Context: an optimization exercise on an open-source flow, tuned for small area. The choices shown serve that exercise and are no tape-out recipe. Only simulation tests tie the RTL to the original design; equivalence was not proved. Some runs may be left out. An edit can pass the tests and still lose a function that they never use. No activity file was given, so power comes from the tool's default toggle rates.

--- flow/config.mk ---
export PLATFORM = sky130hd
export DESIGN_NAME = fpga_bridge
export DESIGN_NICKNAME = fpga_bridge
export VERILOG_FILES = /design/flow/design.v
export SDC_FILE = /design/flow/constraint.sdc
export NUM_CORES = 4
export LEC_CHECK = 0
export CAP_MARGIN = 20
export CORE_MARGIN = 2
export CORE_UTILIZATION = 40
export SLEW_MARGIN = 20
--- flow/constraint.sdc ---
create_clock -name core_clock -period 10.0 [get_ports {sys_clk}]
set_input_delay 2.0000 -clock core_clock [delete_from_list [all_inputs] [get_ports {sys_clk}]]
set_output_delay 2.0000 -clock core_clock [all_outputs]
set_load 0.01 [all_outputs]
--- flow/design.v ---
`default_nettype none
module sr_ff
(
    input wire clk,
    input wire reset,
    input wire set,
    input wire rst,
    output logic state
);
logic r_state;
always_ff @(posedge clk)
if(reset)
    r_state <= 1'b0;
else
    r_state <= (r_state && rst) || (!r_state && !set) ? 1'b0 : ((r_state && !rst) || (!r_state && set) ? 1'b1 : r_state); 
assign state = r_state;
endmodule
`default_nettype wire
module sync_fifo #(
    parameter WIDTH        = 8,
    parameter DEPTH        = 8,
    parameter ALMOST_EMPTY = 1,
    parameter ALMOST_FULL  = DEPTH-1
)
(
  input         clk,
  input         reset,
  input  [WIDTH-1:0]  wdata,
  input         write,
  input         read,      
  output [WIDTH-1:0]  rdata,
  output        empty,
  output        full,
  output        almost_full,
  output        almost_empty
  );
  localparam AWIDTH = $clog2(DEPTH);
  reg                full_in;
  reg               empty_in;
  reg   [AWIDTH-1:0]  rd_ptr;
  reg   [AWIDTH-1:0]  wr_ptr;
  reg   [AWIDTH-1:0]  usedw_in;
  reg   [WIDTH-1:0]  mem[DEPTH-1:0];
  always @(posedge clk)
  if(reset)
  begin
      wr_ptr      <= '0;
      mem[wr_ptr] <= '0;
  end
  else if(write && ~full_in)
  begin
      wr_ptr      <= wr_ptr + 1'b1;
      mem[wr_ptr] <= wdata;
  end
  always @(posedge clk or posedge reset)
  if(reset)
      rd_ptr <= '0;
  else if(read && ~empty_in)
      rd_ptr <= rd_ptr + 1'b1;
  always @(posedge clk or posedge reset)
  if(reset)
      full_in <= 1'b0;
  else if((~read&&write) && ((wr_ptr==rd_ptr-1'b1) || (rd_ptr=='0 && wr_ptr=='1)))
      full_in <= 1'b1;
  else if(full_in && read)
    full_in <= 1'b0;
  always @(posedge clk or posedge reset)
  if(reset)
      empty_in <= 1'b1;
  else if((read&&~write) && ((rd_ptr==wr_ptr-1'b1) || (rd_ptr=='1 && wr_ptr=='0)))
      empty_in <= 1'b1;
  else if(empty_in && write)
      empty_in <= 1'b0;
  always @(posedge clk or posedge reset)
  if(reset)
      usedw_in <= '0;
  else if(write && ~read)
      usedw_in <= wr_ptr + 1'b1;
  else if(write && read)
      usedw_in <= wr_ptr - rd_ptr + 1'b1;
  else if(~write && read)
      usedw_in <= usedw_in - 1'b1;
  else
      usedw_in <= '0;
  assign full  = full_in;
  assign empty = empty_in;
  assign rdata = mem[rd_ptr];
  assign almost_full  = (usedw_in == ALMOST_FULL); 
  assign almost_empty = (usedw_in == ALMOST_EMPTY); 
endmodule
`default_nettype none
module avlst2wshb 
#(
    parameter ADDR_WIDTH   = 32,
    parameter DATA_WIDTH   = 32
)
(
    input  wire                  clk,
    input  wire                  rst,
    input  wire                  st_valid,
    output wire                  st_ready,
    input  wire [DATA_WIDTH-1:0] st_data,
    input  wire                  st_startofpacket,
    input  wire                  st_endofpacket,
    output wire                  m_cyc,
    output wire                  m_stb,
    output wire [ADDR_WIDTH-1:0] m_adr,
    output wire                  m_we,
    output wire [DATA_WIDTH-1:0] m_dat_ms,
    output wire [DATA_WIDTH/8-1:0] m_sel,
    output wire [2:0]            m_cti,
    output wire [1:0]            m_bte,
    input  wire                  m_ack
);
localparam  WB_MAX_TRANS_NB = 16;  
typedef enum {
               WAIT_ID_CTL_DATA, 
               RD_CTL_DATA, 
               WAIT_START_VIDEO_DATA, 
               RD_VIDEO_DATA,
               RD_VIDEO_DATA_1
             } avl_fsm;
avl_fsm r_state;
logic fifo_full;
logic fifo_alfull;
logic fifo_empty;
logic fifo_alempty;
logic fifo_write;
logic [DATA_WIDTH:0] wdata_eop;
logic [DATA_WIDTH:0] rdata_eop;
always_ff @(posedge clk)
if(rst)
begin
    r_state <= WAIT_ID_CTL_DATA;
end
else
    case (r_state)
        WAIT_ID_CTL_DATA:
            if(st_valid && st_startofpacket && st_data[3:0] == 4'hf)
            begin
                r_state   <= RD_CTL_DATA;
            end
        RD_CTL_DATA:
            if(st_valid && st_endofpacket)
                r_state <= WAIT_START_VIDEO_DATA;
        WAIT_START_VIDEO_DATA:
            if(st_valid && st_startofpacket && st_data[3:0] == 4'h0)
                r_state <= RD_VIDEO_DATA;
        RD_VIDEO_DATA:
            if(fifo_alfull && st_valid && !st_endofpacket)
                r_state <= RD_VIDEO_DATA_1;
            else if(!fifo_full && st_valid && st_endofpacket)
                    r_state <= WAIT_ID_CTL_DATA;
        RD_VIDEO_DATA_1:
            if(m_ack) 
                r_state <= RD_VIDEO_DATA;
        default:
            r_state <= WAIT_ID_CTL_DATA;
    endcase
logic [ADDR_WIDTH-1:0] r_pix_adr;
logic r_stall;
always_ff @(posedge clk)
if(rst)
begin
    r_stall   <= '1;
    r_pix_adr <= '0;
end
else
begin
    r_stall <= 1'b0;
    if(m_ack)
    begin
        r_stall   <= (r_pix_adr[ADDR_WIDTH-1:2] % WB_MAX_TRANS_NB) == WB_MAX_TRANS_NB - 1;
        r_pix_adr <= r_pix_adr + 4'h4;
        if(rdata_eop[DATA_WIDTH])  
            r_pix_adr <= '0;
    end
end
assign fifo_write = (r_state == RD_VIDEO_DATA) && st_valid;
assign wdata_eop = {st_endofpacket, st_data};
assign st_ready    = !((r_state == RD_VIDEO_DATA) || (r_state == RD_VIDEO_DATA_1)) ||
                           ((r_state == RD_VIDEO_DATA) && !fifo_alfull) ||
                           ((r_state == RD_VIDEO_DATA_1) && m_ack);
assign m_cyc     = !r_stall;
assign m_stb     = !fifo_empty && !r_stall;
assign m_adr     = r_pix_adr;
assign m_we      = 1'b1;
assign m_sel     = 4'hf;
assign m_dat_ms  = rdata_eop[DATA_WIDTH-1:0];
assign m_cti     = '0;
assign m_bte     = '0;
sync_fifo
#(
    .WIDTH(DATA_WIDTH+1),
    .DEPTH(4)
)
sync_fifo_i
(
    .clk(clk),
    .reset(rst),
    .write(fifo_write),
    .wdata(wdata_eop),
    .read(m_ack),
    .rdata(rdata_eop),
    .empty(fifo_empty),
    .full (fifo_full),
    .almost_full (fifo_alfull),
    .almost_empty(fifo_alempty)
);
endmodule
`default_nettype wire
`default_nettype none
module wshb2avl 
#(
    parameter ADDR_WIDTH   = 32,
    parameter DATA_WIDTH   = 32,
    parameter AVL_BURST_LENGTH = 8
)
(
    input  wire                  clk,
    input  wire                  rst,
    input  wire                  s_cyc,
    input  wire                  s_stb,
    input  wire [ADDR_WIDTH-1:0] s_adr,
    input  wire                  s_we,
    input  wire [DATA_WIDTH-1:0] s_dat_ms,
    output wire                  s_ack,
    output wire [DATA_WIDTH-1:0] s_dat_sm,
    output wire                  s_err,
    output wire                  s_rty,
    input  wire                  avl_waitrequest,
    output wire [ADDR_WIDTH-1:0] avl_address,
    output wire                  avl_read,
    output wire                  avl_write,
    output wire [DATA_WIDTH-1:0] avl_writedata,
    output wire [DATA_WIDTH/8-1:0] avl_byteenable,
    output wire [7:0]            avl_burstcount,
    input  wire                  avl_readdatavalid,
    input  wire [DATA_WIDTH-1:0] avl_readdata,
    input wire [31:0] img_addr
);
wire  [ADDR_WIDTH+DATA_WIDTH-1:0] wr_fifo_rdata;
wire  [ADDR_WIDTH+DATA_WIDTH-1:0] wr_fifo_wdata;
logic wr_fifo_write;
wire  wr_fifo_read;
wire  wr_fifo_full;
wire  wr_fifo_alfull;
wire  wr_fifo_empty;
wire  wr_fifo_alempty;
wire  [ADDR_WIDTH+DATA_WIDTH-1:0] read_fifo_rdata;
wire  [ADDR_WIDTH+DATA_WIDTH-1:0] read_fifo_wdata;
logic read_fifo_write;
wire  read_fifo_read;
wire  read_fifo_full;
wire  read_fifo_alfull;
wire  read_fifo_empty;
wire  read_fifo_alempty;
wire valid_read_req  = s_cyc && s_stb && !s_we;
wire valid_write_req = s_cyc && s_stb &&  s_we;
logic [ADDR_WIDTH-1:0] r_addr;
logic [ADDR_WIDTH-1:0] r_waddr;
logic [7:0] r_burst_count;
logic [7:0] r_wb_wr_burst_count;
logic [7:0] r_wb_rd_burst_count;
logic [7:0] r_burst_avl_wr;
logic wb_write_set, avl_write_rst, wb_avail_write;
logic avl_read_set, wb_read_rst  , avl_avail_read;
sr_ff
sr_ff_wr
(
    .clk(clk),
    .reset(rst),
    .set(wb_write_set),
    .rst(avl_write_rst),
    .state(wb_avail_write)
);
sr_ff
sr_ff_rd
(
    .clk(clk),
    .reset(rst),
    .set(avl_read_set),
    .rst(wb_read_rst),
    .state(avl_avail_read)
);
typedef enum logic [1:0] {AVL_IDLE, RD_BURST, WR_BURST} avl_fsm;
avl_fsm r_avl_state;
wire wb_pending_write;
wire match_write_addr = s_adr == r_waddr;
assign avl_write_rst = (r_avl_state == WR_BURST) && !avl_waitrequest && (r_burst_count == '0);
assign avl_read_set = (r_avl_state == RD_BURST) && avl_readdatavalid && (r_burst_count == '0);
wire avl_pending_read = (r_avl_state == RD_BURST);
always_ff @(posedge clk)
    if(rst) 
    begin
        r_avl_state   <= AVL_IDLE;
        r_addr        <= '0;
        r_burst_count <= '0;
    end
    else
        case (r_avl_state)
            AVL_IDLE:
                if(wb_avail_write)
                begin
                    r_burst_count <= r_burst_avl_wr - 1'b1;
                    r_avl_state   <= WR_BURST;
                end
                else if(valid_read_req && !avl_waitrequest && !avl_avail_read && !wb_pending_write)
                begin
                    r_addr        <= s_adr;
                    r_burst_count <= '0;
                    r_avl_state   <= RD_BURST;
                end
            WR_BURST:
                if(!avl_waitrequest)
                begin
                    if(!wr_fifo_empty)
                    begin
                        if(r_burst_count == '0)
                            r_avl_state <= AVL_IDLE;
                        else
                        begin
                            r_burst_count <= r_burst_count - 1'b1;
                        end
                    end
                end
            RD_BURST:
                if(avl_readdatavalid) 
                begin
                    if(r_burst_count == AVL_BURST_LENGTH - 1)  
                        r_avl_state <= AVL_IDLE;
                    else
                    begin
                        r_addr        <= r_addr + 4'h4;
                        r_burst_count <= r_burst_count + 1'b1;
                    end
                end
            default:
                r_avl_state <= AVL_IDLE;
        endcase
assign read_fifo_write  = (r_avl_state == RD_BURST) && avl_readdatavalid;
assign read_fifo_wdata  = {r_addr, avl_readdata};
assign wr_fifo_read     = (r_avl_state == WR_BURST) && !avl_waitrequest;
assign avl_address    = img_addr + ((r_avl_state == WR_BURST) ? wr_fifo_rdata[ADDR_WIDTH+DATA_WIDTH-1:DATA_WIDTH] : s_adr);
assign avl_read       = (r_avl_state == AVL_IDLE) && valid_read_req && !avl_avail_read && !(wb_pending_write || wb_avail_write);
assign avl_write      = (r_avl_state == WR_BURST) && !wr_fifo_empty;
assign avl_writedata  = wr_fifo_rdata[DATA_WIDTH-1:0];
assign avl_byteenable = '1;
assign avl_burstcount = (r_avl_state == WR_BURST) ? r_burst_avl_wr : AVL_BURST_LENGTH;
typedef enum logic [1:0] {WB_IDLE, WB_FIFO_WRITE, WB_FIFO_READ, WB_FIFO_FLUSH} wb_fsm;
wb_fsm r_wb_state;
assign wb_pending_write = (r_wb_state == WB_FIFO_WRITE);
wire match_read_addr = s_adr == read_fifo_rdata[ADDR_WIDTH+DATA_WIDTH-1:DATA_WIDTH];
always_ff @(posedge clk)
    if(rst)
    begin
        r_wb_state          <= WB_IDLE;
        r_waddr             <= '0;
        r_wb_wr_burst_count <= '0;
        r_wb_rd_burst_count <= '0;
        r_burst_avl_wr      <= '0;
    end
    else
        case (r_wb_state)
            WB_IDLE:
                if(valid_write_req)
                begin
                    r_waddr             <= s_adr;
                    r_wb_wr_burst_count <= '0;
                    r_wb_state     <= WB_FIFO_WRITE;
                end
                else if(valid_read_req) 
                begin
                    r_wb_state <= WB_FIFO_READ;
                    r_wb_rd_burst_count <= '0;
                end
            WB_FIFO_WRITE:
                if(!wr_fifo_full)
                begin
                    if (valid_write_req && match_write_addr)
                    begin
                        r_waddr        <= r_waddr + 4'h4;
                        r_wb_wr_burst_count <= r_wb_wr_burst_count + 1'b1;
                    end
                    else if ((valid_write_req && !match_write_addr) || valid_read_req)
                         begin
                             if(!wb_avail_write)
                             begin
                                 r_burst_avl_wr <= r_wb_wr_burst_count;
                                 r_wb_state     <= WB_IDLE;
                             end
                         end
                end
                else if(!wb_avail_write)  
                begin
                     r_burst_avl_wr <= r_wb_wr_burst_count;
                     r_wb_state     <= WB_IDLE;
                end
            WB_FIFO_READ:
            if(avl_avail_read)
            begin
                    if(read_fifo_empty)
                    begin
                        if(!avl_pending_read)
                        begin
                            r_wb_state <= WB_IDLE;
                        end
                    end
                    else if ((valid_read_req && !match_read_addr) || valid_write_req)
                         begin
                            r_wb_state <= WB_FIFO_FLUSH;
                         end
            end
            WB_FIFO_FLUSH:
                if(read_fifo_empty && !avl_pending_read) 
                    r_wb_state <= WB_IDLE;
            default:
                r_wb_state <= WB_IDLE;
        endcase
 logic wb_read_ack;
 logic wb_write_ack;
assign wb_write_set = (r_wb_state == WB_FIFO_WRITE) && (wr_fifo_full || (valid_write_req && !match_write_addr) || valid_read_req);
 assign wb_read_rst  = ((r_wb_state == WB_FIFO_READ) && avl_avail_read && read_fifo_empty && !avl_pending_read) || 
                        (r_wb_state == WB_FIFO_FLUSH && !avl_pending_read);
 assign wr_fifo_write = (r_wb_state == WB_FIFO_WRITE) && valid_write_req && match_write_addr;
 assign wr_fifo_wdata = {s_adr, s_dat_ms};
 assign wb_write_ack  = (r_wb_state == WB_FIFO_WRITE) && valid_write_req && match_write_addr && !wr_fifo_full;
 assign read_fifo_read = (r_wb_state == WB_FIFO_READ) && avl_avail_read && valid_read_req && match_read_addr; 
 assign wb_read_ack   = read_fifo_read && !read_fifo_empty;
 assign s_ack = wb_read_ack || wb_write_ack;
 assign s_dat_sm = read_fifo_rdata[DATA_WIDTH-1:0];
 assign s_err = 1'b0;
 assign s_rty = 1'b0;
wire read_fifo_rst = rst || (r_wb_state == WB_FIFO_FLUSH && !avl_pending_read);
sync_fifo
#(
    .WIDTH(ADDR_WIDTH+DATA_WIDTH),
    .DEPTH(8)
)
wr_fifo_i
(
    .clk(clk),
    .reset(rst),
    .write(wr_fifo_write),
    .wdata(wr_fifo_wdata),
    .read(wr_fifo_read ),
    .rdata(wr_fifo_rdata),
    .empty(wr_fifo_empty),
    .full (wr_fifo_full),
    .almost_full (wr_fifo_alfull),
    .almost_empty(wr_fifo_alempty)
);
sync_fifo
#(
    .WIDTH(ADDR_WIDTH+DATA_WIDTH),
    .DEPTH(AVL_BURST_LENGTH)
)
read_fifo_i
(
    .clk(clk),
    .reset(read_fifo_rst),
    .write(read_fifo_write),
    .wdata(read_fifo_wdata),
    .read(read_fifo_read ),
    .rdata(read_fifo_rdata),
    .empty(read_fifo_empty),
    .full (read_fifo_full),
    .almost_full (read_fifo_alfull),
    .almost_empty(read_fifo_alempty)
);
endmodule
`default_nettype wire
`default_nettype none
module fpga_bridge
(
    input  wire        sys_clk,
    input  wire        sys_rst,
    input  wire        avl_waitrequest,
    output wire [31:0] avl_address,
    output wire        avl_read,
    output wire        avl_write,
    output wire [31:0] avl_writedata,
    output wire [3:0]  avl_byteenable,
    output wire [7:0]  avl_burstcount,
    input  wire        avl_readdatavalid,
    input  wire [31:0] avl_readdata,
    input  wire        st_valid,
    output wire        st_ready,
    input  wire [31:0] st_data,
    input  wire        st_startofpacket,
    input  wire        st_endofpacket,
    input  wire        s_cyc,
    input  wire        s_stb,
    input  wire [31:0] s_adr,
    input  wire        s_we,
    input  wire [31:0] s_dat_ms,
    input  wire [3:0]  s_sel,
    input  wire [2:0]  s_cti,
    input  wire [1:0]  s_bte,
    output wire        s_ack,
    output wire [31:0] s_dat_sm,
    output wire        s_err,
    output wire        s_rty,
    output wire        m_cyc,
    output wire        m_stb,
    output wire [31:0] m_adr,
    output wire        m_we,
    output wire [31:0] m_dat_ms,
    output wire [3:0]  m_sel,
    output wire [2:0]  m_cti,
    output wire [1:0]  m_bte,
    input  wire        m_ack,
    input  wire [31:0] m_dat_sm,
    input  wire        m_err,
    input  wire        m_rty,
    input  wire [31:0] img_addr
);
avlst2wshb 
avlst2wshb_inst 
(
    .clk(sys_clk),
    .rst(sys_rst),
    .st_valid(st_valid),
    .st_ready(st_ready),
    .st_data(st_data),
    .st_startofpacket(st_startofpacket),
    .st_endofpacket(st_endofpacket),
    .m_cyc(m_cyc),
    .m_stb(m_stb),
    .m_adr(m_adr),
    .m_we(m_we),
    .m_dat_ms(m_dat_ms),
    .m_sel(m_sel),
    .m_cti(m_cti),
    .m_bte(m_bte),
    .m_ack(m_ack)
);
wshb2avl 
#(
    .ADDR_WIDTH(32),
    .DATA_WIDTH(32),
    .AVL_BURST_LENGTH(32)
)
wshb2avl_i 
(
    .clk(sys_clk),
    .rst(sys_rst),
    .s_cyc(s_cyc),
    .s_stb(s_stb),
    .s_adr(s_adr),
    .s_we(s_we),
    .s_dat_ms(s_dat_ms),
    .s_ack(s_ack),
    .s_dat_sm(s_dat_sm),
    .s_err(s_err),
    .s_rty(s_rty),
    .avl_waitrequest(avl_waitrequest),
    .avl_address(avl_address),
    .avl_read(avl_read),
    .avl_write(avl_write),
    .avl_writedata(avl_writedata),
    .avl_byteenable(avl_byteenable),
    .avl_burstcount(avl_burstcount),
    .avl_readdatavalid(avl_readdatavalid),
    .avl_readdata(avl_readdata),
    .img_addr(img_addr)
);
endmodule
`default_nettype wire
--- flow/run.sh ---
#!/bin/bash
# synth_recipe.tcl (not shown) runs the flow's synth.tcl, then flattens the netlist and writes it again
# the make line also repeats each setting of config.mk as NAME=value (left out here)
make -C /OpenROAD-flow-scripts/flow DESIGN_CONFIG=/design/flow/config.mk WORK_HOME=/design/flow/orfs CLKGATE_MAP_FILE= SYNTH_SCRIPT=/design/flow/synth_recipe.tcl finish
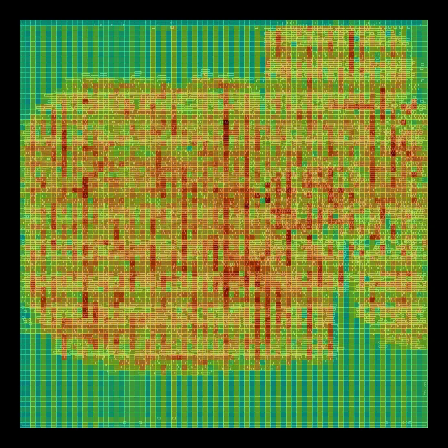
run_1/final_congestion.png
global routing's busiest layer: met2
met1 global-route usage: 0.292
post-layout util: 0.464
met2 Use GR: 0.315

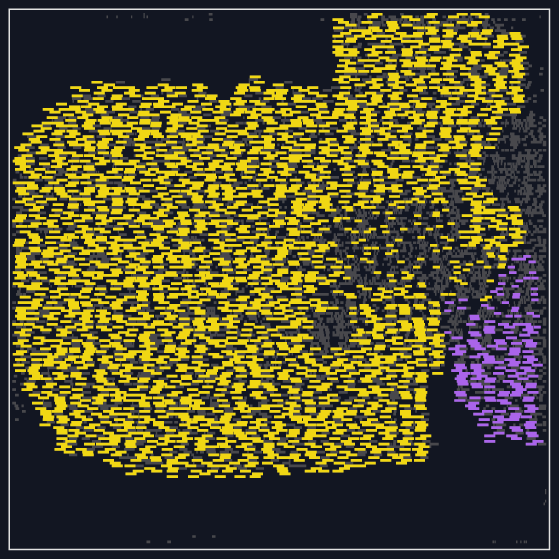
run_1/hierarchy.png
Scale: 1 px per um.
- wshb2avl_i: yellow (placed flops 2674; where spread over the die)
- avlst2wshb_inst: purple (placed flops 174)
Finished Layout Cells: 10371
die area: 290000 um2

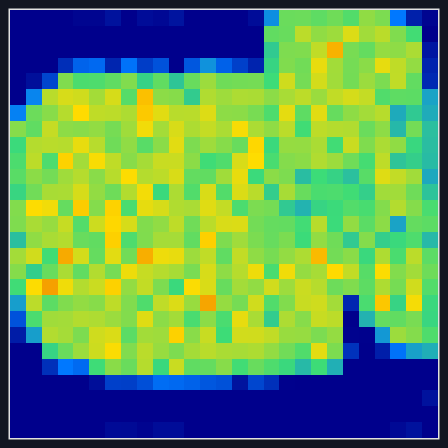
run_1/density.png
27 x 27 tiles, from dark blue (low) to red (high), 0 to 100% covered.
- emptiest ninth of the die: bottom right
- fullest tile: 82%
- mean over tiles: 44%
- tiles over 75% full: 2.7%
- nearly empty tiles: 21%
Starting Density: 0.402
core region area: 285000 um2

==> results by group, run 1 <==
Yosys
  • EDFF count, synth: 2692
  • Adder-cell share of the synthesized area: 0.00855
  • Area share of the largest cell type after synthesis: 0.707
  • YS warnings: 6
  • Ranking of synthesized cells by area: edfxtp_1, mux4_2, dfxtp_1
  • Register area share after synthesis: 0.735
  • Largest family of logic cells by synthesized area: multiplexers
  • Post-Synth XOR/XNOR Area: 0.0125
  • Post-synthesis mux area share: 0.156
  • Cell Area, Synth: 114000 um2
  • Netlist cell types: 77
  • Simple logic cell fraction of the synthesized area: 0.0428
  • FFs w/ async S/R, synth: 0.00632
  • Compound-Gate Fraction of Synth Area: 0.0296
  • Top-count cell post-synth: edfxtp_1
  • Top cells by count, synth: edfxtp_1, mux4_2, nand2_1, nor2_1, clkbuf_1
  • Yosys reg bits: 2848

GRT
  • Initial antenna violation count: 16
  • Total Routing Usage GR: 0.201
  • First-pass GRT wire length: 427000 um
  • Total global routing overflow: 0
  • Largest net degree at the start of global routing: 94

Setup path
  • CP Max Fanout: 45
  • WP data required: 8.00 ns
  • CP endpoint kind: output port
  • Setup CP Type: register to output port
  • R2R Path Start: wshb2avl_i.r_wb_state[1]
  • Crit-path cells: buf_4, mux4_2, mux2i_1, a21oi_1, ha_1, and3_1, nand2_1, nor2_1, o2bb2ai_1, o311ai_0, a21oi_1, o21ai_0, o21bai_1, a21oi_1, xnor2_1, clkdlybuf4s50_1
  • Top delay family on crit path: compound AO/OA/AOI/OAI gates
  • CP max stage delay: 1.04 ns
  • Critical-path top delay cell: dfrtp_4

Clocking
  • TritonCTS Buffers: 295
  • Number of setup buffers added after CTS: 0
  • CTS Hold Bufs: 0
  • Worst-path clk slew: 0.06 ns
  • H-tree depth: 5
  • # clock sinks: 2848
  • Post-CTS resize count: 0
  • TritonCTS clock tree: done

Layout
  • Non-clock buffer share of cell area: 0.0380
  • Buffers excl. clock: 497
  • Layout area overhead: 15.6%
  • Layout clock buffer count: 383
  • Clock-cell share: 0.0696
  • Sequential share of cell area: 0.636
  • Non-clk invs: 51
  • #MultiIn Comb: 2694
  • Leading cell type in the layout, fill and taps excluded: edfxtp_1
  • Fillers: 23705
  • Biggest register: wshb2avl_i.read_fifo_i.mem
  • Footprint of the multi-input gates: 29000 um2
  • Share of cells above drive strength 1: 0.210
  • Multi-input logic portion of the cell area: 0.219
  • Largest regs: wshb2avl_i.read_fifo_i.mem x2048, wshb2avl_i.wr_fifo_i.mem x512, avlst2wshb_inst.sync_fifo_i.mem x132
  • Most frequent cells in the layout: edfxtp_1, mux4_2, clkdlybuf4s50_1, nand2_1, clkbuf_16

Detailed routing
  • DRC violations left: 0
  • DR iter-0 viols: 6816
  • Highest metal used: met5
  • DR vias: 60225
  • Antenna-violating nets left: 0
  • Vias/cell: 5.81
  • WL final: 297000 um
  • 1st-pass router iterations: 6
  • WL per Instance: 28.7 um
  • WL met3: 23400 um

Die
  • Tapcells: 3762
  • DIE HEIGHT: 539 um
  • Total I/O pin count: 404

Job
  • Max Cap Viol: 0

Timing
  • Relative slew slack: 0.197
  • Fin. max-slew vios: 0
  • Peak Freq: 115 MHz
  • Final worst setup slack: 1.27 ns
  • RSZ-0062 raised after global routing: no
  • Part of the cycle the worst path needs: 0.873
  • Setup Skew: 0.0554 ns
  • Final Hold Fails: 0
  • Slew at the pin with the worst max-slew slack: 1.19 ns

Min path
  • Origin of the worst min-delay path: wshb2avl_i.r_wb_wr_burst_count[1]

Pwr
  • Peak VDD IR: 0.131 mV
  • Int Power: 20.2 mW
  • NetSw: 5.79 mW
  • Leak Pwr: 43.4 nW

Place
  • GP Congestion: 0.844
  • I/O Buffers: 342

Run status
  • Status: finished clean
-- run 1: through the flow --
stage | instance area, um2 | hold WS (ns) | power (mW)
global route | 132000 | 0.534 | 26.7
finish | 132000 | 0.515 | 25.9
global placement | 123000 | 0.485 | 15.5
detailed placement | 123000 | 0.501 | 15.6
CTS | 132000 | 0.511 | 26.1
floorplan | 114000 | 0.452 | 14.7
-- run 1: final timing paths --
| kind | slack (ns) | cells past startpoint | to |
|---|---|---|---|
| worst max-delay path | 1.27 | 16 | avl_address[28] |
| worst min-delay path | 0.52 | 2 | wshb2avl_i.r_wb_wr_burst_count[1] |
| worst max register to register | 4.36 | 9 | wshb2avl_i.wr_fifo_i.mem[7][10] |
| worst min register to register | 0.52 | 2 | wshb2avl_i.r_wb_wr_burst_count[1] |
| max in group asynchronous | 6.95 | 4 | wshb2avl_i.read_fifo_i.rd_ptr[0] |
| min in group asynchronous | 1.01 | 3 | wshb2avl_i.read_fifo_i.rd_ptr[3] |
-- run 1: power groups by stage --
stage	Combinational, mW	Sequential (mW)	Clock [mW]
detailed placement	2.02	13.6	0
floorplan	1.30	13.4	0
global route	2.17	13.3	11.2
finish	2.02	13.3	10.6
CTS	2.03	13.3	10.8
global placement	1.99	13.5	0
## Run 2: files that changed since run 1, shown whole
removed: flow/run.sh
==> flow/design.v <==
`default_nettype none
module avlst2wshb
#(
    parameter ADDR_WIDTH   = 32,
    parameter DATA_WIDTH   = 32
)
(
    input  wire                  clk,
    input  wire                  rst,
    input  wire                  st_valid,
    output wire                  st_ready,
    input  wire [DATA_WIDTH-1:0] st_data,
    input  wire                  st_startofpacket,
    input  wire                  st_endofpacket,
    output wire                  m_cyc,
    output wire                  m_stb,
    output wire [ADDR_WIDTH-1:0] m_adr,
    output wire                  m_we,
    output wire [DATA_WIDTH-1:0] m_dat_ms,
    output wire [DATA_WIDTH/8-1:0] m_sel,
    output wire [2:0]            m_cti,
    output wire [1:0]            m_bte,
    input  wire                  m_ack
);
localparam [2:0] WAIT_ID_CTL_DATA      = 3'd0,
                 RD_CTL_DATA           = 3'd1,
                 WAIT_START_VIDEO_DATA = 3'd2,
                 RD_VIDEO_DATA         = 3'd3,
                 RD_VIDEO_DATA_1       = 3'd4;
reg [2:0] r_state;
reg [DATA_WIDTH:0] f_mem [0:3];
reg [1:0] f_wp, f_rp, f_usedw;
reg       f_full, f_empty;
wire f_write  = (r_state == RD_VIDEO_DATA) && st_valid;
wire f_read   = m_ack;
wire f_alfull = (f_usedw == 2'd3);
wire [DATA_WIDTH:0] f_rdata = f_mem[f_rp];
always @(posedge clk)
if (rst)
    r_state <= WAIT_ID_CTL_DATA;
else
    case (r_state)
        WAIT_ID_CTL_DATA:
            if (st_valid && st_startofpacket && st_data[3:0] == 4'hf)
                r_state <= RD_CTL_DATA;
        RD_CTL_DATA:
            if (st_valid && st_endofpacket)
                r_state <= WAIT_START_VIDEO_DATA;
        WAIT_START_VIDEO_DATA:
            if (st_valid && st_startofpacket && st_data[3:0] == 4'h0)
                r_state <= RD_VIDEO_DATA;
        RD_VIDEO_DATA:
            if (f_alfull && st_valid && !st_endofpacket)
                r_state <= RD_VIDEO_DATA_1;
            else if (!f_full && st_valid && st_endofpacket)
                r_state <= WAIT_ID_CTL_DATA;
        RD_VIDEO_DATA_1:
            if (m_ack)
                r_state <= RD_VIDEO_DATA;
        default:
            r_state <= WAIT_ID_CTL_DATA;
    endcase
always @(posedge clk)
if (f_write && !f_full)
    f_mem[f_wp] <= {st_endofpacket, st_data};
always @(posedge clk)
if (rst)
begin
    f_wp    <= 2'd0;
    f_rp    <= 2'd0;
    f_full  <= 1'b0;
    f_empty <= 1'b1;
    f_usedw <= 2'd0;
end
else
begin
    if (f_write && !f_full)
        f_wp <= f_wp + 1'b1;
    if (f_read && !f_empty)
        f_rp <= f_rp + 1'b1;
    if (!f_read && f_write && (f_wp == f_rp - 1'b1))
        f_full <= 1'b1;
    else if (f_full && f_read)
        f_full <= 1'b0;
    if (f_read && !f_write && (f_rp == f_wp - 1'b1))
        f_empty <= 1'b1;
    else if (f_empty && f_write)
        f_empty <= 1'b0;
    if (f_write && !f_read)
        f_usedw <= f_wp + 1'b1;
    else if (f_write && f_read)
        f_usedw <= f_wp - f_rp + 1'b1;
    else if (!f_write && f_read)
        f_usedw <= f_usedw - 1'b1;
    else
        f_usedw <= 2'd0;
end
reg [ADDR_WIDTH-1:2] r_pix_adr;
reg r_stall;
always @(posedge clk)
if (rst)
begin
    r_stall   <= 1'b1;
    r_pix_adr <= '0;
end
else
begin
    r_stall <= 1'b0;
    if (m_ack)
    begin
        r_stall   <= &r_pix_adr[5:2];
        r_pix_adr <= f_rdata[DATA_WIDTH] ? '0 : r_pix_adr + 1'b1;
    end
end
assign st_ready = !((r_state == RD_VIDEO_DATA) || (r_state == RD_VIDEO_DATA_1)) ||
                  ((r_state == RD_VIDEO_DATA) && !f_alfull) ||
                  ((r_state == RD_VIDEO_DATA_1) && m_ack);
assign m_cyc    = !r_stall;
assign m_stb    = !f_empty && !r_stall;
assign m_adr    = {r_pix_adr, 2'b00};
assign m_we     = 1'b1;
assign m_sel    = 4'hf;
assign m_dat_ms = f_rdata[DATA_WIDTH-1:0];
assign m_cti    = 3'd0;
assign m_bte    = 2'd0;
endmodule
`default_nettype wire
`default_nettype none
module wshb2avl
#(
    parameter ADDR_WIDTH   = 32,
    parameter DATA_WIDTH   = 32,
    parameter AVL_BURST_LENGTH = 32
)
(
    input  wire                  clk,
    input  wire                  rst,
    input  wire                  s_cyc,
    input  wire                  s_stb,
    input  wire [ADDR_WIDTH-1:0] s_adr,
    input  wire                  s_we,
    input  wire [DATA_WIDTH-1:0] s_dat_ms,
    output wire                  s_ack,
    output wire [DATA_WIDTH-1:0] s_dat_sm,
    output wire                  s_err,
    output wire                  s_rty,
    input  wire                  avl_waitrequest,
    output wire [ADDR_WIDTH-1:0] avl_address,
    output wire                  avl_read,
    output wire                  avl_write,
    output wire [DATA_WIDTH-1:0] avl_writedata,
    output wire [DATA_WIDTH/8-1:0] avl_byteenable,
    output wire [7:0]            avl_burstcount,
    input  wire                  avl_readdatavalid,
    input  wire [DATA_WIDTH-1:0] avl_readdata,
    input wire [31:0] img_addr
);
wire valid_read_req  = s_cyc && s_stb && !s_we;
wire valid_write_req = s_cyc && s_stb &&  s_we;
localparam [1:0] AVL_IDLE = 2'd0, RD_BURST = 2'd1, WR_BURST = 2'd2;
localparam [1:0] WB_IDLE = 2'd0, WB_FIFO_WRITE = 2'd1, WB_FIFO_READ = 2'd2, WB_FIFO_FLUSH = 2'd3;
reg [1:0] r_avl_state;
reg [1:0] r_wb_state;
reg wb_avail_write;    
reg avl_avail_read;    
reg [ADDR_WIDTH-1:0] r_base;
reg [3:0] r_wcnt;
reg [5:0] r_rcnt;
reg [ADDR_WIDTH-1:0] r_avl_base;
reg [3:0] r_burst_avl_wr;
reg [4:0] r_burst_count;
wire wb_pending_write = (r_wb_state == WB_FIFO_WRITE);
wire avl_pending_read = (r_avl_state == RD_BURST);
wire [4:0] idx = wb_pending_write ? {1'b0, r_wcnt} : r_rcnt[4:0];
wire match_addr = (s_adr == {r_base[ADDR_WIDTH-1:2] + idx, r_base[1:0]});
reg [DATA_WIDTH-1:0] wf_mem [0:7];
reg [2:0] wf_wp, wf_rp;
reg wf_full, wf_empty;
wire wf_write = wb_pending_write && valid_write_req && match_addr;
wire wf_read  = (r_avl_state == WR_BURST) && !avl_waitrequest;
always @(posedge clk)
if (wf_write && !wf_full)
    wf_mem[wf_wp] <= s_dat_ms;
always @(posedge clk)
if (rst)
begin
    wf_wp    <= 3'd0;
    wf_rp    <= 3'd0;
    wf_full  <= 1'b0;
    wf_empty <= 1'b1;
end
else
begin
    if (wf_write && !wf_full)
        wf_wp <= wf_wp + 1'b1;
    if (wf_read && !wf_empty)
        wf_rp <= wf_rp + 1'b1;
    if (!wf_read && wf_write && (wf_wp == wf_rp - 1'b1))
        wf_full <= 1'b1;
    else if (wf_full && wf_read)
        wf_full <= 1'b0;
    if (wf_read && !wf_write && (wf_rp == wf_wp - 1'b1))
        wf_empty <= 1'b1;
    else if (wf_empty && wf_write)
        wf_empty <= 1'b0;
end
reg [DATA_WIDTH-1:0] rf_mem [0:31];
wire rf_empty = (r_rcnt == (avl_pending_read ? {1'b0, r_burst_count} : 6'd32));
wire rf_write = avl_pending_read && avl_readdatavalid;
wire flush_now = (r_wb_state == WB_FIFO_FLUSH) && !avl_pending_read;
wire rf_zero0  = flush_now || (rst && !(avl_pending_read && (r_burst_count != 5'd0)));
always @(posedge clk)
if (rf_zero0)
    rf_mem[0] <= '0;
else if (rf_write && !rst && (r_burst_count == 5'd0))
    rf_mem[0] <= avl_readdata;
genvar gi;
generate
for (gi = 1; gi < 32; gi = gi + 1) begin : g_rf
    always @(posedge clk)
    if (rf_write && (r_burst_count == gi))
        rf_mem[gi] <= avl_readdata;
end
endgenerate
wire avl_write_rst = (r_avl_state == WR_BURST) && !avl_waitrequest &&
                     (r_burst_count[2:0] == r_burst_avl_wr[2:0] - 1'b1);
wire avl_read_set  = avl_pending_read && avl_readdatavalid && (r_burst_count == 5'd0);
wire avl_rd_start  = (r_avl_state == AVL_IDLE) && !wb_avail_write && valid_read_req &&
                     !avl_waitrequest && !avl_avail_read && !wb_pending_write;
always @(posedge clk)
if (rst)
begin
    r_avl_state   <= AVL_IDLE;
    r_burst_count <= 5'd0;
end
else
    case (r_avl_state)
        AVL_IDLE:
            if (wb_avail_write)
            begin
                r_burst_count <= 5'd0;
                r_avl_state   <= WR_BURST;
            end
            else if (avl_rd_start)
            begin
                r_burst_count <= 5'd0;
                r_avl_state   <= RD_BURST;
            end
        WR_BURST:
            if (!avl_waitrequest && !wf_empty)
            begin
                if (r_burst_count[2:0] == r_burst_avl_wr[2:0] - 1'b1)
                    r_avl_state <= AVL_IDLE;
                else
                    r_burst_count <= r_burst_count + 1'b1;
            end
        RD_BURST:
            if (avl_readdatavalid)
            begin
                if (r_burst_count == 5'd31)
                    r_avl_state <= AVL_IDLE;
                else
                    r_burst_count <= r_burst_count + 1'b1;
            end
        default:
            r_avl_state <= AVL_IDLE;
    endcase
wire [ADDR_WIDTH-1:0] wr_addr = {r_avl_base[ADDR_WIDTH-1:2] + r_burst_count[2:0], r_avl_base[1:0]};
assign avl_address    = img_addr + ((r_avl_state == WR_BURST) ? wr_addr : s_adr);
assign avl_read       = (r_avl_state == AVL_IDLE) && valid_read_req && !avl_avail_read &&
                        !(wb_pending_write || wb_avail_write);
assign avl_write      = (r_avl_state == WR_BURST) && !wf_empty;
assign avl_writedata  = wf_mem[wf_rp];
assign avl_byteenable = '1;
assign avl_burstcount = (r_avl_state == WR_BURST) ? {4'd0, r_burst_avl_wr} : AVL_BURST_LENGTH;
wire wr_run_end = wb_pending_write && !wb_avail_write &&
                  (wf_full || (valid_write_req && !match_addr) || valid_read_req);
always @(posedge clk)
if (rst)
    r_wb_state <= WB_IDLE;
else
    case (r_wb_state)
        WB_IDLE:
            if (valid_write_req)
                r_wb_state <= WB_FIFO_WRITE;
            else if (valid_read_req)
                r_wb_state <= WB_FIFO_READ;
        WB_FIFO_WRITE:
            if (wr_run_end)
                r_wb_state <= WB_IDLE;
        WB_FIFO_READ:
            if (avl_avail_read)
            begin
                if (rf_empty)
                begin
                    if (!avl_pending_read)
                        r_wb_state <= WB_IDLE;
                end
                else if ((valid_read_req && !match_addr) || valid_write_req)
                    r_wb_state <= WB_FIFO_FLUSH;
            end
        default:  
            if (!avl_pending_read)
                r_wb_state <= WB_IDLE;
    endcase
always @(posedge clk)
begin
    if ((r_wb_state == WB_IDLE && valid_write_req) || avl_rd_start)
        r_base <= s_adr;
    if (wr_run_end)
    begin
        r_avl_base     <= r_base;
        r_burst_avl_wr <= r_wcnt;
    end
end
wire wb_write_ack = wb_pending_write && valid_write_req && match_addr && !wf_full;
wire wb_read_ack  = (r_wb_state == WB_FIFO_READ) && avl_avail_read && valid_read_req &&
                    match_addr && !rf_empty;
always @(posedge clk)
begin
    if (r_wb_state == WB_IDLE)
        r_wcnt <= 4'd0;
    else if (wb_write_ack)
        r_wcnt <= r_wcnt + 1'b1;
    if (rst || !avl_avail_read)
        r_rcnt <= 6'd0;
    else if (wb_read_ack)
        r_rcnt <= r_rcnt + 1'b1;
end
wire wb_write_set = wb_pending_write && (wf_full || (valid_write_req && !match_addr) || valid_read_req);
wire wb_read_rst  = ((r_wb_state == WB_FIFO_READ) && avl_avail_read && rf_empty && !avl_pending_read) ||
                    flush_now;
always @(posedge clk)
if (rst)
begin
    wb_avail_write <= 1'b0;
    avl_avail_read <= 1'b0;
end
else
begin
    wb_avail_write <= wb_avail_write ? !avl_write_rst : wb_write_set;
    avl_avail_read <= avl_avail_read ? !wb_read_rst   : avl_read_set;
end
assign s_ack    = wb_read_ack || wb_write_ack;
assign s_dat_sm = rf_mem[r_rcnt[4:0]];
assign s_err    = 1'b0;
assign s_rty    = 1'b0;
endmodule
`default_nettype wire
`default_nettype none
module fpga_bridge
(
    input  wire        sys_clk,
    input  wire        sys_rst,
    input  wire        avl_waitrequest,
    output wire [31:0] avl_address,
    output wire        avl_read,
    output wire        avl_write,
    output wire [31:0] avl_writedata,
    output wire [3:0]  avl_byteenable,
    output wire [7:0]  avl_burstcount,
    input  wire        avl_readdatavalid,
    input  wire [31:0] avl_readdata,
    input  wire        st_valid,
    output wire        st_ready,
    input  wire [31:0] st_data,
    input  wire        st_startofpacket,
    input  wire        st_endofpacket,
    input  wire        s_cyc,
    input  wire        s_stb,
    input  wire [31:0] s_adr,
    input  wire        s_we,
    input  wire [31:0] s_dat_ms,
    input  wire [3:0]  s_sel,
    input  wire [2:0]  s_cti,
    input  wire [1:0]  s_bte,
    output wire        s_ack,
    output wire [31:0] s_dat_sm,
    output wire        s_err,
    output wire        s_rty,
    output wire        m_cyc,
    output wire        m_stb,
    output wire [31:0] m_adr,
    output wire        m_we,
    output wire [31:0] m_dat_ms,
    output wire [3:0]  m_sel,
    output wire [2:0]  m_cti,
    output wire [1:0]  m_bte,
    input  wire        m_ack,
    input  wire [31:0] m_dat_sm,
    input  wire        m_err,
    input  wire        m_rty,
    input  wire [31:0] img_addr
);
avlst2wshb 
avlst2wshb_inst 
(
    .clk(sys_clk),
    .rst(sys_rst),
    .st_valid(st_valid),
    .st_ready(st_ready),
    .st_data(st_data),
    .st_startofpacket(st_startofpacket),
    .st_endofpacket(st_endofpacket),
    .m_cyc(m_cyc),
    .m_stb(m_stb),
    .m_adr(m_adr),
    .m_we(m_we),
    .m_dat_ms(m_dat_ms),
    .m_sel(m_sel),
    .m_cti(m_cti),
    .m_bte(m_bte),
    .m_ack(m_ack)
);
wshb2avl 
#(
    .ADDR_WIDTH(32),
    .DATA_WIDTH(32),
    .AVL_BURST_LENGTH(32)
)
wshb2avl_i 
(
    .clk(sys_clk),
    .rst(sys_rst),
    .s_cyc(s_cyc),
    .s_stb(s_stb),
    .s_adr(s_adr),
    .s_we(s_we),
    .s_dat_ms(s_dat_ms),
    .s_ack(s_ack),
    .s_dat_sm(s_dat_sm),
    .s_err(s_err),
    .s_rty(s_rty),
    .avl_waitrequest(avl_waitrequest),
    .avl_address(avl_address),
    .avl_read(avl_read),
    .avl_write(avl_write),
    .avl_writedata(avl_writedata),
    .avl_byteenable(avl_byteenable),
    .avl_burstcount(avl_burstcount),
    .avl_readdatavalid(avl_readdatavalid),
    .avl_readdata(avl_readdata),
    .img_addr(img_addr)
);
endmodule
`default_nettype wire
==> flow/flow/run.sh <==
#!/bin/bash
# Standard ORFS layout (standard.sh, unchanged synthesis), with:
#  - port buffers made of sky130_fd_sc_hd__buf_1 instead of the default cell,
#  - clock tree built from small clock buffers, without dummy loads.
# Each step's full output goes to a log file in this folder.
set -euo pipefail
export BUFFER_PORTS_ARGS="-buffer_cell sky130_fd_sc_hd__buf_1"
export CTS_ARGS="-sink_clustering_enable -repair_clock_nets -dont_use_dummy_load -buf_list sky130_fd_sc_hd__clkbuf_4"
bash standard.sh synth > synth.log 2>&1
bash standard.sh finish > layout.log 2>&1
==> flow/standard.sh <==
#!/bin/bash
# synth_recipe.tcl (not shown) runs the flow's synth.tcl, then flattens the netlist and writes it again
# the make line also repeats each setting of config.mk as NAME=value (left out here)
make -C /OpenROAD-flow-scripts/flow DESIGN_CONFIG=/design/flow/config.mk WORK_HOME=/design/flow/orfs CLKGATE_MAP_FILE= SYNTH_SCRIPT=/design/flow/synth_recipe.tcl "${@:-finish}"
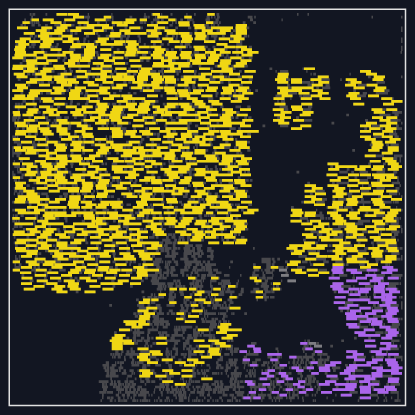
run_2/hierarchy.png
Scale: 1 px per um.
- wshb2avl_i: yellow (placed flops 1377)
- avlst2wshb_inst: purple (placed flops 174; where bottom right)
- not colored: 5
die area: 156000 um2
Finished Layout Cells: 6374

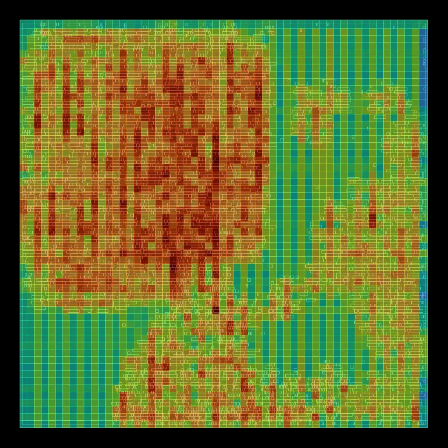
run_2/final_congestion.png
Total Routing Usage GR: 0.230
met2 Use GR: 0.382
met1 global-route usage: 0.292
WL per Instance: 28.7 um

==> run 2 against run 1 <==
Compared with the run above: routed wire length fell by 38%; core utilization fell by 1.3 points; critical endpoint is now avl_address[31]; setup slack improved by 0.26 ns.
==> results by group, run 2 <==
Layout
  • Largest regs: wshb2avl_i.rf_mem x1024, wshb2avl_i.wf_mem x256, avlst2wshb_inst.f_mem x132
  • Biggest register: wshb2avl_i.rf_mem
  • Fillers: 13447 (-43%)
  • Number of flip-flops under the largest register name: 1024
  • Share of cells above drive strength 1: 0.179 (-0.0306)
  • Footprint of the multi-input gates: 15000 um2 (-48%)
  • Most frequent cells in the layout: edfxtp_1, clkbuf_4, buf_1, nor2_1, a22oi_1
  • Layout area overhead: 12.1%
  • Leading cell type in the layout, fill and taps excluded: edfxtp_1
  • Design area: 68500 um2 (-48%)

Yosys
  • EDFF count, synth: 1448 (-46%)
  • FFs w/ async S/R, synth: 0 (-0.00632)
  • Cell Area, Synth: 61100 um2 (-47%)
  • Netlist cell types: 86 (+12%)
  • Ranking of synthesized cells by area: edfxtp_1, mux4_2, dfxtp_1
  • Register area share after synthesis: 0.748 (+0.0127)
  • Yosys reg bits: 1556 (-45%)
  • Top-count cell post-synth: edfxtp_1
  • Area share of the largest cell type after synthesis: 0.712 (+0.00544)
  • YS warnings: 3 (-3)
  • Top cells by count, synth: edfxtp_1, nor2_1, a22oi_1, nand2_1, a21oi_1

Detailed routing
  • DR iter-0 viols: 4076 (-40%)
  • 1st-pass router iterations: 6 (unchanged)
  • Highest metal used: met5
  • DRC violations left: 0 (unchanged)
  • Antenna-violating nets left: 0 (unchanged)
  • Vias/cell: 5.92 (+2.0%)

Setup path
  • Flop2flop setup slack: 4.00 ns (-0.36 ns)
  • CP max stage delay: 0.70 ns (-0.34 ns)
  • Crit-path cells: ha_1, a21o_1, a21oi_1, nor4b_4, nand2_1, xor2_1, a21oi_1, ha_1, o2111ai_1, nor3_1, a21oi_1, o21ai_1, a221oi_1, o211ai_1, o221ai_1, o41ai_1, a311oi_1, buf_1
  • WP data required: 8.00 ns (about the same)
  • CP Max Fanout: 10 (-78%)
  • R2R Path Start: wshb2avl_i.r_wb_state[1]
  • RR Endpoint: wshb2avl_i.wf_mem[5][10]
  • Setup CP Type: register to output port
  • CP endpoint kind: output port
  • Top delay family on crit path: compound AO/OA/AOI/OAI gates
  • Critical-path top delay cell: nor4b_4
  • End point of the critical path: avl_address[31]

Clocking
  • Post-CTS resize count: 0 (unchanged)
  • Worst-path clk slew: 0.06 ns (about the same)
  • CTS Hold Bufs: 0 (unchanged)
  • Number of setup buffers added after CTS: 0 (unchanged)
  • H-tree depth: 5 (unchanged)
  • TritonCTS Buffers: 406 (+38%)
  • # clock sinks: 1556 (-45%)
  • TritonCTS clock tree: done

Pwr
  • Peak VDD IR: 0.105 mV (-20%)
  • Int Power: 9.17 mW (-54%)
  • NetSw: 2.64 mW (-54%)
  • Clk. pwr: 4.03 mW (-62%)
  • P_comb: 577 uW (-71%)
  • Power Dens Cells: 173 nW/um2
  • Overall power: 11.8 mW (-54%)
  • Power in sequential cells: 7.21 mW (-46%)
  • Leading power group: registers
  • Leak Pwr: 21.5 nW (-50%)

Timing
  • Fin. max-slew vios: 0 (unchanged)
  • Setup Skew: 0.149 ns (+0.0935 ns)
  • Part of the cycle the worst path needs: 0.846 (-0.0263)
  • Final worst setup slack: 1.54 ns (+0.263 ns)
  • Worst hold slack: 0.453 ns (-0.0618 ns)
  • Final Hold Fails: 0 (unchanged)
  • Relative slew slack: 0.325 (+0.127)
  • RSZ-0062 raised after global routing: no
  • Slew at the pin with the worst max-slew slack: 1.01 ns (-0.183 ns)
  • Peak Freq: 118 MHz (+3.1%)

Place
  • DP Area: 65300 um2 (-47%)
  • I/O Buffers: 339 (-0.88%)
  • GP Congestion: 0.806 (-4.6%)

Min path
  • Hold path depth: 2 (unchanged)
  • WHS Endpoint: wshb2avl_i.rf_mem[0][23]
  • Origin of the worst min-delay path: wshb2avl_i.rf_mem[0][23]

GRT
  • Initial antenna violation count: 17 (+1)
  • Total global routing overflow: 0 (unchanged)
  • Largest net degree at the start of global routing: 65 (-31%)

Die
  • Total I/O pin count: 404 (unchanged)
  • DIE HEIGHT: 395 um (-27%)

Run status
  • Status: finished clean

Job
  • Max Cap Viol: 0 (unchanged)
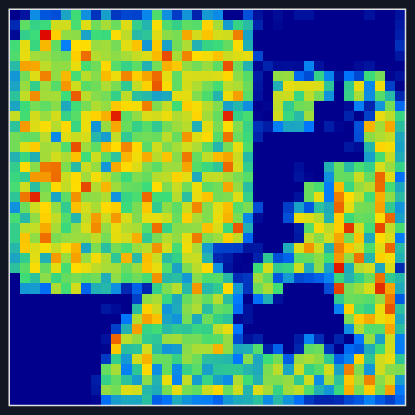
run_2/density.png
Scale: 1 px per um. 39 x 39 tiles, from dark blue (low) to red (high), 0 to 100% covered.
- fullest tile: 99%
- tiles over 75% full: 11%
- emptiest ninth of the die: bottom left
core region area: 152000 um2
post-layout util: 0.451
Starting Density: 0.402

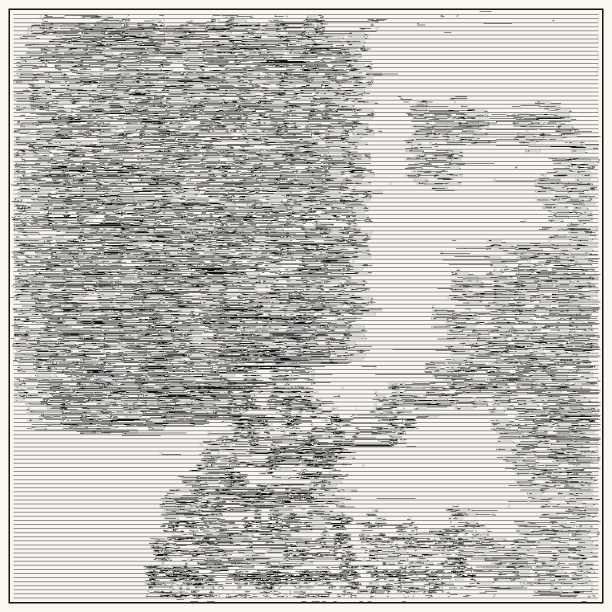
run_2/met1.png
Scale: 1.5 px per um. Supply wires on this layer in gray.
- longest straight run: 104 um
- wire length on this layer: 69.0 mm
- nets with wire on the layer: 4324
WL final: 183000 um
DR vias: 37755

## run 2: changes by cell type in the layout (fill, tap and decap cells not counted), moves of 116 or more
cell             before   now
edfxtp_1           2692  1448
mux4_2              700    97
clkbuf_4              1   406
clkdlybuf4s50_1     341     0
buf_1                 0   313
clkbuf_16           303     0
mux2i_1             165    13
nand2_1             306   158
a221oi_1             13   141
a22o_1               10   138
and3_1              146    22
a22oi_1              55   171
## run 2: layout make-up
| class | count | area share |
|---|---|---|
| Tap cell | 2030 | 0.0371 |
| Antenna cell | 9 | 0.000329 |
| Multi-Input combinational cell | 1901 | 0.219 |
| Clock buffer | 406 | 0.0445 |
| Timing Repair Buffer | 434 | 0.0296 |
| Inverter | 38 | 0.00208 |
| Sequential cell | 1556 | 0.667 |
## run 2: kinds of logic (layout without fill, tap and decap cells)
family / count (synthesis) / after routing / share of synthesized area
mux: 155 / 155 / 0.0463
compound gates: 754 / 754 / 0.0937
xor+xnor: 145 / 145 / 0.0208
other cells: 2 / 30 / 0.000123
fa+ha+maj: 71 / 71 / 0.0149
simple gates: 755 / 755 / 0.0603
flops: 1556 / 1556 / 0.748
buf+inv: 240 / 878 / 0.0164
==> inputs of run 3 (changes only) <==
==> flow/run.sh (new file) <==
#!/bin/bash
# synth_recipe.tcl (not shown) runs the flow's synth.tcl, then flattens the netlist and writes it again
# the make line also repeats each setting of config.mk as NAME=value (left out here)
make -C /OpenROAD-flow-scripts/flow DESIGN_CONFIG=/design/flow/config.mk WORK_HOME=/design/flow/orfs CLKGATE_MAP_FILE= SYNTH_SCRIPT=/design/flow/synth_recipe.tcl finish
removed: flow/flow/run.sh
removed: flow/standard.sh
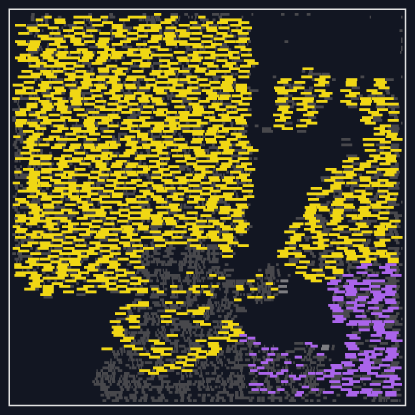
run_3/hierarchy.png
Scale: 1 px per um.
Finished Layout Cells: 6254
post-layout util: 0.479

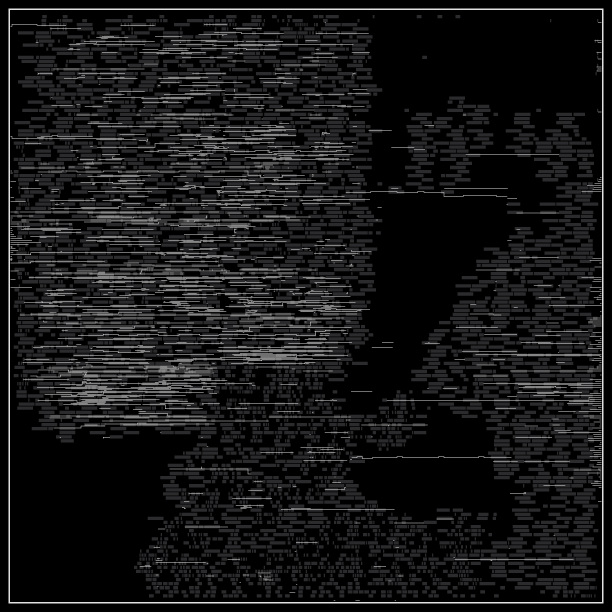
run_3/met3.png
Scale: 1.5 px per um.
- longest straight run: 171 um
- main direction: horizontal
- nets with wire on the layer: 401
met3 Use GR: 0.0517
WL final: 183000 um
DR vias: 36946

==> run 3 against run 2 <==
Compared with the run above: maximum frequency down 2.6%; register-to-register slack got worse by 0.05 ns; global-route usage increased by 0.091 points; clock skew decreased by 0.080 ns; critical endpoint unchanged; clock-buffer cell count down 209; via count fell by 2.1%; flip-flop and latch count is the same; worst hold slack better by 0.00083 ns; setup slack lost 0.22 ns; critical path depth increased by 1; sequential share of layout area down 3.9 points; synthesized cell count did not move.
==> results by group, run 3 <==
Setup path
  • Bufs and invs on worst path: 1
  • Flop2flop setup slack: 3.95 ns (-0.05 ns)
  • Crit-path cells: ha_1, fa_1, a21oi_1, nor2b_1, and3_1, nand3_1, xor2_1, a21oi_1, ha_1, a21oi_1, o211ai_1, a21oi_1, o21ai_1, a221oi_1, o211ai_1, o221ai_1, o41ai_1, a311oi_1, clkdlybuf4s50_1
  • RR Endpoint: wshb2avl_i.wf_mem[3][5]
  • Cell mode on critical path: a21oi_1
  • CP Max Fanout: 7 (-3)
  • WP data arrival: 6.69 ns
  • Critical-path top delay cell: clkdlybuf4s50_1
  • WP data required: 8.00 ns (about the same)
  • CP max stage delay: 0.60 ns (-0.10 ns)
  • Top delay family on crit path: compound AO/OA/AOI/OAI gates
  • CP endpoint kind: output port
  • Reg2Reg Depth: 13
  • R2R Path Start: wshb2avl_i.r_wb_state[1]
  • Worst setup SP type: register
  • Setup CP Type: register to output port

Detailed routing
  • DR iter-0 viols: 4046 (-0.74%)
  • Met2 wire len: 87900 um
  • Vias/cell: 5.91 (-0.27%)
  • WL met3: 17500 um
  • Highest metal used: met5
  • Met1 wire length: 72200 um
  • DRC violations left: 0 (unchanged)
  • 1st-pass router iterations: 6 (unchanged)
  • Antenna-violating nets left: 0 (unchanged)

Timing
  • Final worst setup slack: 1.31 ns (-0.223 ns)
  • Post-layout minimum cycle time: 8.69 ns
  • Part of the cycle the worst path needs: 0.869 (+0.0223)
  • Relative slew slack: 0.229 (-0.0954)
  • Final Hold Fails: 0 (unchanged)
  • Slew at the pin with the worst max-slew slack: 1.15 ns (+0.142 ns)
  • Total negative slack: 0 ns
  • RSZ-0062 raised after global routing: no
  • Peak Freq: 115 MHz (-2.6%)
  • Worst hold slack: 0.454 ns (+0.000827 ns)
  • Fin. max-slew vios: 0 (unchanged)
  • Setup Skew: 0.0691 ns (-0.0797 ns)
  • # setup viols final: 0

Pwr
  • NetSw: 3.05 mW (+16%)
  • Clk. pwr: 5.97 mW (+48%)
  • Leak Pwr: 23.0 nW (+6.8%)
  • Peak VDD IR: 0.179 mV (+71%)
  • P_comb: 661 uW (+15%)
  • Reg power frac: 0.521
  • Int Power: 10.8 mW (+18%)
  • Switching Fraction: 0.221
  • Power Dens Cells: 190 nW/um2 (+10%)
  • Power in sequential cells: 7.21 mW (about the same)
  • Comb power frac: 0.048
  • Clock network power share: 0.432
  • Leading power group: registers
  • Overall power: 13.8 mW (+17%)

Layout
  • #MultiIn Comb: 1901 (unchanged)
  • Number of flip-flops under the largest register name: 1024 (unchanged)
  • Non-clock buffer share of cell area: 0.0554 (+0.0258)
  • Fillers: 12859 (-4.4%)
  • Num sequential: 1556 (unchanged)
  • Antenna cell count: 0 (-9)
  • Footprint of the multi-input gates: 15000 um2 (about the same)
  • Sequential share of cell area: 0.628 (-0.0392)
  • Layout area overhead: 19.1%
  • Buffers excl. clock: 427 (-1.6%)
  • Biggest register: wshb2avl_i.rf_mem
  • Clock-cell share: 0.0735 (+0.0290)
  • Post-layout net count: 4372
  • Largest regs: wshb2avl_i.rf_mem x1024, wshb2avl_i.wf_mem x256, avlst2wshb_inst.f_mem x132
  • Share of cells above drive strength 1: 0.136 (-0.0426)
  • Most frequent cells in the layout: edfxtp_1, clkdlybuf4s50_1, nor2_1, a22oi_1, clkbuf_16
  • Design area: 72700 um2 (+6.3%)
  • Multi-input logic portion of the cell area: 0.207 (-0.0129)
  • Layout clock buffer count: 197 (-51%)
  • Leading cell kind: flip-flops and latches
  • Leading cell type in the layout, fill and taps excluded: edfxtp_1
  • Non-clk invs: 38 (unchanged)
  • Reg area: 45700 um2

Yosys
  • Area share of the largest cell type after synthesis: 0.712 (unchanged)
  • Post-synth top area cell: edfxtp_1
  • Post-Synthesis Cells: 3678
  • Adder-cell share of the synthesized area: 0.0149 (unchanged)
  • Largest family of logic cells by synthesized area: compound AO/OA/AOI/OAI gates
  • Netlist cell types: 86 (unchanged)
  • Simple logic cell fraction of the synthesized area: 0.0603 (unchanged)
  • Top cells by count, synth: edfxtp_1, nor2_1, a22oi_1, nand2_1, a21oi_1
  • Cell Area, Synth: 61100 um2 (unchanged)
  • Register area share after synthesis: 0.748 (unchanged)
  • Top-count cell post-synth: edfxtp_1
  • Post-synthesis mux area share: 0.0463 (unchanged)
  • Ys flop type: edfxtp_1
  • Compound-Gate Fraction of Synth Area: 0.0937 (unchanged)
  • EDFF count, synth: 1448 (unchanged)
  • Post-Synth XOR/XNOR Area: 0.0208 (unchanged)
  • Yosys reg bits: 1556 (unchanged)
  • FFs w/ async S/R, synth: 0 (unchanged)
  • YS warnings: 3 (unchanged)
  • Syn_area_per_cell: 16.6 um2
  • Ranking of synthesized cells by area: edfxtp_1, mux4_2, dfxtp_1

Place
  • HPWL after DPL: 93400 um
  • Dpl cells: 5951
  • DP Area: 67400 um2 (+3.1%)
  • Place WS: 1.65 ns
  • I/O Buffers: 339 (unchanged)
  • GP Congestion: 0.823 (+2.1%)

GRT
  • Initial antenna violation count: 14 (-3)
  • Total global routing overflow: 0 (unchanged)
  • First-pass GRT wire length: 259000 um
  • Vias in the first global route: 35415
  • Largest net degree at the start of global routing: 65 (unchanged)
  • Global routing's busiest layer: met2

Min path
  • WHS Endpoint: wshb2avl_i.rf_mem[0][21]
  • Origin of the worst min-delay path: wshb2avl_i.rf_mem[0][21]
  • HP Class: register to register
  • Hold path depth: 2 (unchanged)

Clocking
  • CTS Hold Bufs: 0 (unchanged)
  • Number of setup buffers added after CTS: 0 (unchanged)
  • # clock sinks: 1556 (unchanged)
  • Worst-path clk slew: 0.06 ns (about the same)
  • TritonCTS Buffers: 163 (-60%)
  • CTS Buffer Depth: 3
  • TritonCTS clock tree: done
  • H-tree depth: 4 (-1)
  • Post-CTS resize count: 0 (unchanged)
  • Skew-Pair Late Insertion Delay: 0.80 ns
  • Root buf cell: clkbuf_16

Run status
  • Status: finished clean

Die
  • Die width: 395 um
  • Die area: 156000 um2 (unchanged)
  • Tapcells: 2030 (unchanged)
  • Total I/O pin count: 404 (unchanged)
  • Starting Density: 0.402 (unchanged)
  • DIE HEIGHT: 395 um (unchanged)
  • Site Rows: 143
  • Core region area: 152000 um2 (unchanged)

Job
  • Max Cap Viol: 0 (unchanged)
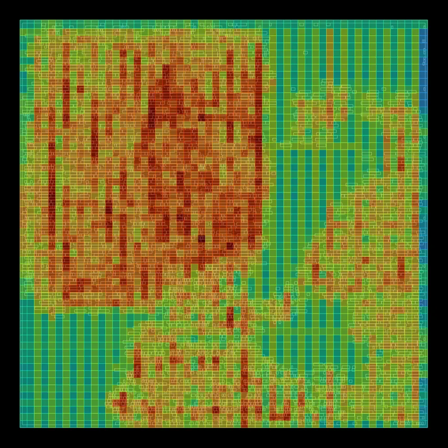
run_3/final_congestion.png
met1 global-route usage: 0.306
WL per Instance: 29.3 um
Total Routing Usage GR: 0.231
met2 Use GR: 0.377

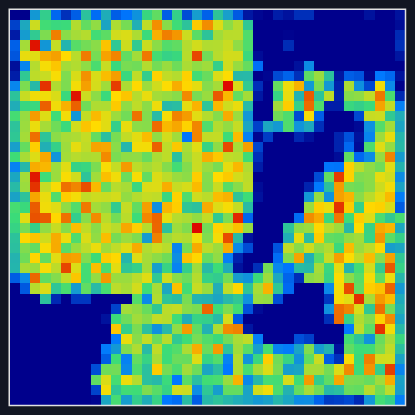
run_3/density.png
Scale: 1 px per um. 39 x 39 tiles, from dark blue (low) to red (high), 0 to 100% covered.
- fullest tile: 99%
- nearly empty tiles: 19%
- densest ninth of the die: left middle
- tiles over 75% full: 13%

==> run 3: changes by cell type in the layout (fill, tap and decap cells not counted), moves of 9 or more <==
cell	previous run	this run
clkdlybuf4s50_1	0	334
clkbuf_2	25	0
bufinv_16	0	11
clkbuf_16	0	164
clkinv_2	0	26
clkinv_1	1	38
clkbuf_4	406	0
diode_2	9	0
buf_1	313	0
clkinv_16	0	10
clkinvlp_4	0	9
clkbuf_1	0	31
==> run 3: worst max path at each step <==
stage          slack, ns                       to  cells past startpoint                         from
2_1_floorplan       2.68  wshb2avl_i.wf_mem[1][0]                     10                    s_adr[22]
3_3_place_gp        1.57          avl_address[31]                     14                     s_adr[4]
4_1_cts             1.31          avl_address[31]                     19  wshb2avl_i.r_burst_count[0]
3_5_place_dp        1.65          avl_address[31]                     12                     s_adr[5]
5_1_grt             0.92          avl_address[31]                     19  wshb2avl_i.r_burst_count[0]
6_report            1.31          avl_address[31]                     19  wshb2avl_i.r_burst_count[0]
==> inputs of run 4 (changes only) <==
==> flow/flow/run.sh (new file) <==
#!/bin/bash
# Standard ORFS layout (standard.sh, unchanged synthesis), with:
#  - port buffers made of sky130_fd_sc_hd__buf_1 instead of the default cell,
#  - a clock tree of small clock buffers, larger sink clusters, no dummy loads,
#  - synthesis buffers removed before placement.
# Each step's full output goes to a log file in this folder.
set -euo pipefail
export BUFFER_PORTS_ARGS="-buffer_cell sky130_fd_sc_hd__buf_1"
export CTS_ARGS="-sink_clustering_enable -repair_clock_nets -dont_use_dummy_load -buf_list sky130_fd_sc_hd__clkbuf_4 -sink_clustering_size 10 -sink_clustering_max_diameter 40"
export REMOVE_ABC_BUFFERS=1
bash standard.sh synth > synth.log 2>&1
bash standard.sh finish > layout.log 2>&1
==> flow/standard.sh (new file) <==
#!/bin/bash
# synth_recipe.tcl (not shown) runs the flow's synth.tcl, then flattens the netlist and writes it again
# the make line also repeats each setting of config.mk as NAME=value (left out here)
make -C /OpenROAD-flow-scripts/flow DESIGN_CONFIG=/design/flow/config.mk WORK_HOME=/design/flow/orfs CLKGATE_MAP_FILE= SYNTH_SCRIPT=/design/flow/synth_recipe.tcl "${@:-finish}"
--- a/flow/config.mk
+++ b/flow/config.mk
@@ -7,5 +7,6 @@
 export LEC_CHECK = 0
-export CAP_MARGIN = 20
+export CAP_MARGIN = 5
 export CORE_MARGIN = 2
 export CORE_UTILIZATION = 40
-export SLEW_MARGIN = 20
+export GPL_TIMING_DRIVEN = 0
+export SLEW_MARGIN = 5
removed: flow/run.sh
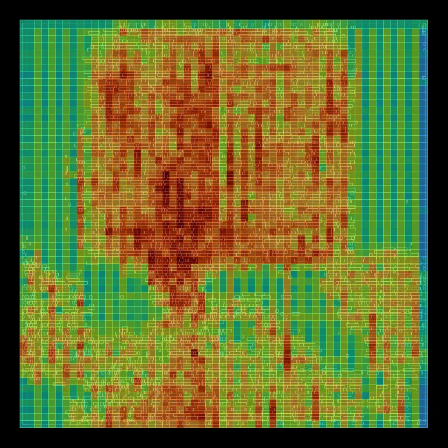
run_4/final_congestion.png
met3 Use GR: 0.0512
met2 Use GR: 0.388

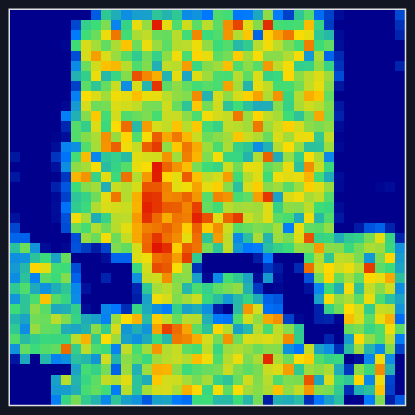
run_4/density.png
Scale: 1 px per um. 39 x 39 tiles, from dark blue (low) to red (high), 0 to 100% covered.
- nearly empty tiles: 22%
- tiles over 75% full: 13%
- mean over tiles: 43%
- fullest tile: 98%
post-layout util: 0.457

==> run 4 against run 3 <==
Compared with the run above: still clean on timing, DRC and antenna; synthesized cell count unchanged; routed wire length is 1.4% higher; total power down 23%; flip-flop and latch count stayed put; via count increased by 1.5%.
==> results by group, run 4 <==
Timing
  • # setup viols final: 0 (unchanged)
  • Post-layout minimum cycle time: 8.76 ns (+0.0726 ns)
  • Slew at the pin with the worst max-slew slack: 1.31 ns (+0.159 ns)
  • Relative slew slack: 0.126 (-0.103)
  • Final Hold Fails: 0 (unchanged)
  • Part of the cycle the worst path needs: 0.876 (+0.00726)
  • Worst hold slack: 0.452 ns (-0.00248 ns)
  • Setup Skew: 0.136 ns (+0.0670 ns)

Pwr
  • Comb power frac: 0.056 (+0.008)
  • Power Dens Cells: 154 nW/um2 (-19%)
  • Clk. pwr: 2.92 mW (-51%)
  • Leading power group: registers
  • P_comb: 602 uW (-8.9%)
  • Switching Fraction: 0.229 (+0.00846)
  • Peak VDD IR: 0.127 mV (-29%)
  • Int Power: 8.26 mW (-23%)
  • Reg power frac: 0.671 (+0.150)
  • Clock network power share: 0.273 (-0.159)
  • Power in sequential cells: 7.19 mW (about the same)
  • Overall power: 10.7 mW (-23%)

Setup path
  • Cell mode on critical path: a21oi_1
  • Top delay family on crit path: compound AO/OA/AOI/OAI gates
  • Reg2Reg Depth: 16 (+3)
  • Critical-path top delay cell: nor4b_2
  • RR Endpoint: wshb2avl_i.wf_mem[0][11]
  • CP endpoint kind: output port
  • CP Max Fanout: 11 (+4)
  • Flop2flop setup slack: 3.60 ns (-0.35 ns)
  • Setup CP Type: register to output port
  • R2R Path Start: wshb2avl_i.r_wb_state[1]

Yosys
  • EDFF count, synth: 1448 (unchanged)
  • Simple logic cell fraction of the synthesized area: 0.0603 (unchanged)
  • Post-Synth XOR/XNOR Area: 0.0208 (unchanged)
  • Top-count cell post-synth: edfxtp_1
  • Area share of the largest cell type after synthesis: 0.712 (unchanged)
  • Cell Area, Synth: 61100 um2 (unchanged)
  • Adder-cell share of the synthesized area: 0.0149 (unchanged)

Clocking
  • Root buf cell: clkbuf_4
  • # clock sinks: 1556 (unchanged)
  • Worst-path clk slew: 0.08 ns (+0.02 ns)
  • CTS Buffer Depth: 3 (unchanged)
  • TritonCTS clock tree: done

Detailed routing
  • 1st-pass router iterations: 9 (+3)
  • Vias/cell: 5.99 (+1.4%)
  • DR iter-0 viols: 4590 (+13%)

Die
  • Core region area: 152000 um2 (unchanged)
  • Total I/O pin count: 404 (unchanged)

Layout
  • Footprint of the multi-input gates: 15000 um2 (unchanged)
  • Finished Layout Cells: 6261 (+0.11%)
  • Largest regs: wshb2avl_i.rf_mem x1024, wshb2avl_i.wf_mem x256, avlst2wshb_inst.f_mem x132
  • Reg area: 45700 um2 (about the same)
  • Design area: 69400 um2 (-4.6%)
  • Post-layout net count: 4504 (+3.0%)
  • Most frequent cells in the layout: edfxtp_1, buf_1, clkbuf_4, nor2_1, a22oi_1
  • Biggest register: wshb2avl_i.rf_mem

GRT
  • Vias in the first global route: 36380 (+2.7%)
  • First-pass GRT wire length: 263000 um (+1.9%)

Run status
  • Status: finished clean

Place
  • I/O Buffers: 339 (unchanged)
  • Place WS: 2.39 ns (+0.748 ns)

Min path
  • HP Class: register to register
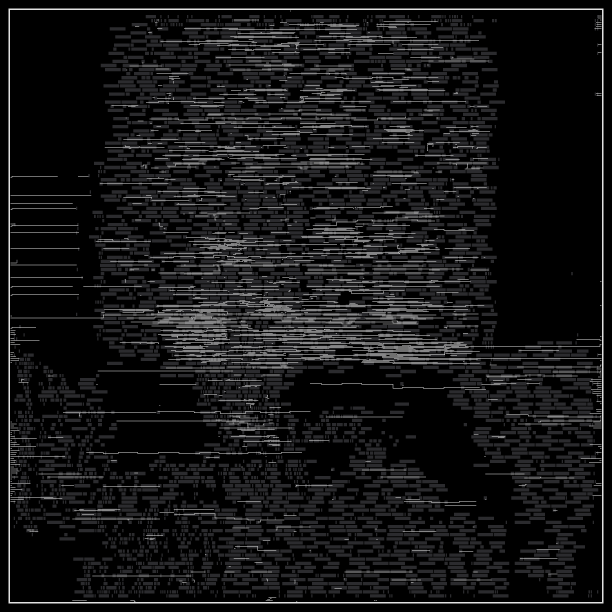
run_4/met3.png
Scale: 1.5 px per um.
- share of all routed wire: 9.5%
- main direction: horizontal
- nets with wire on the layer: 513
- longest straight run: 138 um
- wire length on this layer: 17700 um
WL final: 186000 um
DR vias: 37518

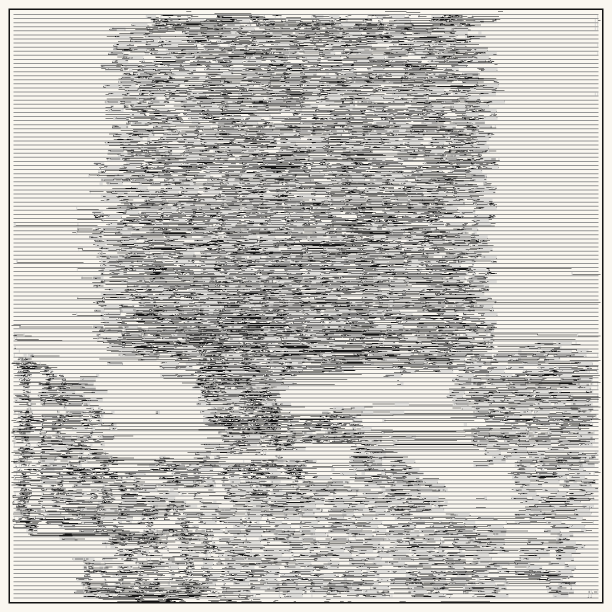
run_4/met1.png
Scale: 1.5 px per um. Supply wires on this layer in gray.
- main direction: horizontal
- longest straight run: 109 um
met1 global-route usage: 0.303

## run 4: layout make-up
class / count / share of cell area
diodes: 14 / 0.000505
clock buffers: 202 / 0.0219
inverters: 38 / 0.00206
multi-input cells: 1901 / 0.217
flip-flops and latches: 1556 / 0.658
well taps: 2030 / 0.0366
repair buffers: 520 / 0.0645
## run 4: cells by family after synthesis
kind of cell,count (synthesis)
AND/OR/NAND/NOR,755
other,2
multiplexers,155
flip-flops,1556
adder cells (fa/ha/maj),71
AO/OA/AOI/OAI,754
buffers and inverters,240
XOR/XNOR,145
## run 4: worst max-delay path by stage
| stage | slack, ns | cells after the start | end |
|---|---|---|---|
| CTS | 1.01 | 17 | avl_address[31] |
| global route | 0.54 | 18 | avl_address[31] |
| global placement | -2.32 | 12 | wshb2avl_i.wf_mem[4][28] |
| finish | 1.24 | 17 | avl_address[31] |
| floorplan | 2.47 | 9 | wshb2avl_i.wf_mem[3][0] |
| detailed placement | 2.39 | 14 | avl_address[30] |
## run 4: layer usage
layer	track usage	part of all wire	wire length [um]	up-vias
li1	-	-	-	15862
met1	0.303	0.38	70900	19105
met2	0.388	0.49	90700	2130
met3	0.0512	0.095	17700	413
met4	0.0869	0.037	6830	8
met5	0	0.00026	49	-
==> inputs of run 5 (changes only) <==
--- a/flow/config.mk
+++ b/flow/config.mk
@@ -10,3 +10,2 @@
 export CORE_UTILIZATION = 40
-export GPL_TIMING_DRIVEN = 0
 export SLEW_MARGIN = 5
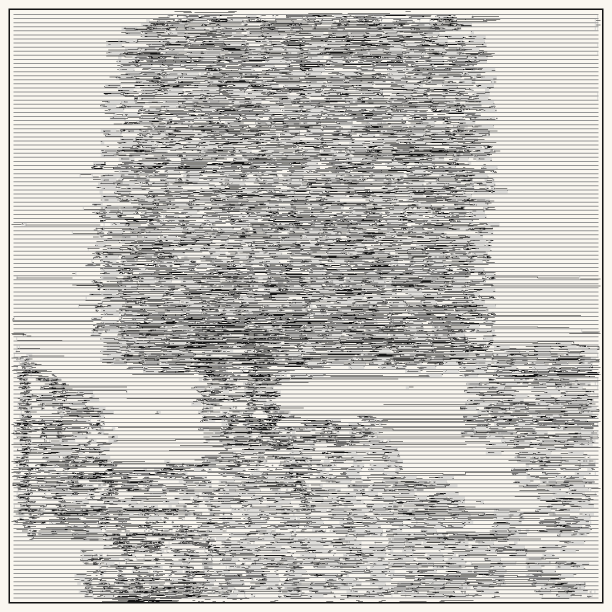
run_5/met1.png
Scale: 1.5 px per um. Supply wires on this layer in gray.
- longest straight run: 132 um
- nets with wire on the layer: 4124
- main direction: horizontal
- wire length on this layer: 71.2 mm
- share of all routed wire: 39%
WL final: 184000 um
met1 global-route usage: 0.303

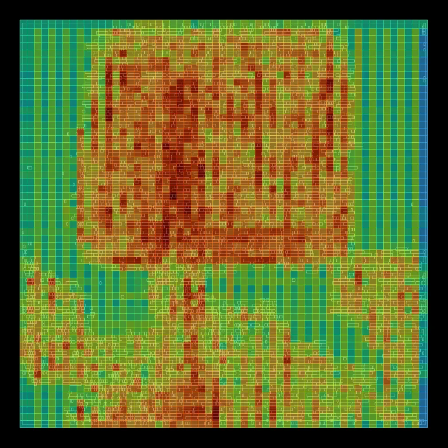
run_5/final_congestion.png
met2 Use GR: 0.378
met3 Use GR: 0.0537
post-layout util: 0.441
Total Routing Usage GR: 0.231

==> run 5 against run 4 <==
Compared with the run above: worst hold slack got worse by 0.030 ns; setup slack improved by 0.26 ns; clock power barely moved; sequential share of layout area rose by 2.5 points; area after synthesis did not move; synthesized cell count did not move; final area fell by 3.6%; clock-buffer cell count did not move; flip-flop and latch count did not move; core utilization fell by 1.7 points; largest power group unchanged.
==> results by group, run 5 <==
Yosys
  • Yosys reg bits: 1556
  • Post-synth top area cell: edfxtp_1
  • Netlist cell types: 86
  • Syn_area_per_cell: 16.6 um2
  • EDFF count, synth: 1448 (unchanged)
  • Register area share after synthesis: 0.748
  • Ys flop type: edfxtp_1
  • Top-count cell post-synth: edfxtp_1
  • Top cells by count, synth: edfxtp_1, nor2_1, a22oi_1, nand2_1, a21oi_1
  • Area share of the largest cell type after synthesis: 0.712 (unchanged)
  • Cell Area, Synth: 61100 um2 (unchanged)
  • FFs w/ async S/R, synth: 0

Setup path
  • Reg2Reg Depth: 13 (-3)
  • Crit-path cells: nand2b_1, mux2_2, ha_1, a21o_1, a21oi_2, nand2_1, and4_1, mux2i_1, or4_4, nor3_4, nand2_1, o32ai_1, buf_1
  • End point of the critical path: s_ack
  • Flop2flop setup slack: 4.06 ns (+0.46 ns)
  • Critical Path Stages: 13 (-4)
  • Bufs and invs on worst path: 1
  • RR Endpoint: wshb2avl_i.wf_mem[7][6]
  • Critical-path top delay cell: nor3_4
  • WP data required: 8.00 ns
  • CP Max Fanout: 15 (+4)
  • R2R Path Start: wshb2avl_i.r_wb_state[1]
  • WP data arrival: 6.50 ns
  • Setup CP Type: register to output port
  • Cell mode on critical path: nand2_1
  • Crit path from: wshb2avl_i.r_wb_state[1]
  • Top delay family on crit path: simple AND/OR/NAND/NOR gates
  • CP endpoint kind: output port

Die
  • Die area: 156000 um2
  • Total I/O pin count: 404 (unchanged)
  • DIE HEIGHT: 395 um
  • Core region area: 152000 um2 (unchanged)

Clocking
  • H-tree depth: 4
  • TritonCTS clock tree: done
  • CTS Hold Bufs: 0
  • # clock sinks: 1556 (unchanged)
  • CTS Buffer Depth: 3 (unchanged)
  • Skew-Pair Late Insertion Delay: 1.23 ns
  • Root buf cell: clkbuf_4
  • Worst-path clk slew: 0.08 ns (about the same)

Pwr
  • Peak VDD IR: 0.108 mV (-15%)
  • Power Dens Cells: 159 nW/um2 (+3.2%)
  • Leak Pwr: 20.5 nW

Layout
  • Largest regs: wshb2avl_i.rf_mem x1024, wshb2avl_i.wf_mem x256, avlst2wshb_inst.f_mem x132
  • Footprint of the multi-input gates: 15000 um2 (about the same)
  • Fillers: 13556
  • Biggest register: wshb2avl_i.rf_mem
  • Design area: 66900 um2 (-3.6%)
  • Post-layout net count: 4413 (-2.0%)
  • Most frequent cells in the layout: edfxtp_1, buf_1, clkbuf_4, nor2_1, a22oi_1
  • Number of flip-flops under the largest register name: 1024
  • Share of cells above drive strength 1: 0.132
  • Reg area: 45700 um2 (about the same)

Place
  • Place WS: 2.36 ns (-0.0362 ns)
  • Dpl cells: 5952
  • HPWL after DPL: 91100 um
  • GP Congestion: 0.815
  • I/O Buffers: 339 (unchanged)

Job
  • Max Cap Viol: 0

Timing
  • Fin. max-slew vios: 0
  • Slew at the pin with the worst max-slew slack: 1.34 ns (+0.0309 ns)
  • Part of the cycle the worst path needs: 0.850 (-0.0257)
  • RSZ-0062 raised after global routing: no
  • Relative slew slack: 0.105 (-0.0206)
  • Final Hold Fails: 0 (unchanged)
  • Setup Skew: 0.150 ns (+0.0137 ns)
  • Final worst setup slack: 1.50 ns
  • Post-layout minimum cycle time: 8.50 ns (-0.257 ns)
  • # setup viols final: 0 (unchanged)
  • Peak Freq: 118 MHz
  • Total negative slack: 0 ns

Detailed routing
  • Met1 wire length: 71200 um (+0.42%)
  • DR vias: 36764 (-2.0%)
  • Vias/cell: 5.95 (-0.63%)
  • Highest metal used: met5
  • WL met3: 17800 um (+0.75%)
  • 1st-pass router iterations: 8 (-1)
  • DR iter-0 viols: 4212 (-8.2%)
  • DRC violations left: 0
  • Met2 wire len: 88700 um (-2.2%)

GRT
  • Global routing's busiest layer: met2
  • Vias in the first global route: 35635 (-2.0%)
  • Initial antenna violation count: 17
  • Total global routing overflow: 0
  • First-pass GRT wire length: 258000 um (-2.0%)

Min path
  • Origin of the worst min-delay path: wshb2avl_i.r_base[3]
  • HP Class: register to register

Run status
  • Status: finished clean
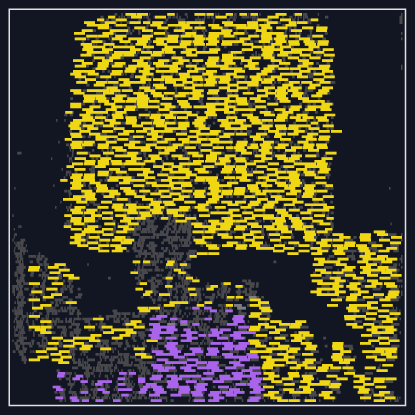
run_5/hierarchy.png
Scale: 1 px per um.
- wshb2avl_i: yellow (placed flops 1377; where spread over the die)
- avlst2wshb_inst: purple (placed flops 174; where bottom middle)
Finished Layout Cells: 6174

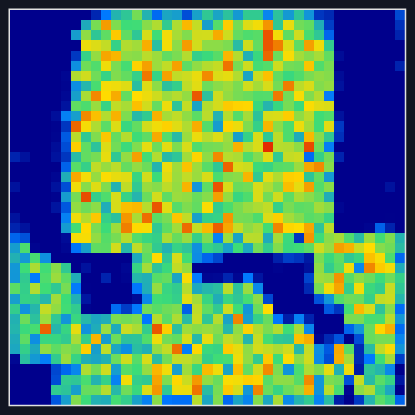
run_5/density.png
Scale: 1 px per um. 39 x 39 tiles, from dark blue (low) to red (high), 0 to 100% covered.
- tiles over 75% full: 8.7%
- mean over tiles: 41%
- densest ninth of the die: top middle
- fullest tile: 95%
- nearly empty tiles: 23%

-- run 5: cell counts after synthesis --
No cell type changed its count.
-- run 5: power by group --
part           internal (mW)  switching (mW)
logic                  0.176           0.395
clock network          0.921            1.98
registers               7.15          0.0467
total                   8.24            2.42
-- run 5: layout make-up --
cell class	count	share of cell area
Inverter	38	0.00213
Antenna cell	18	0.000674
Multi-Input combinational cell	1901	0.225
Timing Repair Buffer	429	0.0293
Tap cell	2030	0.0380
Clock buffer	202	0.0227
Sequential cell	1556	0.683
-- run 5: cells by family after synthesis --
family                   count (synthesis)  share of synthesized area
flip-flops                            1556                      0.748
XOR/XNOR                               145                     0.0208
other                                    2                   0.000123
multiplexers                           155                     0.0463
AND/OR/NAND/NOR                        755                     0.0603
buffers and inverters                  240                     0.0164
AO/OA/AOI/OAI                          754                     0.0937
adder cells (fa/ha/maj)                 71                     0.0149
-- run 5: metrics by stage --
| stage | hold WS (ns) | total power [mW] |
|---|---|---|
| after floorplan | 0.431 | 7.65 |
| after global placement | 0.442 | 7.90 |
| after detailed placement | 0.447 | 7.91 |
| after CTS | 0.409 | 10.8 |
| after global routing | 0.467 | 11.1 |
| final | 0.421 | 10.7 |
==> inputs of run 6 (changes only) <==
--- a/flow/flow/run.sh
+++ b/flow/flow/run.sh
@@ -4,3 +4,4 @@
 #  - a clock tree of small clock buffers, larger sink clusters, no dummy loads,
-#  - synthesis buffers removed before placement.
+#  - synthesis buffers removed before placement,
+#  - gates off the critical paths downsized after global routing (RECOVER_POWER).
 # Each step's full output goes to a log file in this folder.
@@ -10,2 +11,3 @@
 export REMOVE_ABC_BUFFERS=1
+export RECOVER_POWER=100
 bash standard.sh synth > synth.log 2>&1
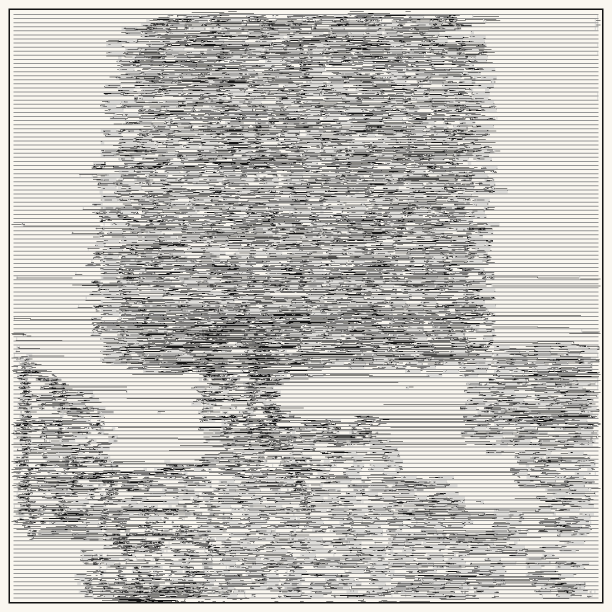
run_6/met1.png
Scale: 1.5 px per um. Supply wires on this layer in gray.
DR vias: 36748
WL final: 184000 um

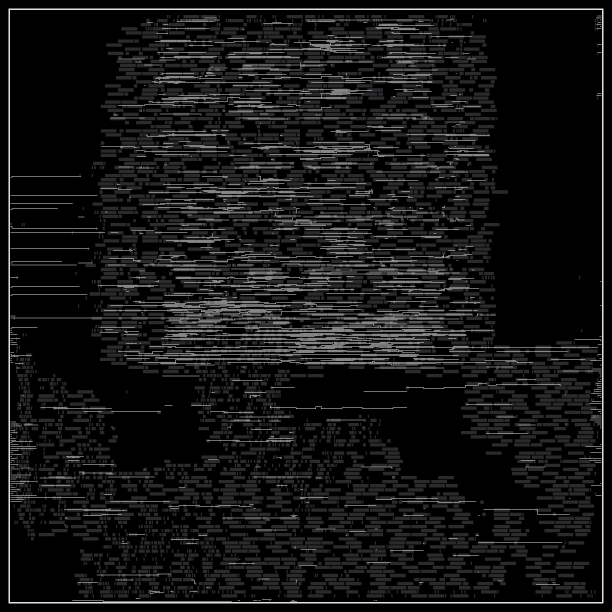
run_6/met3.png
Scale: 1.5 px per um.
- main direction: horizontal
- wire length on this layer: 18200 um

==> run 6 against run 5 <==
Compared with the run above: the layout now fails its checks (max-capacitance violations, max-slew violations); critical path depth did not move; worst hold slack worse by 0.012 ns; clock-buffer cell count is the same; setup slack lost 0.25 ns; first-iteration DRC count is 3.5% lower; combinational power shrank 1%; area after synthesis unchanged; global-route usage unchanged; flip-flop and latch count stayed put; via count hardly changed; sequential power barely moved; clock power hardly changed; critical path type unchanged; critical endpoint unchanged; largest power group unchanged.
==> results by group, run 6 <==
Yosys
  • Top-count cell post-synth: edfxtp_1
  • Cell Area, Synth: 61100 um2 (unchanged)
  • Yosys reg bits: 1556 (unchanged)
  • Netlist cell types: 86 (unchanged)
  • Area share of the largest cell type after synthesis: 0.712 (unchanged)
  • FFs w/ async S/R, synth: 0 (unchanged)
  • Syn_area_per_cell: 16.6 um2 (unchanged)
  • Top cells by count, synth: edfxtp_1, nor2_1, a22oi_1, nand2_1, a21oi_1
  • Post-synth top area cell: edfxtp_1

Layout
  • Biggest register: wshb2avl_i.rf_mem
  • Clock-cell share: 0.0228 (+0.000117)
  • #MultiIn Comb: 1901 (unchanged)
  • Number of flip-flops under the largest register name: 1024 (unchanged)
  • Leading cell kind: flip-flops and latches
  • Sequential share of cell area: 0.686 (+0.00351)
  • Footprint of the multi-input gates: 14900 um2 (-0.73%)
  • Most frequent cells in the layout: edfxtp_1, buf_1, clkbuf_4, nor2_1, a22oi_1
  • Antenna cell count: 11 (-7)
  • Fillers: 13623 (+0.49%)
  • Reg area: 45700 um2 (about the same)
  • Non-clock buffer share of cell area: 0.0263 (-0.00308)
  • Buffers excl. clock: 429 (unchanged)
  • Largest regs: wshb2avl_i.rf_mem x1024, wshb2avl_i.wf_mem x256, avlst2wshb_inst.f_mem x132
  • Post-layout net count: 4413 (unchanged)

Timing
  • Final Hold Fails: 0 (unchanged)
  • Fin. max-slew vios: 1729 (+1729)
  • Post-layout minimum cycle time: 8.76 ns (+0.255 ns)
  • Worst hold slack: 0.409 ns (-0.0122 ns)
  • Peak Freq: 114 MHz (-2.9%)

Die
  • Core region area: 152000 um2 (unchanged)
  • Die area: 156000 um2 (unchanged)
  • Total I/O pin count: 404 (unchanged)

Job
  • Max Cap Viol: 54 (+54)

Setup path
  • CP endpoint kind: output port
  • Bufs and invs on worst path: 1 (unchanged)
  • Cell mode on critical path: nand2_1
  • Setup CP Type: register to output port
  • Critical-path top delay cell: nor3_4

Pwr
  • Peak VDD IR: 0.107 mV (-1.2%)
  • Power Dens Cells: 160 nW/um2 (+0.47%)
  • Overall power: 10.7 mW (about the same)
  • Leak Pwr: 20.2 nW (-1.2%)

GRT
  • Met3 Use GR: 0.0537 (unchanged)
  • Vias in the first global route: 35635 (unchanged)
  • Total global routing overflow: 0 (unchanged)
  • Initial antenna violation count: 16 (-1)
  • First-pass GRT wire length: 258000 um (unchanged)
  • Met2 Use GR: 0.378 (unchanged)

Place
  • GP Congestion: 0.815 (unchanged)
  • Dpl cells: 5952 (unchanged)
  • I/O Buffers: 339 (unchanged)
  • HPWL after DPL: 91100 um (unchanged)
  • Place WS: 2.36 ns (unchanged)

Detailed routing
  • Met1 wire length: 70900 um (-0.39%)
  • DRC violations left: 0 (unchanged)
  • Met2 wire len: 88300 um (-0.37%)

Min path
  • HP Class: register to register

Clocking
  • TritonCTS clock tree: done
  • CTS Buffer Depth: 3 (unchanged)
  • H-tree depth: 4 (unchanged)
  • Root buf cell: clkbuf_4
  • Skew-Pair Late Insertion Delay: 1.23 ns (about the same)
  • Worst-path clk slew: 0.08 ns (about the same)
  • # clock sinks: 1556 (unchanged)

Run status
  • Failing Checks: max-capacitance violations, max-slew violations
  • Status: finished with violations
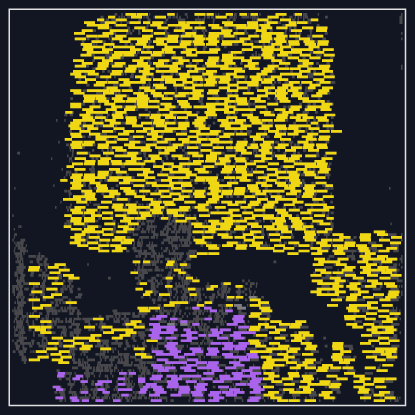
run_6/hierarchy.png
Scale: 1 px per um.
- avlst2wshb_inst: purple (placed flops 174; where bottom middle)
- wshb2avl_i: yellow (placed flops 1377; where spread over the die)
- not colored: 5
post-layout util: 0.438
Finished Layout Cells: 6167

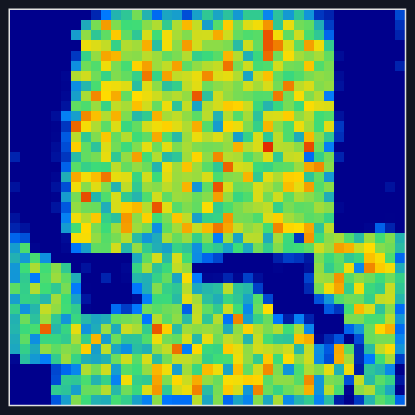
run_6/density.png
Scale: 1 px per um. 39 x 39 tiles, from dark blue (low) to red (high), 0 to 100% covered.
- nearly empty tiles: 23%
- mean over tiles: 41%
- fullest tile: 95%
- densest ninth of the die: top middle

## run 6: cell counts after synthesis
Identical to the previous run, type by type.
## run 6: final timing paths
check,slack [ns],cells after the start,startpoint,to
worst min-delay path,0.41,0,wshb2avl_i.r_base[3],wshb2avl_i.r_avl_base[3]
worst max register to register,2.33,13,wshb2avl_i.r_wb_state[1],wshb2avl_i.wf_mem[3][4]
worst max-delay path,1.24,13,wshb2avl_i.r_wb_state[1],s_ack
worst min register to register,0.41,0,wshb2avl_i.r_base[3],wshb2avl_i.r_avl_base[3]
## run 6: logic make-up after synthesis
group / after synthesis / share of synthesized area
DFF: 1556 / 0.748
and+or+nand+nor: 755 / 0.0603
AOI/OAI and AO/OA: 754 / 0.0937
buffers and inverters: 240 / 0.0164
muxes: 155 / 0.0463
xor gates and xnor gates: 145 / 0.0208
adders and majority gates: 71 / 0.0149
other: 2 / 0.000123
## run 6: where the power goes
part / internal, mW / switching (mW) / total [mW]
Combinational: 0.170 / 0.393 / 0.563
Sequential: 7.15 / 0.0468 / 7.20
Clock: 0.921 / 1.98 / 2.90
==> inputs of run 7 (changes only) <==
--- a/flow/design.v
+++ b/flow/design.v
@@ -175,3 +175,2 @@
 wire match_addr = (s_adr == {r_base[ADDR_WIDTH-1:2] + idx, r_base[1:0]});
-reg [DATA_WIDTH-1:0] wf_mem [0:7];
 reg [2:0] wf_wp, wf_rp;
@@ -181,5 +180,2 @@
 always @(posedge clk)
-if (wf_write && !wf_full)
-    wf_mem[wf_wp] <= s_dat_ms;
-always @(posedge clk)
 if (rst)
@@ -193,3 +189,3 @@
 begin
-    if (wf_write && !wf_full)
+    if (wf_put)
         wf_wp <= wf_wp + 1'b1;
@@ -207,2 +203,3 @@
 reg [DATA_WIDTH-1:0] rf_mem [0:31];
+wire wf_put = wf_write && !wf_full;
 wire rf_empty = (r_rcnt == (avl_pending_read ? {1'b0, r_burst_count} : 6'd32));
@@ -219,5 +216,14 @@
 for (gi = 1; gi < 32; gi = gi + 1) begin : g_rf
-    always @(posedge clk)
-    if (rf_write && (r_burst_count == gi))
-        rf_mem[gi] <= avl_readdata;
+    if (gi >= 8 && gi < 16) begin : g_shared
+        always @(posedge clk)
+        if (rf_write && (r_burst_count == gi))
+            rf_mem[gi] <= avl_readdata;
+        else if (wf_put && (wf_wp == gi - 8))
+            rf_mem[gi] <= s_dat_ms;
+    end
+    else begin : g_rd
+        always @(posedge clk)
+        if (rf_write && (r_burst_count == gi))
+            rf_mem[gi] <= avl_readdata;
+    end
 end
@@ -272,3 +278,3 @@
 assign avl_write      = (r_avl_state == WR_BURST) && !wf_empty;
-assign avl_writedata  = wf_mem[wf_rp];
+assign avl_writedata  = rf_mem[{2'b01, wf_rp}];
 assign avl_byteenable = '1;
--- a/flow/flow/run.sh
+++ b/flow/flow/run.sh
@@ -4,4 +4,3 @@
 #  - a clock tree of small clock buffers, larger sink clusters, no dummy loads,
-#  - synthesis buffers removed before placement,
-#  - gates off the critical paths downsized after global routing (RECOVER_POWER).
+#  - synthesis buffers removed before placement.
 # Each step's full output goes to a log file in this folder.
@@ -11,3 +10,2 @@
 export REMOVE_ABC_BUFFERS=1
-export RECOVER_POWER=100
 bash standard.sh synth > synth.log 2>&1
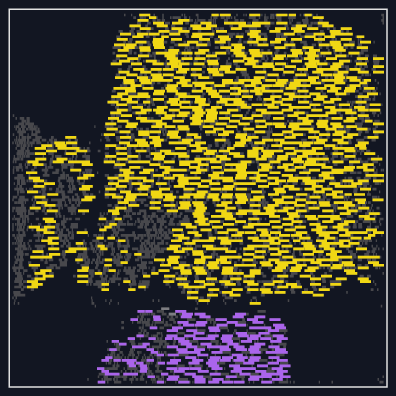
run_7/hierarchy.png
Scale: 1 px per um.
- wshb2avl_i: yellow (placed flops 1121)
- avlst2wshb_inst: purple (placed flops 174; where bottom middle)
die area: 142000 um2
post-layout util: 0.441

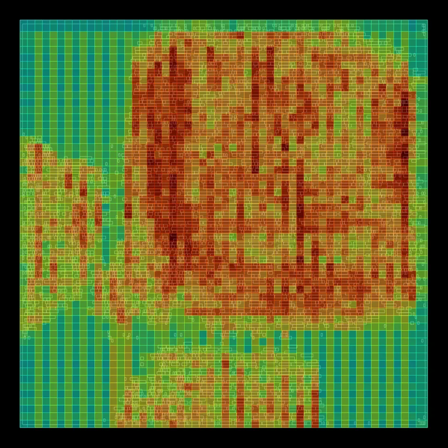
run_7/final_congestion.png
met2 Use GR: 0.423
WL per Instance: 33.1 um
met1 global-route usage: 0.352
met3 Use GR: 0.0744
Total Routing Usage GR: 0.268

==> run 7 against run 6 <==
Compared with the run above: register-to-register slack better by 0.86 ns; non-clock buffer count is 3 higher; total power is 16% lower; worst hold slack better by 0.030 ns; area after synthesis is 9.2% lower; the run now finishes clean; flip-flop and latch count is 259 lower; largest cell class unchanged; sequential power is 18% lower; clock power is 11% lower; critical endpoint is now avl_address[30]; combinational power is 18% lower; die area is 9.1% lower; core utilization is 0.29 points higher.
==> results by group, run 7 <==
GRT
  • First-pass GRT wire length: 270000 um (+4.4%)
  • Initial antenna violation count: 17 (+1)
  • Total global routing overflow: 0 (unchanged)
  • Vias in the first global route: 36844 (+3.4%)
  • Largest net degree at the start of global routing: 65

Pwr
  • Overall power: 8.99 mW (-16%)
  • Leak Pwr: 19.1 nW (-5.5%)
  • Peak VDD IR: 0.101 mV (-5.1%)
  • Power Dens Cells: 148 nW/um2 (-7.6%)

Layout
  • Multi-input logic portion of the cell area: 0.280
  • Footprint of the multi-input gates: 17000 um2 (+14%)
  • Layout clock buffer count: 183
  • Post-layout net count: 4376 (-0.84%)
  • Leading cell kind: flip-flops and latches
  • Sequential share of cell area: 0.625 (-0.0617)
  • Largest regs: wshb2avl_i.rf_mem x1024, avlst2wshb_inst.f_mem x132
  • Non-clock buffer share of cell area: 0.0328 (+0.00651)
  • Antenna cell count: 17 (+6)
  • Biggest register: wshb2avl_i.rf_mem
  • Layout area overhead: 9.46%
  • #MultiIn Comb: 2122 (+12%)
  • Share of cells above drive strength 1: 0.166
  • Most frequent cells in the layout: edfxtp_1, buf_1, mux2_2, a22oi_1, clkbuf_4
  • Clock-cell share: 0.0226 (-0.000155)
  • Reg area: 37900 um2 (-17%)
  • Num sequential: 1297
  • Fillers: 12395 (-9.0%)
  • Non-clk invs: 45
  • Buffers excl. clock: 432 (+0.70%)
  • Leading cell type in the layout, fill and taps excluded: edfxtp_1
  • Number of flip-flops under the largest register name: 1024 (unchanged)

Die
  • Site Rows: 136
  • Die width: 376 um
  • DIE HEIGHT: 376 um
  • Total I/O pin count: 404 (unchanged)
  • Tapcells: 1794

Clocking
  • Post-CTS resize count: 0
  • TritonCTS Buffers: 183
  • Root buf cell: clkbuf_4
  • CTS Hold Bufs: 0
  • CTS Buffer Depth: 3 (unchanged)
  • Skew-Pair Late Insertion Delay: 1.30 ns (+0.07 ns)
  • Worst-path clk slew: 0.08 ns (about the same)
  • H-tree depth: 4 (unchanged)
  • TritonCTS clock tree: done
  • Number of setup buffers added after CTS: 0
  • # clock sinks: 1297 (-17%)

Yosys
  • Register area share after synthesis: 0.684
  • Post-Synth XOR/XNOR Area: 0.0226 (+0.00179)
  • Largest family of logic cells by synthesized area: compound AO/OA/AOI/OAI gates
  • Adder-cell share of the synthesized area: 0.0187 (+0.00377)
  • Syn_area_per_cell: 15.1 um2 (-9.0%)
  • EDFF count, synth: 1192
  • YS warnings: 3
  • Post-Synthesis Cells: 3671
  • Ys flop type: edfxtp_1
  • Top-count cell post-synth: edfxtp_1
  • Post-synthesis mux area share: 0.0752 (+0.0290)
  • Netlist cell types: 79 (-8.1%)
  • FFs w/ async S/R, synth: 0 (unchanged)
  • Top cells by count, synth: edfxtp_1, mux2_2, nor2_1, a22oi_1, a222oi_1
  • Compound-Gate Fraction of Synth Area: 0.119 (+0.0251)
  • Cell Area, Synth: 55400 um2 (-9.2%)
  • Area share of the largest cell type after synthesis: 0.646 (-0.0665)
  • Ranking of synthesized cells by area: edfxtp_1, mux2_2, dfxtp_1
  • Post-synth top area cell: edfxtp_1
  • Yosys reg bits: 1297 (-17%)
  • Simple logic cell fraction of the synthesized area: 0.0611 (+0.000783)

Min path
  • HP Class: register to register
  • Origin of the worst min-delay path: wshb2avl_i.r_base[31]

Detailed routing
  • DR iter-0 viols: 6400
  • WL met3: 26000 um
  • DRC violations left: 0 (unchanged)
  • Highest metal used: met5
  • Vias/cell: 6.48
  • Antenna-violating nets left: 0
  • Met1 wire length: 72300 um (+2.0%)
  • 1st-pass router iterations: 17
  • Met2 wire len: 89000 um (+0.75%)

Timing
  • Setup Skew: 0.189 ns
  • Final Hold Fails: 0 (unchanged)
  • Final worst setup slack: 1.60 ns
  • Fin. max-slew vios: 0 (-100%)
  • RSZ-0062 raised after global routing: no
  • Part of the cycle the worst path needs: 0.840
  • Total negative slack: 0 ns
  • Relative slew slack: 0.0791
  • Post-layout minimum cycle time: 8.40 ns (-0.361 ns)
  • # setup viols final: 0
  • Worst hold slack: 0.439 ns (+0.0304 ns)
  • Peak Freq: 119 MHz (+4.3%)
  • Slew at the pin with the worst max-slew slack: 1.38 ns

Setup path
  • Setup CP Type: register to output port
  • CP endpoint kind: output port
  • Critical-path top delay cell: nor4b_1
  • CP Max Fanout: 9
  • Worst setup SP type: register
  • Crit path from: wshb2avl_i.r_burst_count[1]
  • Crit-path cells: ha_1, a21o_1, a21oi_1, nor4b_1, and2_1, nand2_1, xor2_1, a21oi_1, ha_1, and3_1, a221oi_1, o31a_1, o221ai_1, a21oi_1, o21ai_0, nor3_1, o21bai_1, a21oi_1, xnor2_1, buf_1
  • WP data arrival: 6.40 ns
  • R2R Path Start: wshb2avl_i.r_wb_state[1]
  • Bufs and invs on worst path: 1 (unchanged)
  • CP max stage delay: 0.67 ns
  • Top delay family on crit path: compound AO/OA/AOI/OAI gates
  • Cell mode on critical path: a21oi_1
  • WP data required: 8.00 ns

Job
  • Max Cap Viol: 0 (-100%)

Run status
  • Status: finished clean

Place
  • Place WS: 2.37 ns (+0.00774 ns)
  • GP Congestion: 0.848 (+4.1%)
  • HPWL after DPL: 103000 um (+13%)
  • I/O Buffers: 339 (unchanged)
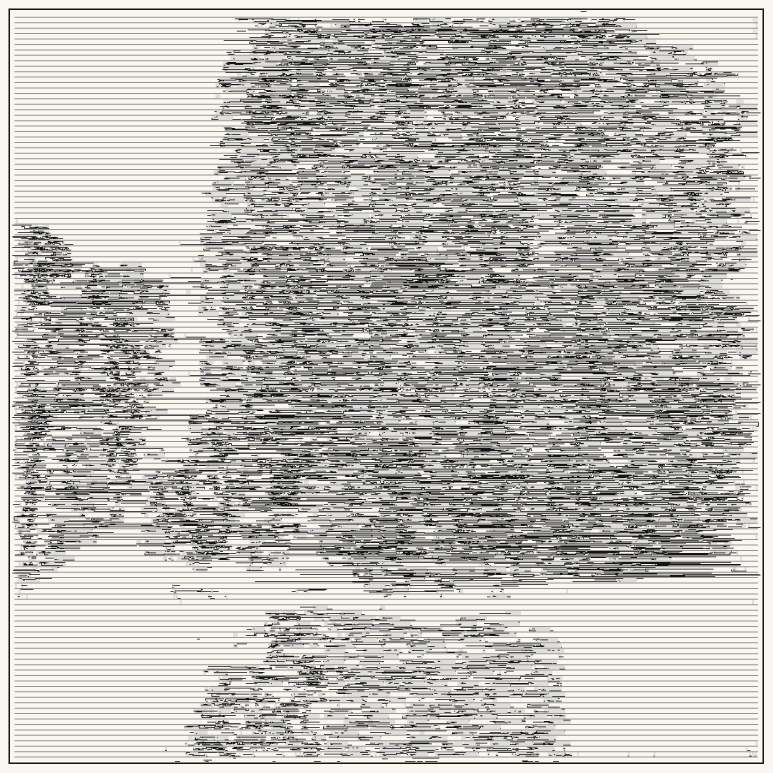
run_7/met1.png
Scale: 2 px per um. Supply wires on this layer in gray.
- share of all routed wire: 37%
- longest straight run: 179 um
- wire length on this layer: 72.3 mm
- nets with wire on the layer: 4071
- main direction: horizontal
DR vias: 38143
WL final: 195000 um

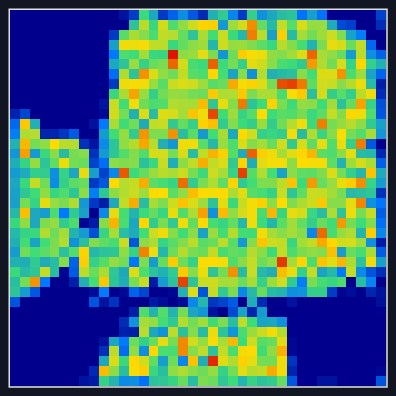
run_7/density.png
Scale: 1 px per um. 38 x 38 tiles, from dark blue (low) to red (high), 0 to 100% covered.
- emptiest ninth of the die: top left
- tiles over 75% full: 8.0%
- nearly empty tiles: 22%
Starting Density: 0.403
core region area: 137000 um2

==> run 7: worst paths after layout <==
| kind | endpoint | slack [ns] | depth (start not counted) |
|---|---|---|---|
| setup / recovery | avl_address[30] | 1.60 | 20 |
| hold / removal | wshb2avl_i.r_avl_base[31] | 0.44 | 0 |
| setup reg to reg | wshb2avl_i.rf_mem[13][9] | 3.19 | 17 |
| hold reg to reg | wshb2avl_i.r_avl_base[31] | 0.44 | 0 |
==> run 7: per-layer routing <==
metal  vias to the layer above  GRT usage
li1                      15736          -
met1                     19117      0.352
met2                      2770      0.423
met3                       502     0.0744
met4                        18      0.103
met5                         -          0
==> run 7: power breakdown <==
group	internal, mW	total, mW	leakage, nW	switching, mW
clock	0.834	2.58	0.842	1.75
sequential	5.92	5.94	11.6	0.0172
combinational	0.161	0.464	6.72	0.303
==> run 7: metrics by stage <==
step,instance area (um2),cells
after detailed placement,59200,5687
after floorplan,54600,3464
after global placement,59200,5687
final,60700,5890
after CTS,60600,5870
after global routing,60700,5886
==> inputs of run 8 (changes only) <==
--- a/flow/design.v
+++ b/flow/design.v
@@ -168,3 +168,2 @@
 reg [5:0] r_rcnt;
-reg [ADDR_WIDTH-1:0] r_avl_base;
 reg [3:0] r_burst_avl_wr;
@@ -202,4 +201,7 @@
 end
+wire wr_run_end = wb_pending_write && !wb_avail_write &&
+                  (wf_full || (valid_write_req && !match_addr) || valid_read_req);
 reg [DATA_WIDTH-1:0] rf_mem [0:31];
 wire wf_put = wf_write && !wf_full;
+wire [DATA_WIDTH-1:0] rf_wdata = avl_pending_read ? avl_readdata : s_dat_ms;
 wire rf_empty = (r_rcnt == (avl_pending_read ? {1'b0, r_burst_count} : 6'd32));
@@ -218,6 +220,11 @@
         always @(posedge clk)
-        if (rf_write && (r_burst_count == gi))
+        if ((rf_write && (r_burst_count == gi)) || (wf_put && (wf_wp == gi - 8)))
+            rf_mem[gi] <= rf_wdata;
+    end
+    else if (gi == 16) begin : g_base
+        always @(posedge clk)
+        if (wr_run_end)
+            rf_mem[gi] <= r_base;
+        else if (rf_write && (r_burst_count == gi))
             rf_mem[gi] <= avl_readdata;
-        else if (wf_put && (wf_wp == gi - 8))
-            rf_mem[gi] <= s_dat_ms;
     end
@@ -273,2 +280,3 @@
     endcase
+wire [ADDR_WIDTH-1:0] r_avl_base = rf_mem[16];
 wire [ADDR_WIDTH-1:0] wr_addr = {r_avl_base[ADDR_WIDTH-1:2] + r_burst_count[2:0], r_avl_base[1:0]};
@@ -278,7 +286,7 @@
 assign avl_write      = (r_avl_state == WR_BURST) && !wf_empty;
-assign avl_writedata  = rf_mem[{2'b01, wf_rp}];
+wire [4:0] rf_ridx = (r_avl_state == WR_BURST) ? {2'b01, wf_rp} : r_rcnt[4:0];
+wire [DATA_WIDTH-1:0] rf_rdata = rf_mem[rf_ridx];
+assign avl_writedata  = rf_rdata;
 assign avl_byteenable = '1;
 assign avl_burstcount = (r_avl_state == WR_BURST) ? {4'd0, r_burst_avl_wr} : AVL_BURST_LENGTH;
-wire wr_run_end = wb_pending_write && !wb_avail_write &&
-                  (wf_full || (valid_write_req && !match_addr) || valid_read_req);
 always @(posedge clk)
@@ -317,3 +325,2 @@
     begin
-        r_avl_base     <= r_base;
         r_burst_avl_wr <= r_wcnt;
@@ -350,3 +357,3 @@
 assign s_ack    = wb_read_ack || wb_write_ack;
-assign s_dat_sm = rf_mem[r_rcnt[4:0]];
+assign s_dat_sm = wb_pending_write ? rf_mem[0] : rf_rdata;
 assign s_err    = 1'b0;
--- a/flow/config.mk
+++ b/flow/config.mk
@@ -9,3 +9,3 @@
 export CORE_MARGIN = 2
-export CORE_UTILIZATION = 40
+export CORE_UTILIZATION = 55
 export SLEW_MARGIN = 5
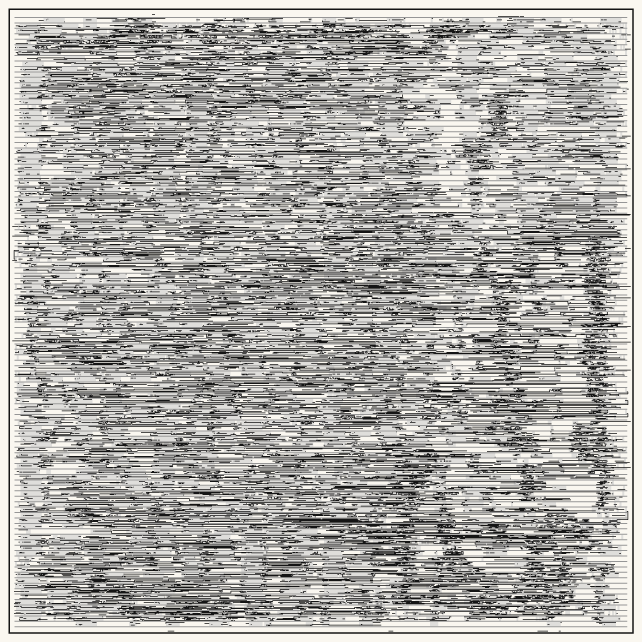
run_8/met1.png
Scale: 2 px per um. Supply wires on this layer in gray.
- main direction: horizontal
- longest straight run: 116 um
- wire length on this layer: 65.0 mm
- nets with wire on the layer: 3766
met1 global-route usage: 0.464
WL final: 163000 um

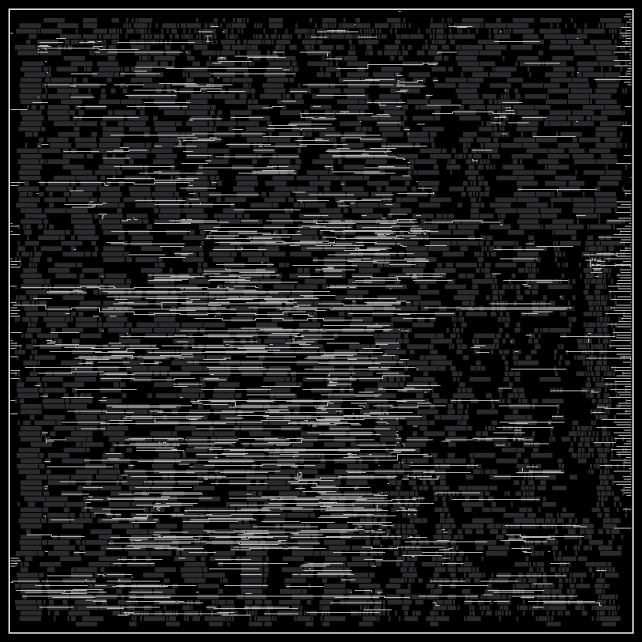
run_8/met3.png
Scale: 2 px per um.
- wire length on this layer: 17600 um
- longest straight run: 181 um
- share of all routed wire: 11%
- nets with wire on the layer: 510
- main direction: horizontal
met3 Use GR: 0.0751
DR vias: 33912

==> run 8 against run 7 <==
Compared with the run above: via count down 11%; final area shrank 7.1%; combinational power increased by 33%; still clean on timing, DRC and antenna.
==> results by group, run 8 <==
Run status
  • Status: finished clean

Place
  • HPWL after DPL: 91900 um (-11%)
  • Dpl cells: 4886 (-14%)
  • Place WS: 2.39 ns (+0.0212 ns)
  • GP Congestion: 0.863 (+1.7%)

Timing
  • # setup viols final: 0 (unchanged)
  • Peak Freq: 113 MHz (-4.8%)
  • Relative slew slack: 0.0869 (+0.00787)
  • Slew at the pin with the worst max-slew slack: 1.37 ns (-0.0118 ns)
  • Post-layout minimum cycle time: 8.82 ns (+0.424 ns)
  • Setup Skew: 0.141 ns (-0.0477 ns)
  • Final worst setup slack: 1.18 ns (-0.424 ns)

Clocking
  • CTS Buffer Depth: 3 (unchanged)
  • Skew-Pair Late Insertion Delay: 1.14 ns (-0.16 ns)
  • Number of setup buffers added after CTS: 0 (unchanged)
  • TritonCTS clock tree: done
  • TritonCTS Buffers: 170 (-7.1%)
  • Post-CTS resize count: 0 (unchanged)
  • # clock sinks: 1265 (-2.5%)

Yosys
  • Largest family of logic cells by synthesized area: compound AO/OA/AOI/OAI gates
  • Post-Synthesis Cells: 3376 (-8.0%)
  • Ranking of synthesized cells by area: edfxtp_1, dfxtp_1, a22oi_1
  • Post-synth top area cell: edfxtp_1
  • Syn_area_per_cell: 15.4 um2 (+1.7%)
  • Register area share after synthesis: 0.712 (+0.0285)
  • Netlist cell types: 76 (-3.8%)
  • Simple logic cell fraction of the synthesized area: 0.0702 (+0.00914)
  • Area share of the largest cell type after synthesis: 0.672 (+0.0258)
  • Top cells by count, synth: edfxtp_1, a22oi_1, nand2_1, nor2_1, clkbuf_1
  • Adder-cell share of the synthesized area: 0.0176 (-0.00113)
  • Cell Area, Synth: 51900 um2 (-6.4%)

GRT
  • Vias in the first global route: 32528 (-12%)
  • First-pass GRT wire length: 230000 um (-15%)
  • Total Routing Usage GR: 0.333 (+0.0649)
  • Global routing's busiest layer: met2

Layout
  • Non-clk invs: 47 (+4.4%)
  • Layout clock buffer count: 170 (-7.1%)
  • Most frequent cells in the layout: edfxtp_1, buf_1, a22oi_1, clkbuf_4, nand2_1
  • Leading cell type in the layout, fill and taps excluded: edfxtp_1
  • Antenna cell count: 10 (-7)
  • Footprint of the multi-input gates: 14400 um2 (-15%)
  • Buffers excl. clock: 431 (-0.23%)
  • Design area: 56400 um2 (-7.1%)
  • Sequential share of cell area: 0.655 (+0.0307)
  • Reg area: 36900 um2 (-2.5%)
  • #MultiIn Comb: 1891 (-11%)

Detailed routing
  • DR iter-0 viols: 4679 (-27%)
  • WL met3: 17600 um (-32%)
  • Antenna-violating nets left: 0 (unchanged)
  • Met2 wire len: 74600 um (-16%)
  • Vias/cell: 6.69 (+3.3%)
  • DRC violations left: 0 (unchanged)

Setup path
  • CP Max Fanout: 89 (+80)
  • Crit-path cells: inv_1, ha_4, nor3b_1, a31oi_2, nor2_4, buf_4, or4_1, nor4_1, nand4_1, a21oi_4, buf_4, mux2_2, mux2_2, buf_1
  • Reg2Reg Depth: 13 (-4)
  • CP max stage delay: 0.86 ns (+0.19 ns)
  • CP endpoint kind: output port
  • WP data arrival: 6.82 ns (+0.42 ns)

Pwr
  • Overall power: 8.89 mW (-1.0%)
  • Leak Pwr: 18.0 nW (-5.8%)

Min path
  • Hold path depth: 2 (+2)
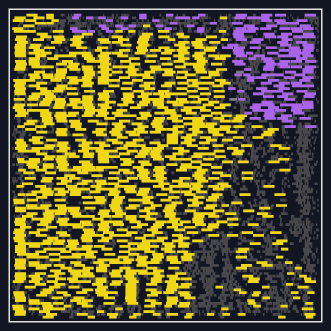
run_8/hierarchy.png
Scale: 1 px per um.
Finished Layout Cells: 5068
die area: 96800 um2
post-layout util: 0.604

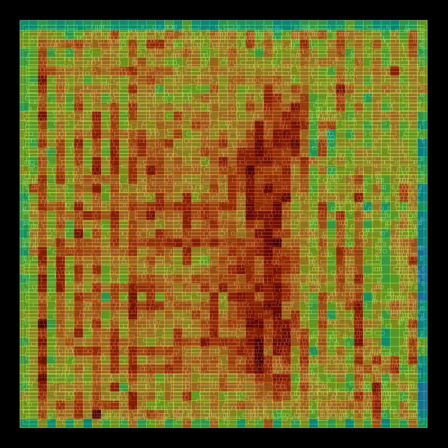
run_8/final_congestion.png
WL per Instance: 32.2 um
met2 Use GR: 0.513

==> run 8: changes by cell type in the layout (fill, tap and decap cells not counted), sizes merged, moves of 24 or more <==
cell	previous run	this run
mux2i	41	11
a22o	82	123
a221oi	83	122
nor3	53	29
or4	7	32
edfxtp	1192	1160
a31oi	40	15
a222oi	160	32
a221o	32	2
mux2	268	134
nor2	205	160
==> run 8: path summary, 6_finish.rpt <==
path | start | end | slack (ns)
setup / recovery | wshb2avl_i.r_avl_state[0] | s_dat_sm[2] | 1.18
setup reg to reg | wshb2avl_i.r_wb_state[0] | wshb2avl_i.rf_mem[16][13] | 3.40
hold / removal | wshb2avl_i.rf_mem[0][13] | wshb2avl_i.rf_mem[0][13] | 0.47
hold reg to reg | wshb2avl_i.rf_mem[0][13] | wshb2avl_i.rf_mem[0][13] | 0.47
==> run 8: power by group <==
group	leakage [nW]	total, mW	switching (mW)	internal, mW
registers	11.3	5.88	0.0282	5.85
clock network	0.782	2.40	1.62	0.778
logic	5.96	0.618	0.419	0.198
==> run 8: worst max-delay path, delay by kind of cell (launching register included) <==
family          cells  cell delay [ns]
mux                 2             0.66
buf+inv             4             1.15
flops               1             0.35
fa+ha+maj           1             0.78
compound gates      2             1.57
simple gates        5             1.12
==> inputs of run 9 (changes only) <==
--- a/flow/config.mk
+++ b/flow/config.mk
@@ -9,3 +9,3 @@
 export CORE_MARGIN = 2
-export CORE_UTILIZATION = 55
+export CORE_UTILIZATION = 40
 export SLEW_MARGIN = 5
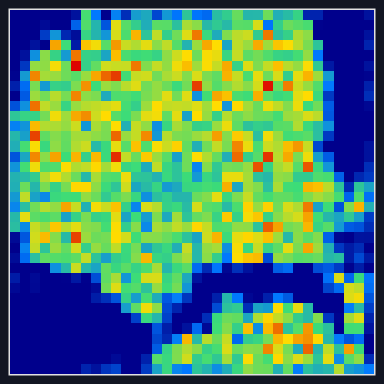
run_9/density.png
Scale: 1 px per um. 36 x 36 tiles, from dark blue (low) to red (high), 0 to 100% covered.
- mean over tiles: 41%
- emptiest ninth of the die: bottom left
- nearly empty tiles: 20%
- fullest tile: 100%
post-layout util: 0.441
Starting Density: 0.402
core region area: 129000 um2

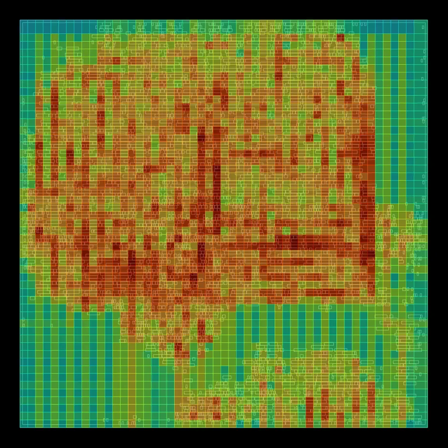
run_9/final_congestion.png
met1 global-route usage: 0.343
met3 Use GR: 0.0859

==> run 9 against run 8 <==
Compared with the run above: first-iteration DRC count down 2.7%; die area up 37%; register-to-register slack worse by 0.59 ns; critical path depth up 5; total power up 0.22%; clock skew up 0.024 ns; area after synthesis unchanged; core utilization down 16 points; setup slack worse by 0.54 ns; critical path type unchanged.
==> results by group, run 9 <==
Run status
  • Status: finished clean

Pwr
  • Switching Fraction: 0.236 (+0.00316)
  • Reg power frac: 0.659 (-0.002)
  • Leak Pwr: 18.0 nW (-0.24%)
  • P_comb: 659 uW (+6.6%)
  • Power in sequential cells: 5.88 mW (about the same)
  • Clk. pwr: 2.38 mW (about the same)
  • Clock network power share: 0.267 (-0.003)
  • Leading power group: registers
  • NetSw: 2.10 mW (+1.6%)
  • Int Power: 6.81 mW (-0.20%)
  • Comb power frac: 0.074 (+0.005)

Layout
  • Layout area overhead: 9.82%
  • Footprint of the multi-input gates: 14500 um2 (+0.32%)
  • Leading cell type in the layout, fill and taps excluded: edfxtp_1
  • Non-clk invs: 47 (unchanged)
  • Num sequential: 1265
  • Buffers excl. clock: 425 (-1.4%)
  • Share of cells above drive strength 1: 0.126
  • Reg area: 36900 um2 (unchanged)
  • Number of flip-flops under the largest register name: 1024
  • Antenna cell count: 15 (+5)
  • Layout clock buffer count: 167 (-1.8%)
  • Sequential share of cell area: 0.648 (-0.00684)
  • Fillers: 11647
  • Clock-cell share: 0.0220
  • #MultiIn Comb: 1891 (unchanged)
  • Most frequent cells in the layout: edfxtp_1, buf_1, a22oi_1, clkbuf_4, nand2_1

GRT
  • Total Routing Usage GR: 0.255 (-0.0777)
  • First-pass GRT wire length: 236000 um (+2.8%)
  • Total global routing overflow: 0
  • Largest net degree at the start of global routing: 63
  • Met2 Use GR: 0.392 (-0.122)
  • Vias in the first global route: 31589 (-2.9%)
  • Global routing's busiest layer: met2

Place
  • HPWL after DPL: 103000 um (+12%)
  • GP Congestion: 0.927 (+7.5%)
  • Dpl cells: 5370 (+9.9%)

Detailed routing
  • Met2 wire len: 77700 um (+4.2%)
  • DRC violations left: 0 (unchanged)
  • WL per Instance: 31.0 um (-3.7%)
  • 1st-pass router iterations: 7
  • Antenna-violating nets left: 0 (unchanged)
  • WL met3: 20800 um (+18%)
  • Vias/cell: 6.04 (-9.8%)
  • DR iter-0 viols: 4551 (-2.7%)

Clocking
  • CTS Hold Bufs: 0
  • # clock sinks: 1265 (unchanged)
  • Worst-path clk slew: 0.10 ns
  • Number of setup buffers added after CTS: 0 (unchanged)
  • Post-CTS resize count: 0 (unchanged)
  • TritonCTS clock tree: done
  • CTS Buffer Depth: 3 (unchanged)
  • TritonCTS Buffers: 167 (-1.8%)
  • Skew-Pair Late Insertion Delay: 1.25 ns (+0.11 ns)

Yosys
  • FFs w/ async S/R, synth: 0
  • Area share of the largest cell type after synthesis: 0.672 (unchanged)
  • Top cells by count, synth: edfxtp_1, a22oi_1, nand2_1, nor2_1, clkbuf_1
  • Netlist cell types: 76 (unchanged)
  • Post-synthesis mux area share: 0.0455
  • Simple logic cell fraction of the synthesized area: 0.0702 (unchanged)
  • Register area share after synthesis: 0.712 (unchanged)
  • Post-synth top area cell: edfxtp_1
  • YS warnings: 3
  • Largest family of logic cells by synthesized area: compound AO/OA/AOI/OAI gates
  • Post-Synthesis Cells: 3376 (unchanged)
  • Adder-cell share of the synthesized area: 0.0176 (unchanged)
  • Syn_area_per_cell: 15.4 um2 (unchanged)
  • Cell Area, Synth: 51900 um2 (unchanged)
  • Ranking of synthesized cells by area: edfxtp_1, dfxtp_1, a22oi_1
  • Ys flop type: edfxtp_1

Min path
  • HP Class: register to register
  • Hold path depth: 2 (unchanged)
  • WHS Endpoint: wshb2avl_i.rf_mem[0][23]
  • Origin of the worst min-delay path: wshb2avl_i.rf_mem[0][23]

Setup path
  • CP endpoint kind: output port
  • End point of the critical path: avl_address[29]
  • Reg2Reg Depth: 15 (+2)
  • WP data required: 8.00 ns
  • R2R Path Start: wshb2avl_i.r_wb_state[0]
  • WP data arrival: 7.36 ns (+0.54 ns)
  • Crit path from: wshb2avl_i.r_burst_count[1]
  • CP Max Fanout: 9 (-90%)
  • Flop2flop setup slack: 2.81 ns (-0.59 ns)
  • RR Endpoint: wshb2avl_i.rf_mem[16][14]

Die
  • DIE HEIGHT: 364 um
  • Total I/O pin count: 404

Timing
  • Relative slew slack: 0.149 (+0.0619)
  • RSZ-0062 raised after global routing: no
  • Setup Skew: 0.165 ns (+0.0238 ns)
  • # setup viols final: 0 (unchanged)
  • Slew at the pin with the worst max-slew slack: 1.27 ns (-0.0957 ns)
  • Peak Freq: 107 MHz (-5.8%)
  • Post-layout minimum cycle time: 9.36 ns (+0.541 ns)
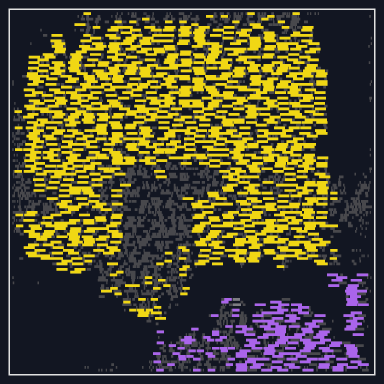
run_9/hierarchy.png
Scale: 1 px per um.
die area: 133000 um2
Finished Layout Cells: 5552

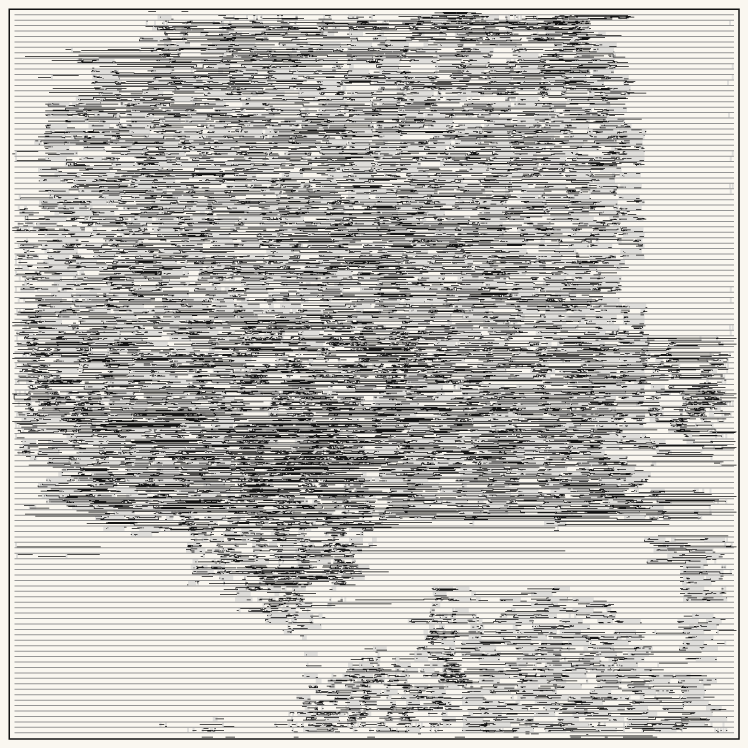
run_9/met1.png
Scale: 2 px per um. Supply wires on this layer in gray.
- nets with wire on the layer: 3752
- share of all routed wire: 40%
WL final: 172000 um
DR vias: 33507

-- run 9: critical path, stage by stage, from the launching register on --
cell and delay [ns]:
dfxtp_1 0.69, ha_1 0.34, a21o_1 0.16, a21o_1 0.21, nand4_1 0.10, buf_4 0.18, inv_1 0.14, and3_1 0.22
xnor2_1 0.40, a21oi_1 0.19, ha_1 0.40, o21a_1 0.22, a221oi_1 0.87, o221ai_1 0.72, o31ai_1 0.51, a31oi_1 0.20
a21o_1 0.22, a21oi_1 0.17, xnor2_1 0.13, buf_1 0.17
-- run 9: through the flow --
step | setup WS, ns | area (um2) | power, mW
floorplan | 1.08 | 51100 | 6.33
global placement | 1.83 | 55700 | 6.63
detailed placement | 1.85 | 55700 | 6.64
CTS | 0.935 | 56900 | 8.95
global route | 0.454 | 57000 | 9.22
finish | 0.639 | 57000 | 8.91
-- run 9: cells by family (layout without fill, tap and decap cells) --
family	count (synthesis)	count (layout)
and+or+nand+nor	710	710
other	2	36
muxes	178	178
xor gates and xnor gates	148	148
adders and majority gates	71	71
buffers and inverters	239	639
AOI/OAI and AO/OA	763	763
DFF	1265	1265
==> inputs of run 10 (changes only) <==
--- a/flow/config.mk
+++ b/flow/config.mk
@@ -7,5 +7,5 @@
 export LEC_CHECK = 0
-export CAP_MARGIN = 5
+export CAP_MARGIN = 0
 export CORE_MARGIN = 2
 export CORE_UTILIZATION = 40
-export SLEW_MARGIN = 5
+export SLEW_MARGIN = 0
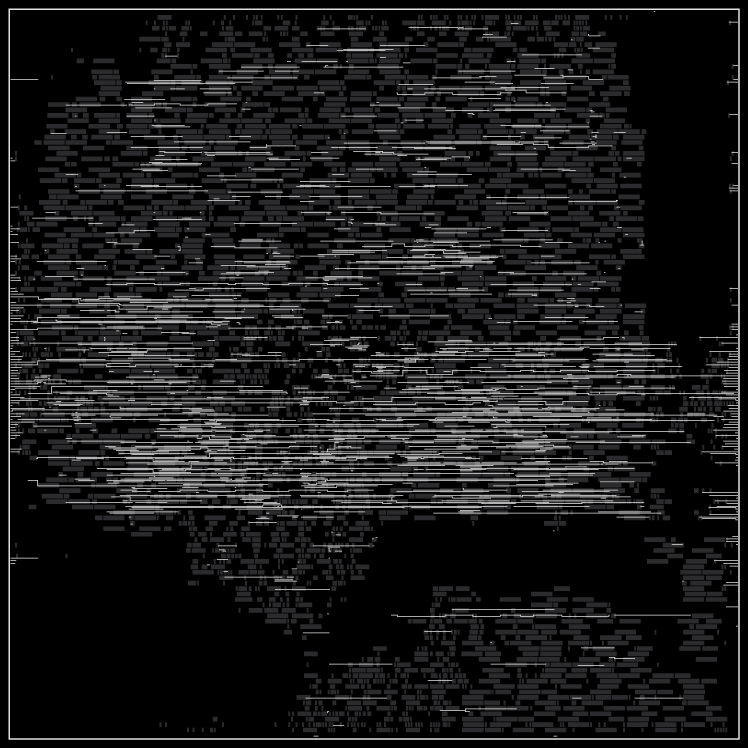
run_10/met3.png
Scale: 2 px per um.
- wire length on this layer: 20.8 mm
- main direction: horizontal

==> run 10 against run 9 <==
Compared with the run above: still clean; maximum frequency is the same; global-route usage is the same; total power is the same; critical path type unchanged.
==> results by group, run 10 <==
Yosys
  • Area share of the largest cell type after synthesis: 0.672 (unchanged)
  • Ys flop type: edfxtp_1
  • Syn_area_per_cell: 15.4 um2 (unchanged)
  • Top cells by count, synth: edfxtp_1, a22oi_1, nand2_1, nor2_1, clkbuf_1
  • Largest family of logic cells by synthesized area: compound AO/OA/AOI/OAI gates
  • Ranking of synthesized cells by area: edfxtp_1, dfxtp_1, a22oi_1
  • Simple logic cell fraction of the synthesized area: 0.0702 (unchanged)
  • Post-synthesis mux area share: 0.0455 (unchanged)
  • YS warnings: 3 (unchanged)
  • Yosys reg bits: 1265
  • Adder-cell share of the synthesized area: 0.0176 (unchanged)
  • Register area share after synthesis: 0.712 (unchanged)
  • Post-Synthesis Cells: 3376 (unchanged)
  • FFs w/ async S/R, synth: 0 (unchanged)
  • Post-synth top area cell: edfxtp_1
  • Cell Area, Synth: 51900 um2 (unchanged)
  • Netlist cell types: 76 (unchanged)

Layout
  • Footprint of the multi-input gates: 14500 um2 (unchanged)
  • Non-clk invs: 47 (unchanged)
  • Leading cell kind: flip-flops and latches
  • Sequential share of cell area: 0.648 (unchanged)
  • Number of flip-flops under the largest register name: 1024 (unchanged)
  • Leading cell type in the layout, fill and taps excluded: edfxtp_1
  • Finished Layout Cells: 5552 (unchanged)
  • Most frequent cells in the layout: edfxtp_1, buf_1, a22oi_1, clkbuf_4, nand2_1
  • Buffers excl. clock: 425 (unchanged)
  • Num sequential: 1265 (unchanged)
  • Non-clock buffer share of cell area: 0.0337
  • Layout area overhead: 9.82% (unchanged)
  • Design area: 57000 um2 (unchanged)
  • Reg area: 36900 um2 (unchanged)
  • Biggest register: wshb2avl_i.rf_mem
  • Clock-cell share: 0.0220 (unchanged)
  • Antenna cell count: 15 (unchanged)
  • Layout clock buffer count: 167 (unchanged)
  • #MultiIn Comb: 1891 (unchanged)
  • Fillers: 11647 (unchanged)
  • Share of cells above drive strength 1: 0.126 (unchanged)
  • Post-layout util: 0.441 (unchanged)
  • Post-layout net count: 4082

Timing
  • Slew at the pin with the worst max-slew slack: 1.27 ns (unchanged)
  • Final worst setup slack: 0.639 ns (unchanged)
  • # setup viols final: 0 (unchanged)
  • RSZ-0062 raised after global routing: no
  • Post-layout minimum cycle time: 9.36 ns (unchanged)
  • Peak Freq: 107 MHz (unchanged)
  • Total negative slack: 0 ns
  • Relative slew slack: 0.149 (unchanged)
  • Setup Skew: 0.165 ns (unchanged)

GRT
  • Vias in the first global route: 31589 (unchanged)
  • Total global routing overflow: 0 (unchanged)
  • Total Routing Usage GR: 0.255 (unchanged)
  • Initial antenna violation count: 17
  • First-pass GRT wire length: 236000 um (unchanged)
  • Largest net degree at the start of global routing: 63 (unchanged)

Detailed routing
  • WL per Instance: 31.0 um (unchanged)
  • Vias/cell: 6.04 (unchanged)
  • Antenna-violating nets left: 0 (unchanged)
  • WL final: 172000 um (unchanged)
  • DR iter-0 viols: 4551 (unchanged)
  • 1st-pass router iterations: 7 (unchanged)
  • DRC violations left: 0 (unchanged)
  • DR vias: 33507 (unchanged)

Min path
  • Hold path depth: 2 (unchanged)
  • HP Class: register to register

Setup path
  • Critical Path Stages: 19 (unchanged)
  • Cell mode on critical path: a21o_1
  • CP endpoint kind: output port
  • Critical-path top delay cell: a221oi_1
  • CP max stage delay: 0.87 ns (about the same)
  • Reg2Reg Depth: 15 (unchanged)
  • WP data arrival: 7.36 ns (about the same)
  • WP data required: 8.00 ns (about the same)
  • Bufs and invs on worst path: 3 (unchanged)
  • Crit-path cells: ha_1, a21o_1, a21o_1, nand4_1, buf_4, inv_1, and3_1, xnor2_1, a21oi_1, ha_1, o21a_1, a221oi_1, o221ai_1, o31ai_1, a31oi_1, a21o_1, a21oi_1, xnor2_1, buf_1
  • Top delay family on crit path: compound AO/OA/AOI/OAI gates
  • CP Max Fanout: 9 (unchanged)

Clocking
  • TritonCTS Buffers: 167 (unchanged)
  • Root buf cell: clkbuf_4
  • Skew-Pair Late Insertion Delay: 1.25 ns (about the same)
  • Worst-path clk slew: 0.10 ns (about the same)
  • # clock sinks: 1265 (unchanged)
  • CTS Buffer Depth: 3 (unchanged)
  • Number of setup buffers added after CTS: 0 (unchanged)
  • Post-CTS resize count: 0 (unchanged)
  • CTS Hold Bufs: 0 (unchanged)
  • TritonCTS clock tree: done

Die
  • Die area: 133000 um2 (unchanged)
  • Site Rows: 132
  • Starting Density: 0.402 (unchanged)
  • Total I/O pin count: 404 (unchanged)
  • DIE HEIGHT: 364 um (unchanged)
  • Tapcells: 1742
  • Core region area: 129000 um2 (unchanged)

Run status
  • Status: finished clean

Place
  • Place WS: 1.85 ns (unchanged)
  • HPWL after DPL: 103000 um (unchanged)
  • DP Area: 55700 um2 (unchanged)
  • GP Congestion: 0.927 (unchanged)
  • Dpl cells: 5370 (unchanged)

Pwr
  • Leak Pwr: 18.0 nW (unchanged)
  • Overall power: 8.91 mW (unchanged)
  • Power Dens Cells: 156 nW/um2
  • Peak VDD IR: 0.115 mV
==> run 10: cell counts in the layout (fill, tap and decap cells not counted) <==
No cell type changed its count.
==> run 10: power by group <==
part	switching, mW	internal (mW)
Combinational	0.461	0.198
Sequential	0.0274	5.85
Clock	1.61	0.764
==> run 10: cells by family (layout without fill, tap and decap cells) <==
logic type,after synthesis,after routing
fa+ha+maj,71,71
xor+xnor,148,148
simple gates,710,710
buf+inv,239,639
flops,1265,1265
compound gates,763,763
mux,178,178
other cells,2,36
==> run 10: worst paths after layout <==
check                                            startpoint                         to  slack [ns]
worst min-delay path               wshb2avl_i.rf_mem[0][23]   wshb2avl_i.rf_mem[0][23]        0.47
worst max-delay path            wshb2avl_i.r_burst_count[1]            avl_address[29]        0.64
worst max register to register     wshb2avl_i.r_wb_state[0]  wshb2avl_i.rf_mem[16][14]        2.81
worst min register to register     wshb2avl_i.rf_mem[0][23]   wshb2avl_i.rf_mem[0][23]        0.47
==> run 10: layer usage <==
layer	GRT usage	vias up	routed length, um	share of wire
met5	0.00654	-	192	0.0011
met4	0.0787	14	5430	0.031
met3	0.0859	311	20800	0.12
met2	0.392	1981	77700	0.45
met1	0.343	16865	68200	0.40
li1	-	14336	-	-

==> port drivers added, routing unchanged <==
No port has a modelled driver above. Below, the same layouts with a new extraction and two added sets of constraints. Step 1, drivers: a clkbuf_16 drives sys_clk and a buf_2 each remaining input, both assumed. Step 2 times the ports against the registers' clock, not the clock port: input delays grow and output delays shrink by t, the midpoint of the rising clock arrivals with the driver on. a / b / c = no drivers / after step 1 / after step 2; a / b = the first two.
run	t (ns)	slack for setup (ns)
run 1	0.942	1.274 / 1.178 / 1.528
run 2	1.280	1.537 / 1.455 / 2.302
run 3	0.867	1.314 / 1.218 / 1.607
run 4	1.285	1.241 / 1.165 / 2.316
run 5	1.232	1.498 / 1.422 / 2.305
run 6	1.226	1.243 / 1.165 / 2.089
run 7	1.294	1.605 / 1.518 / 2.295
run 8	1.151	1.180 / 1.113 / 2.264
run 9	1.241	0.639 / 0.569 / 1.473
run 10	1.241	0.639 / 0.569 / 1.473
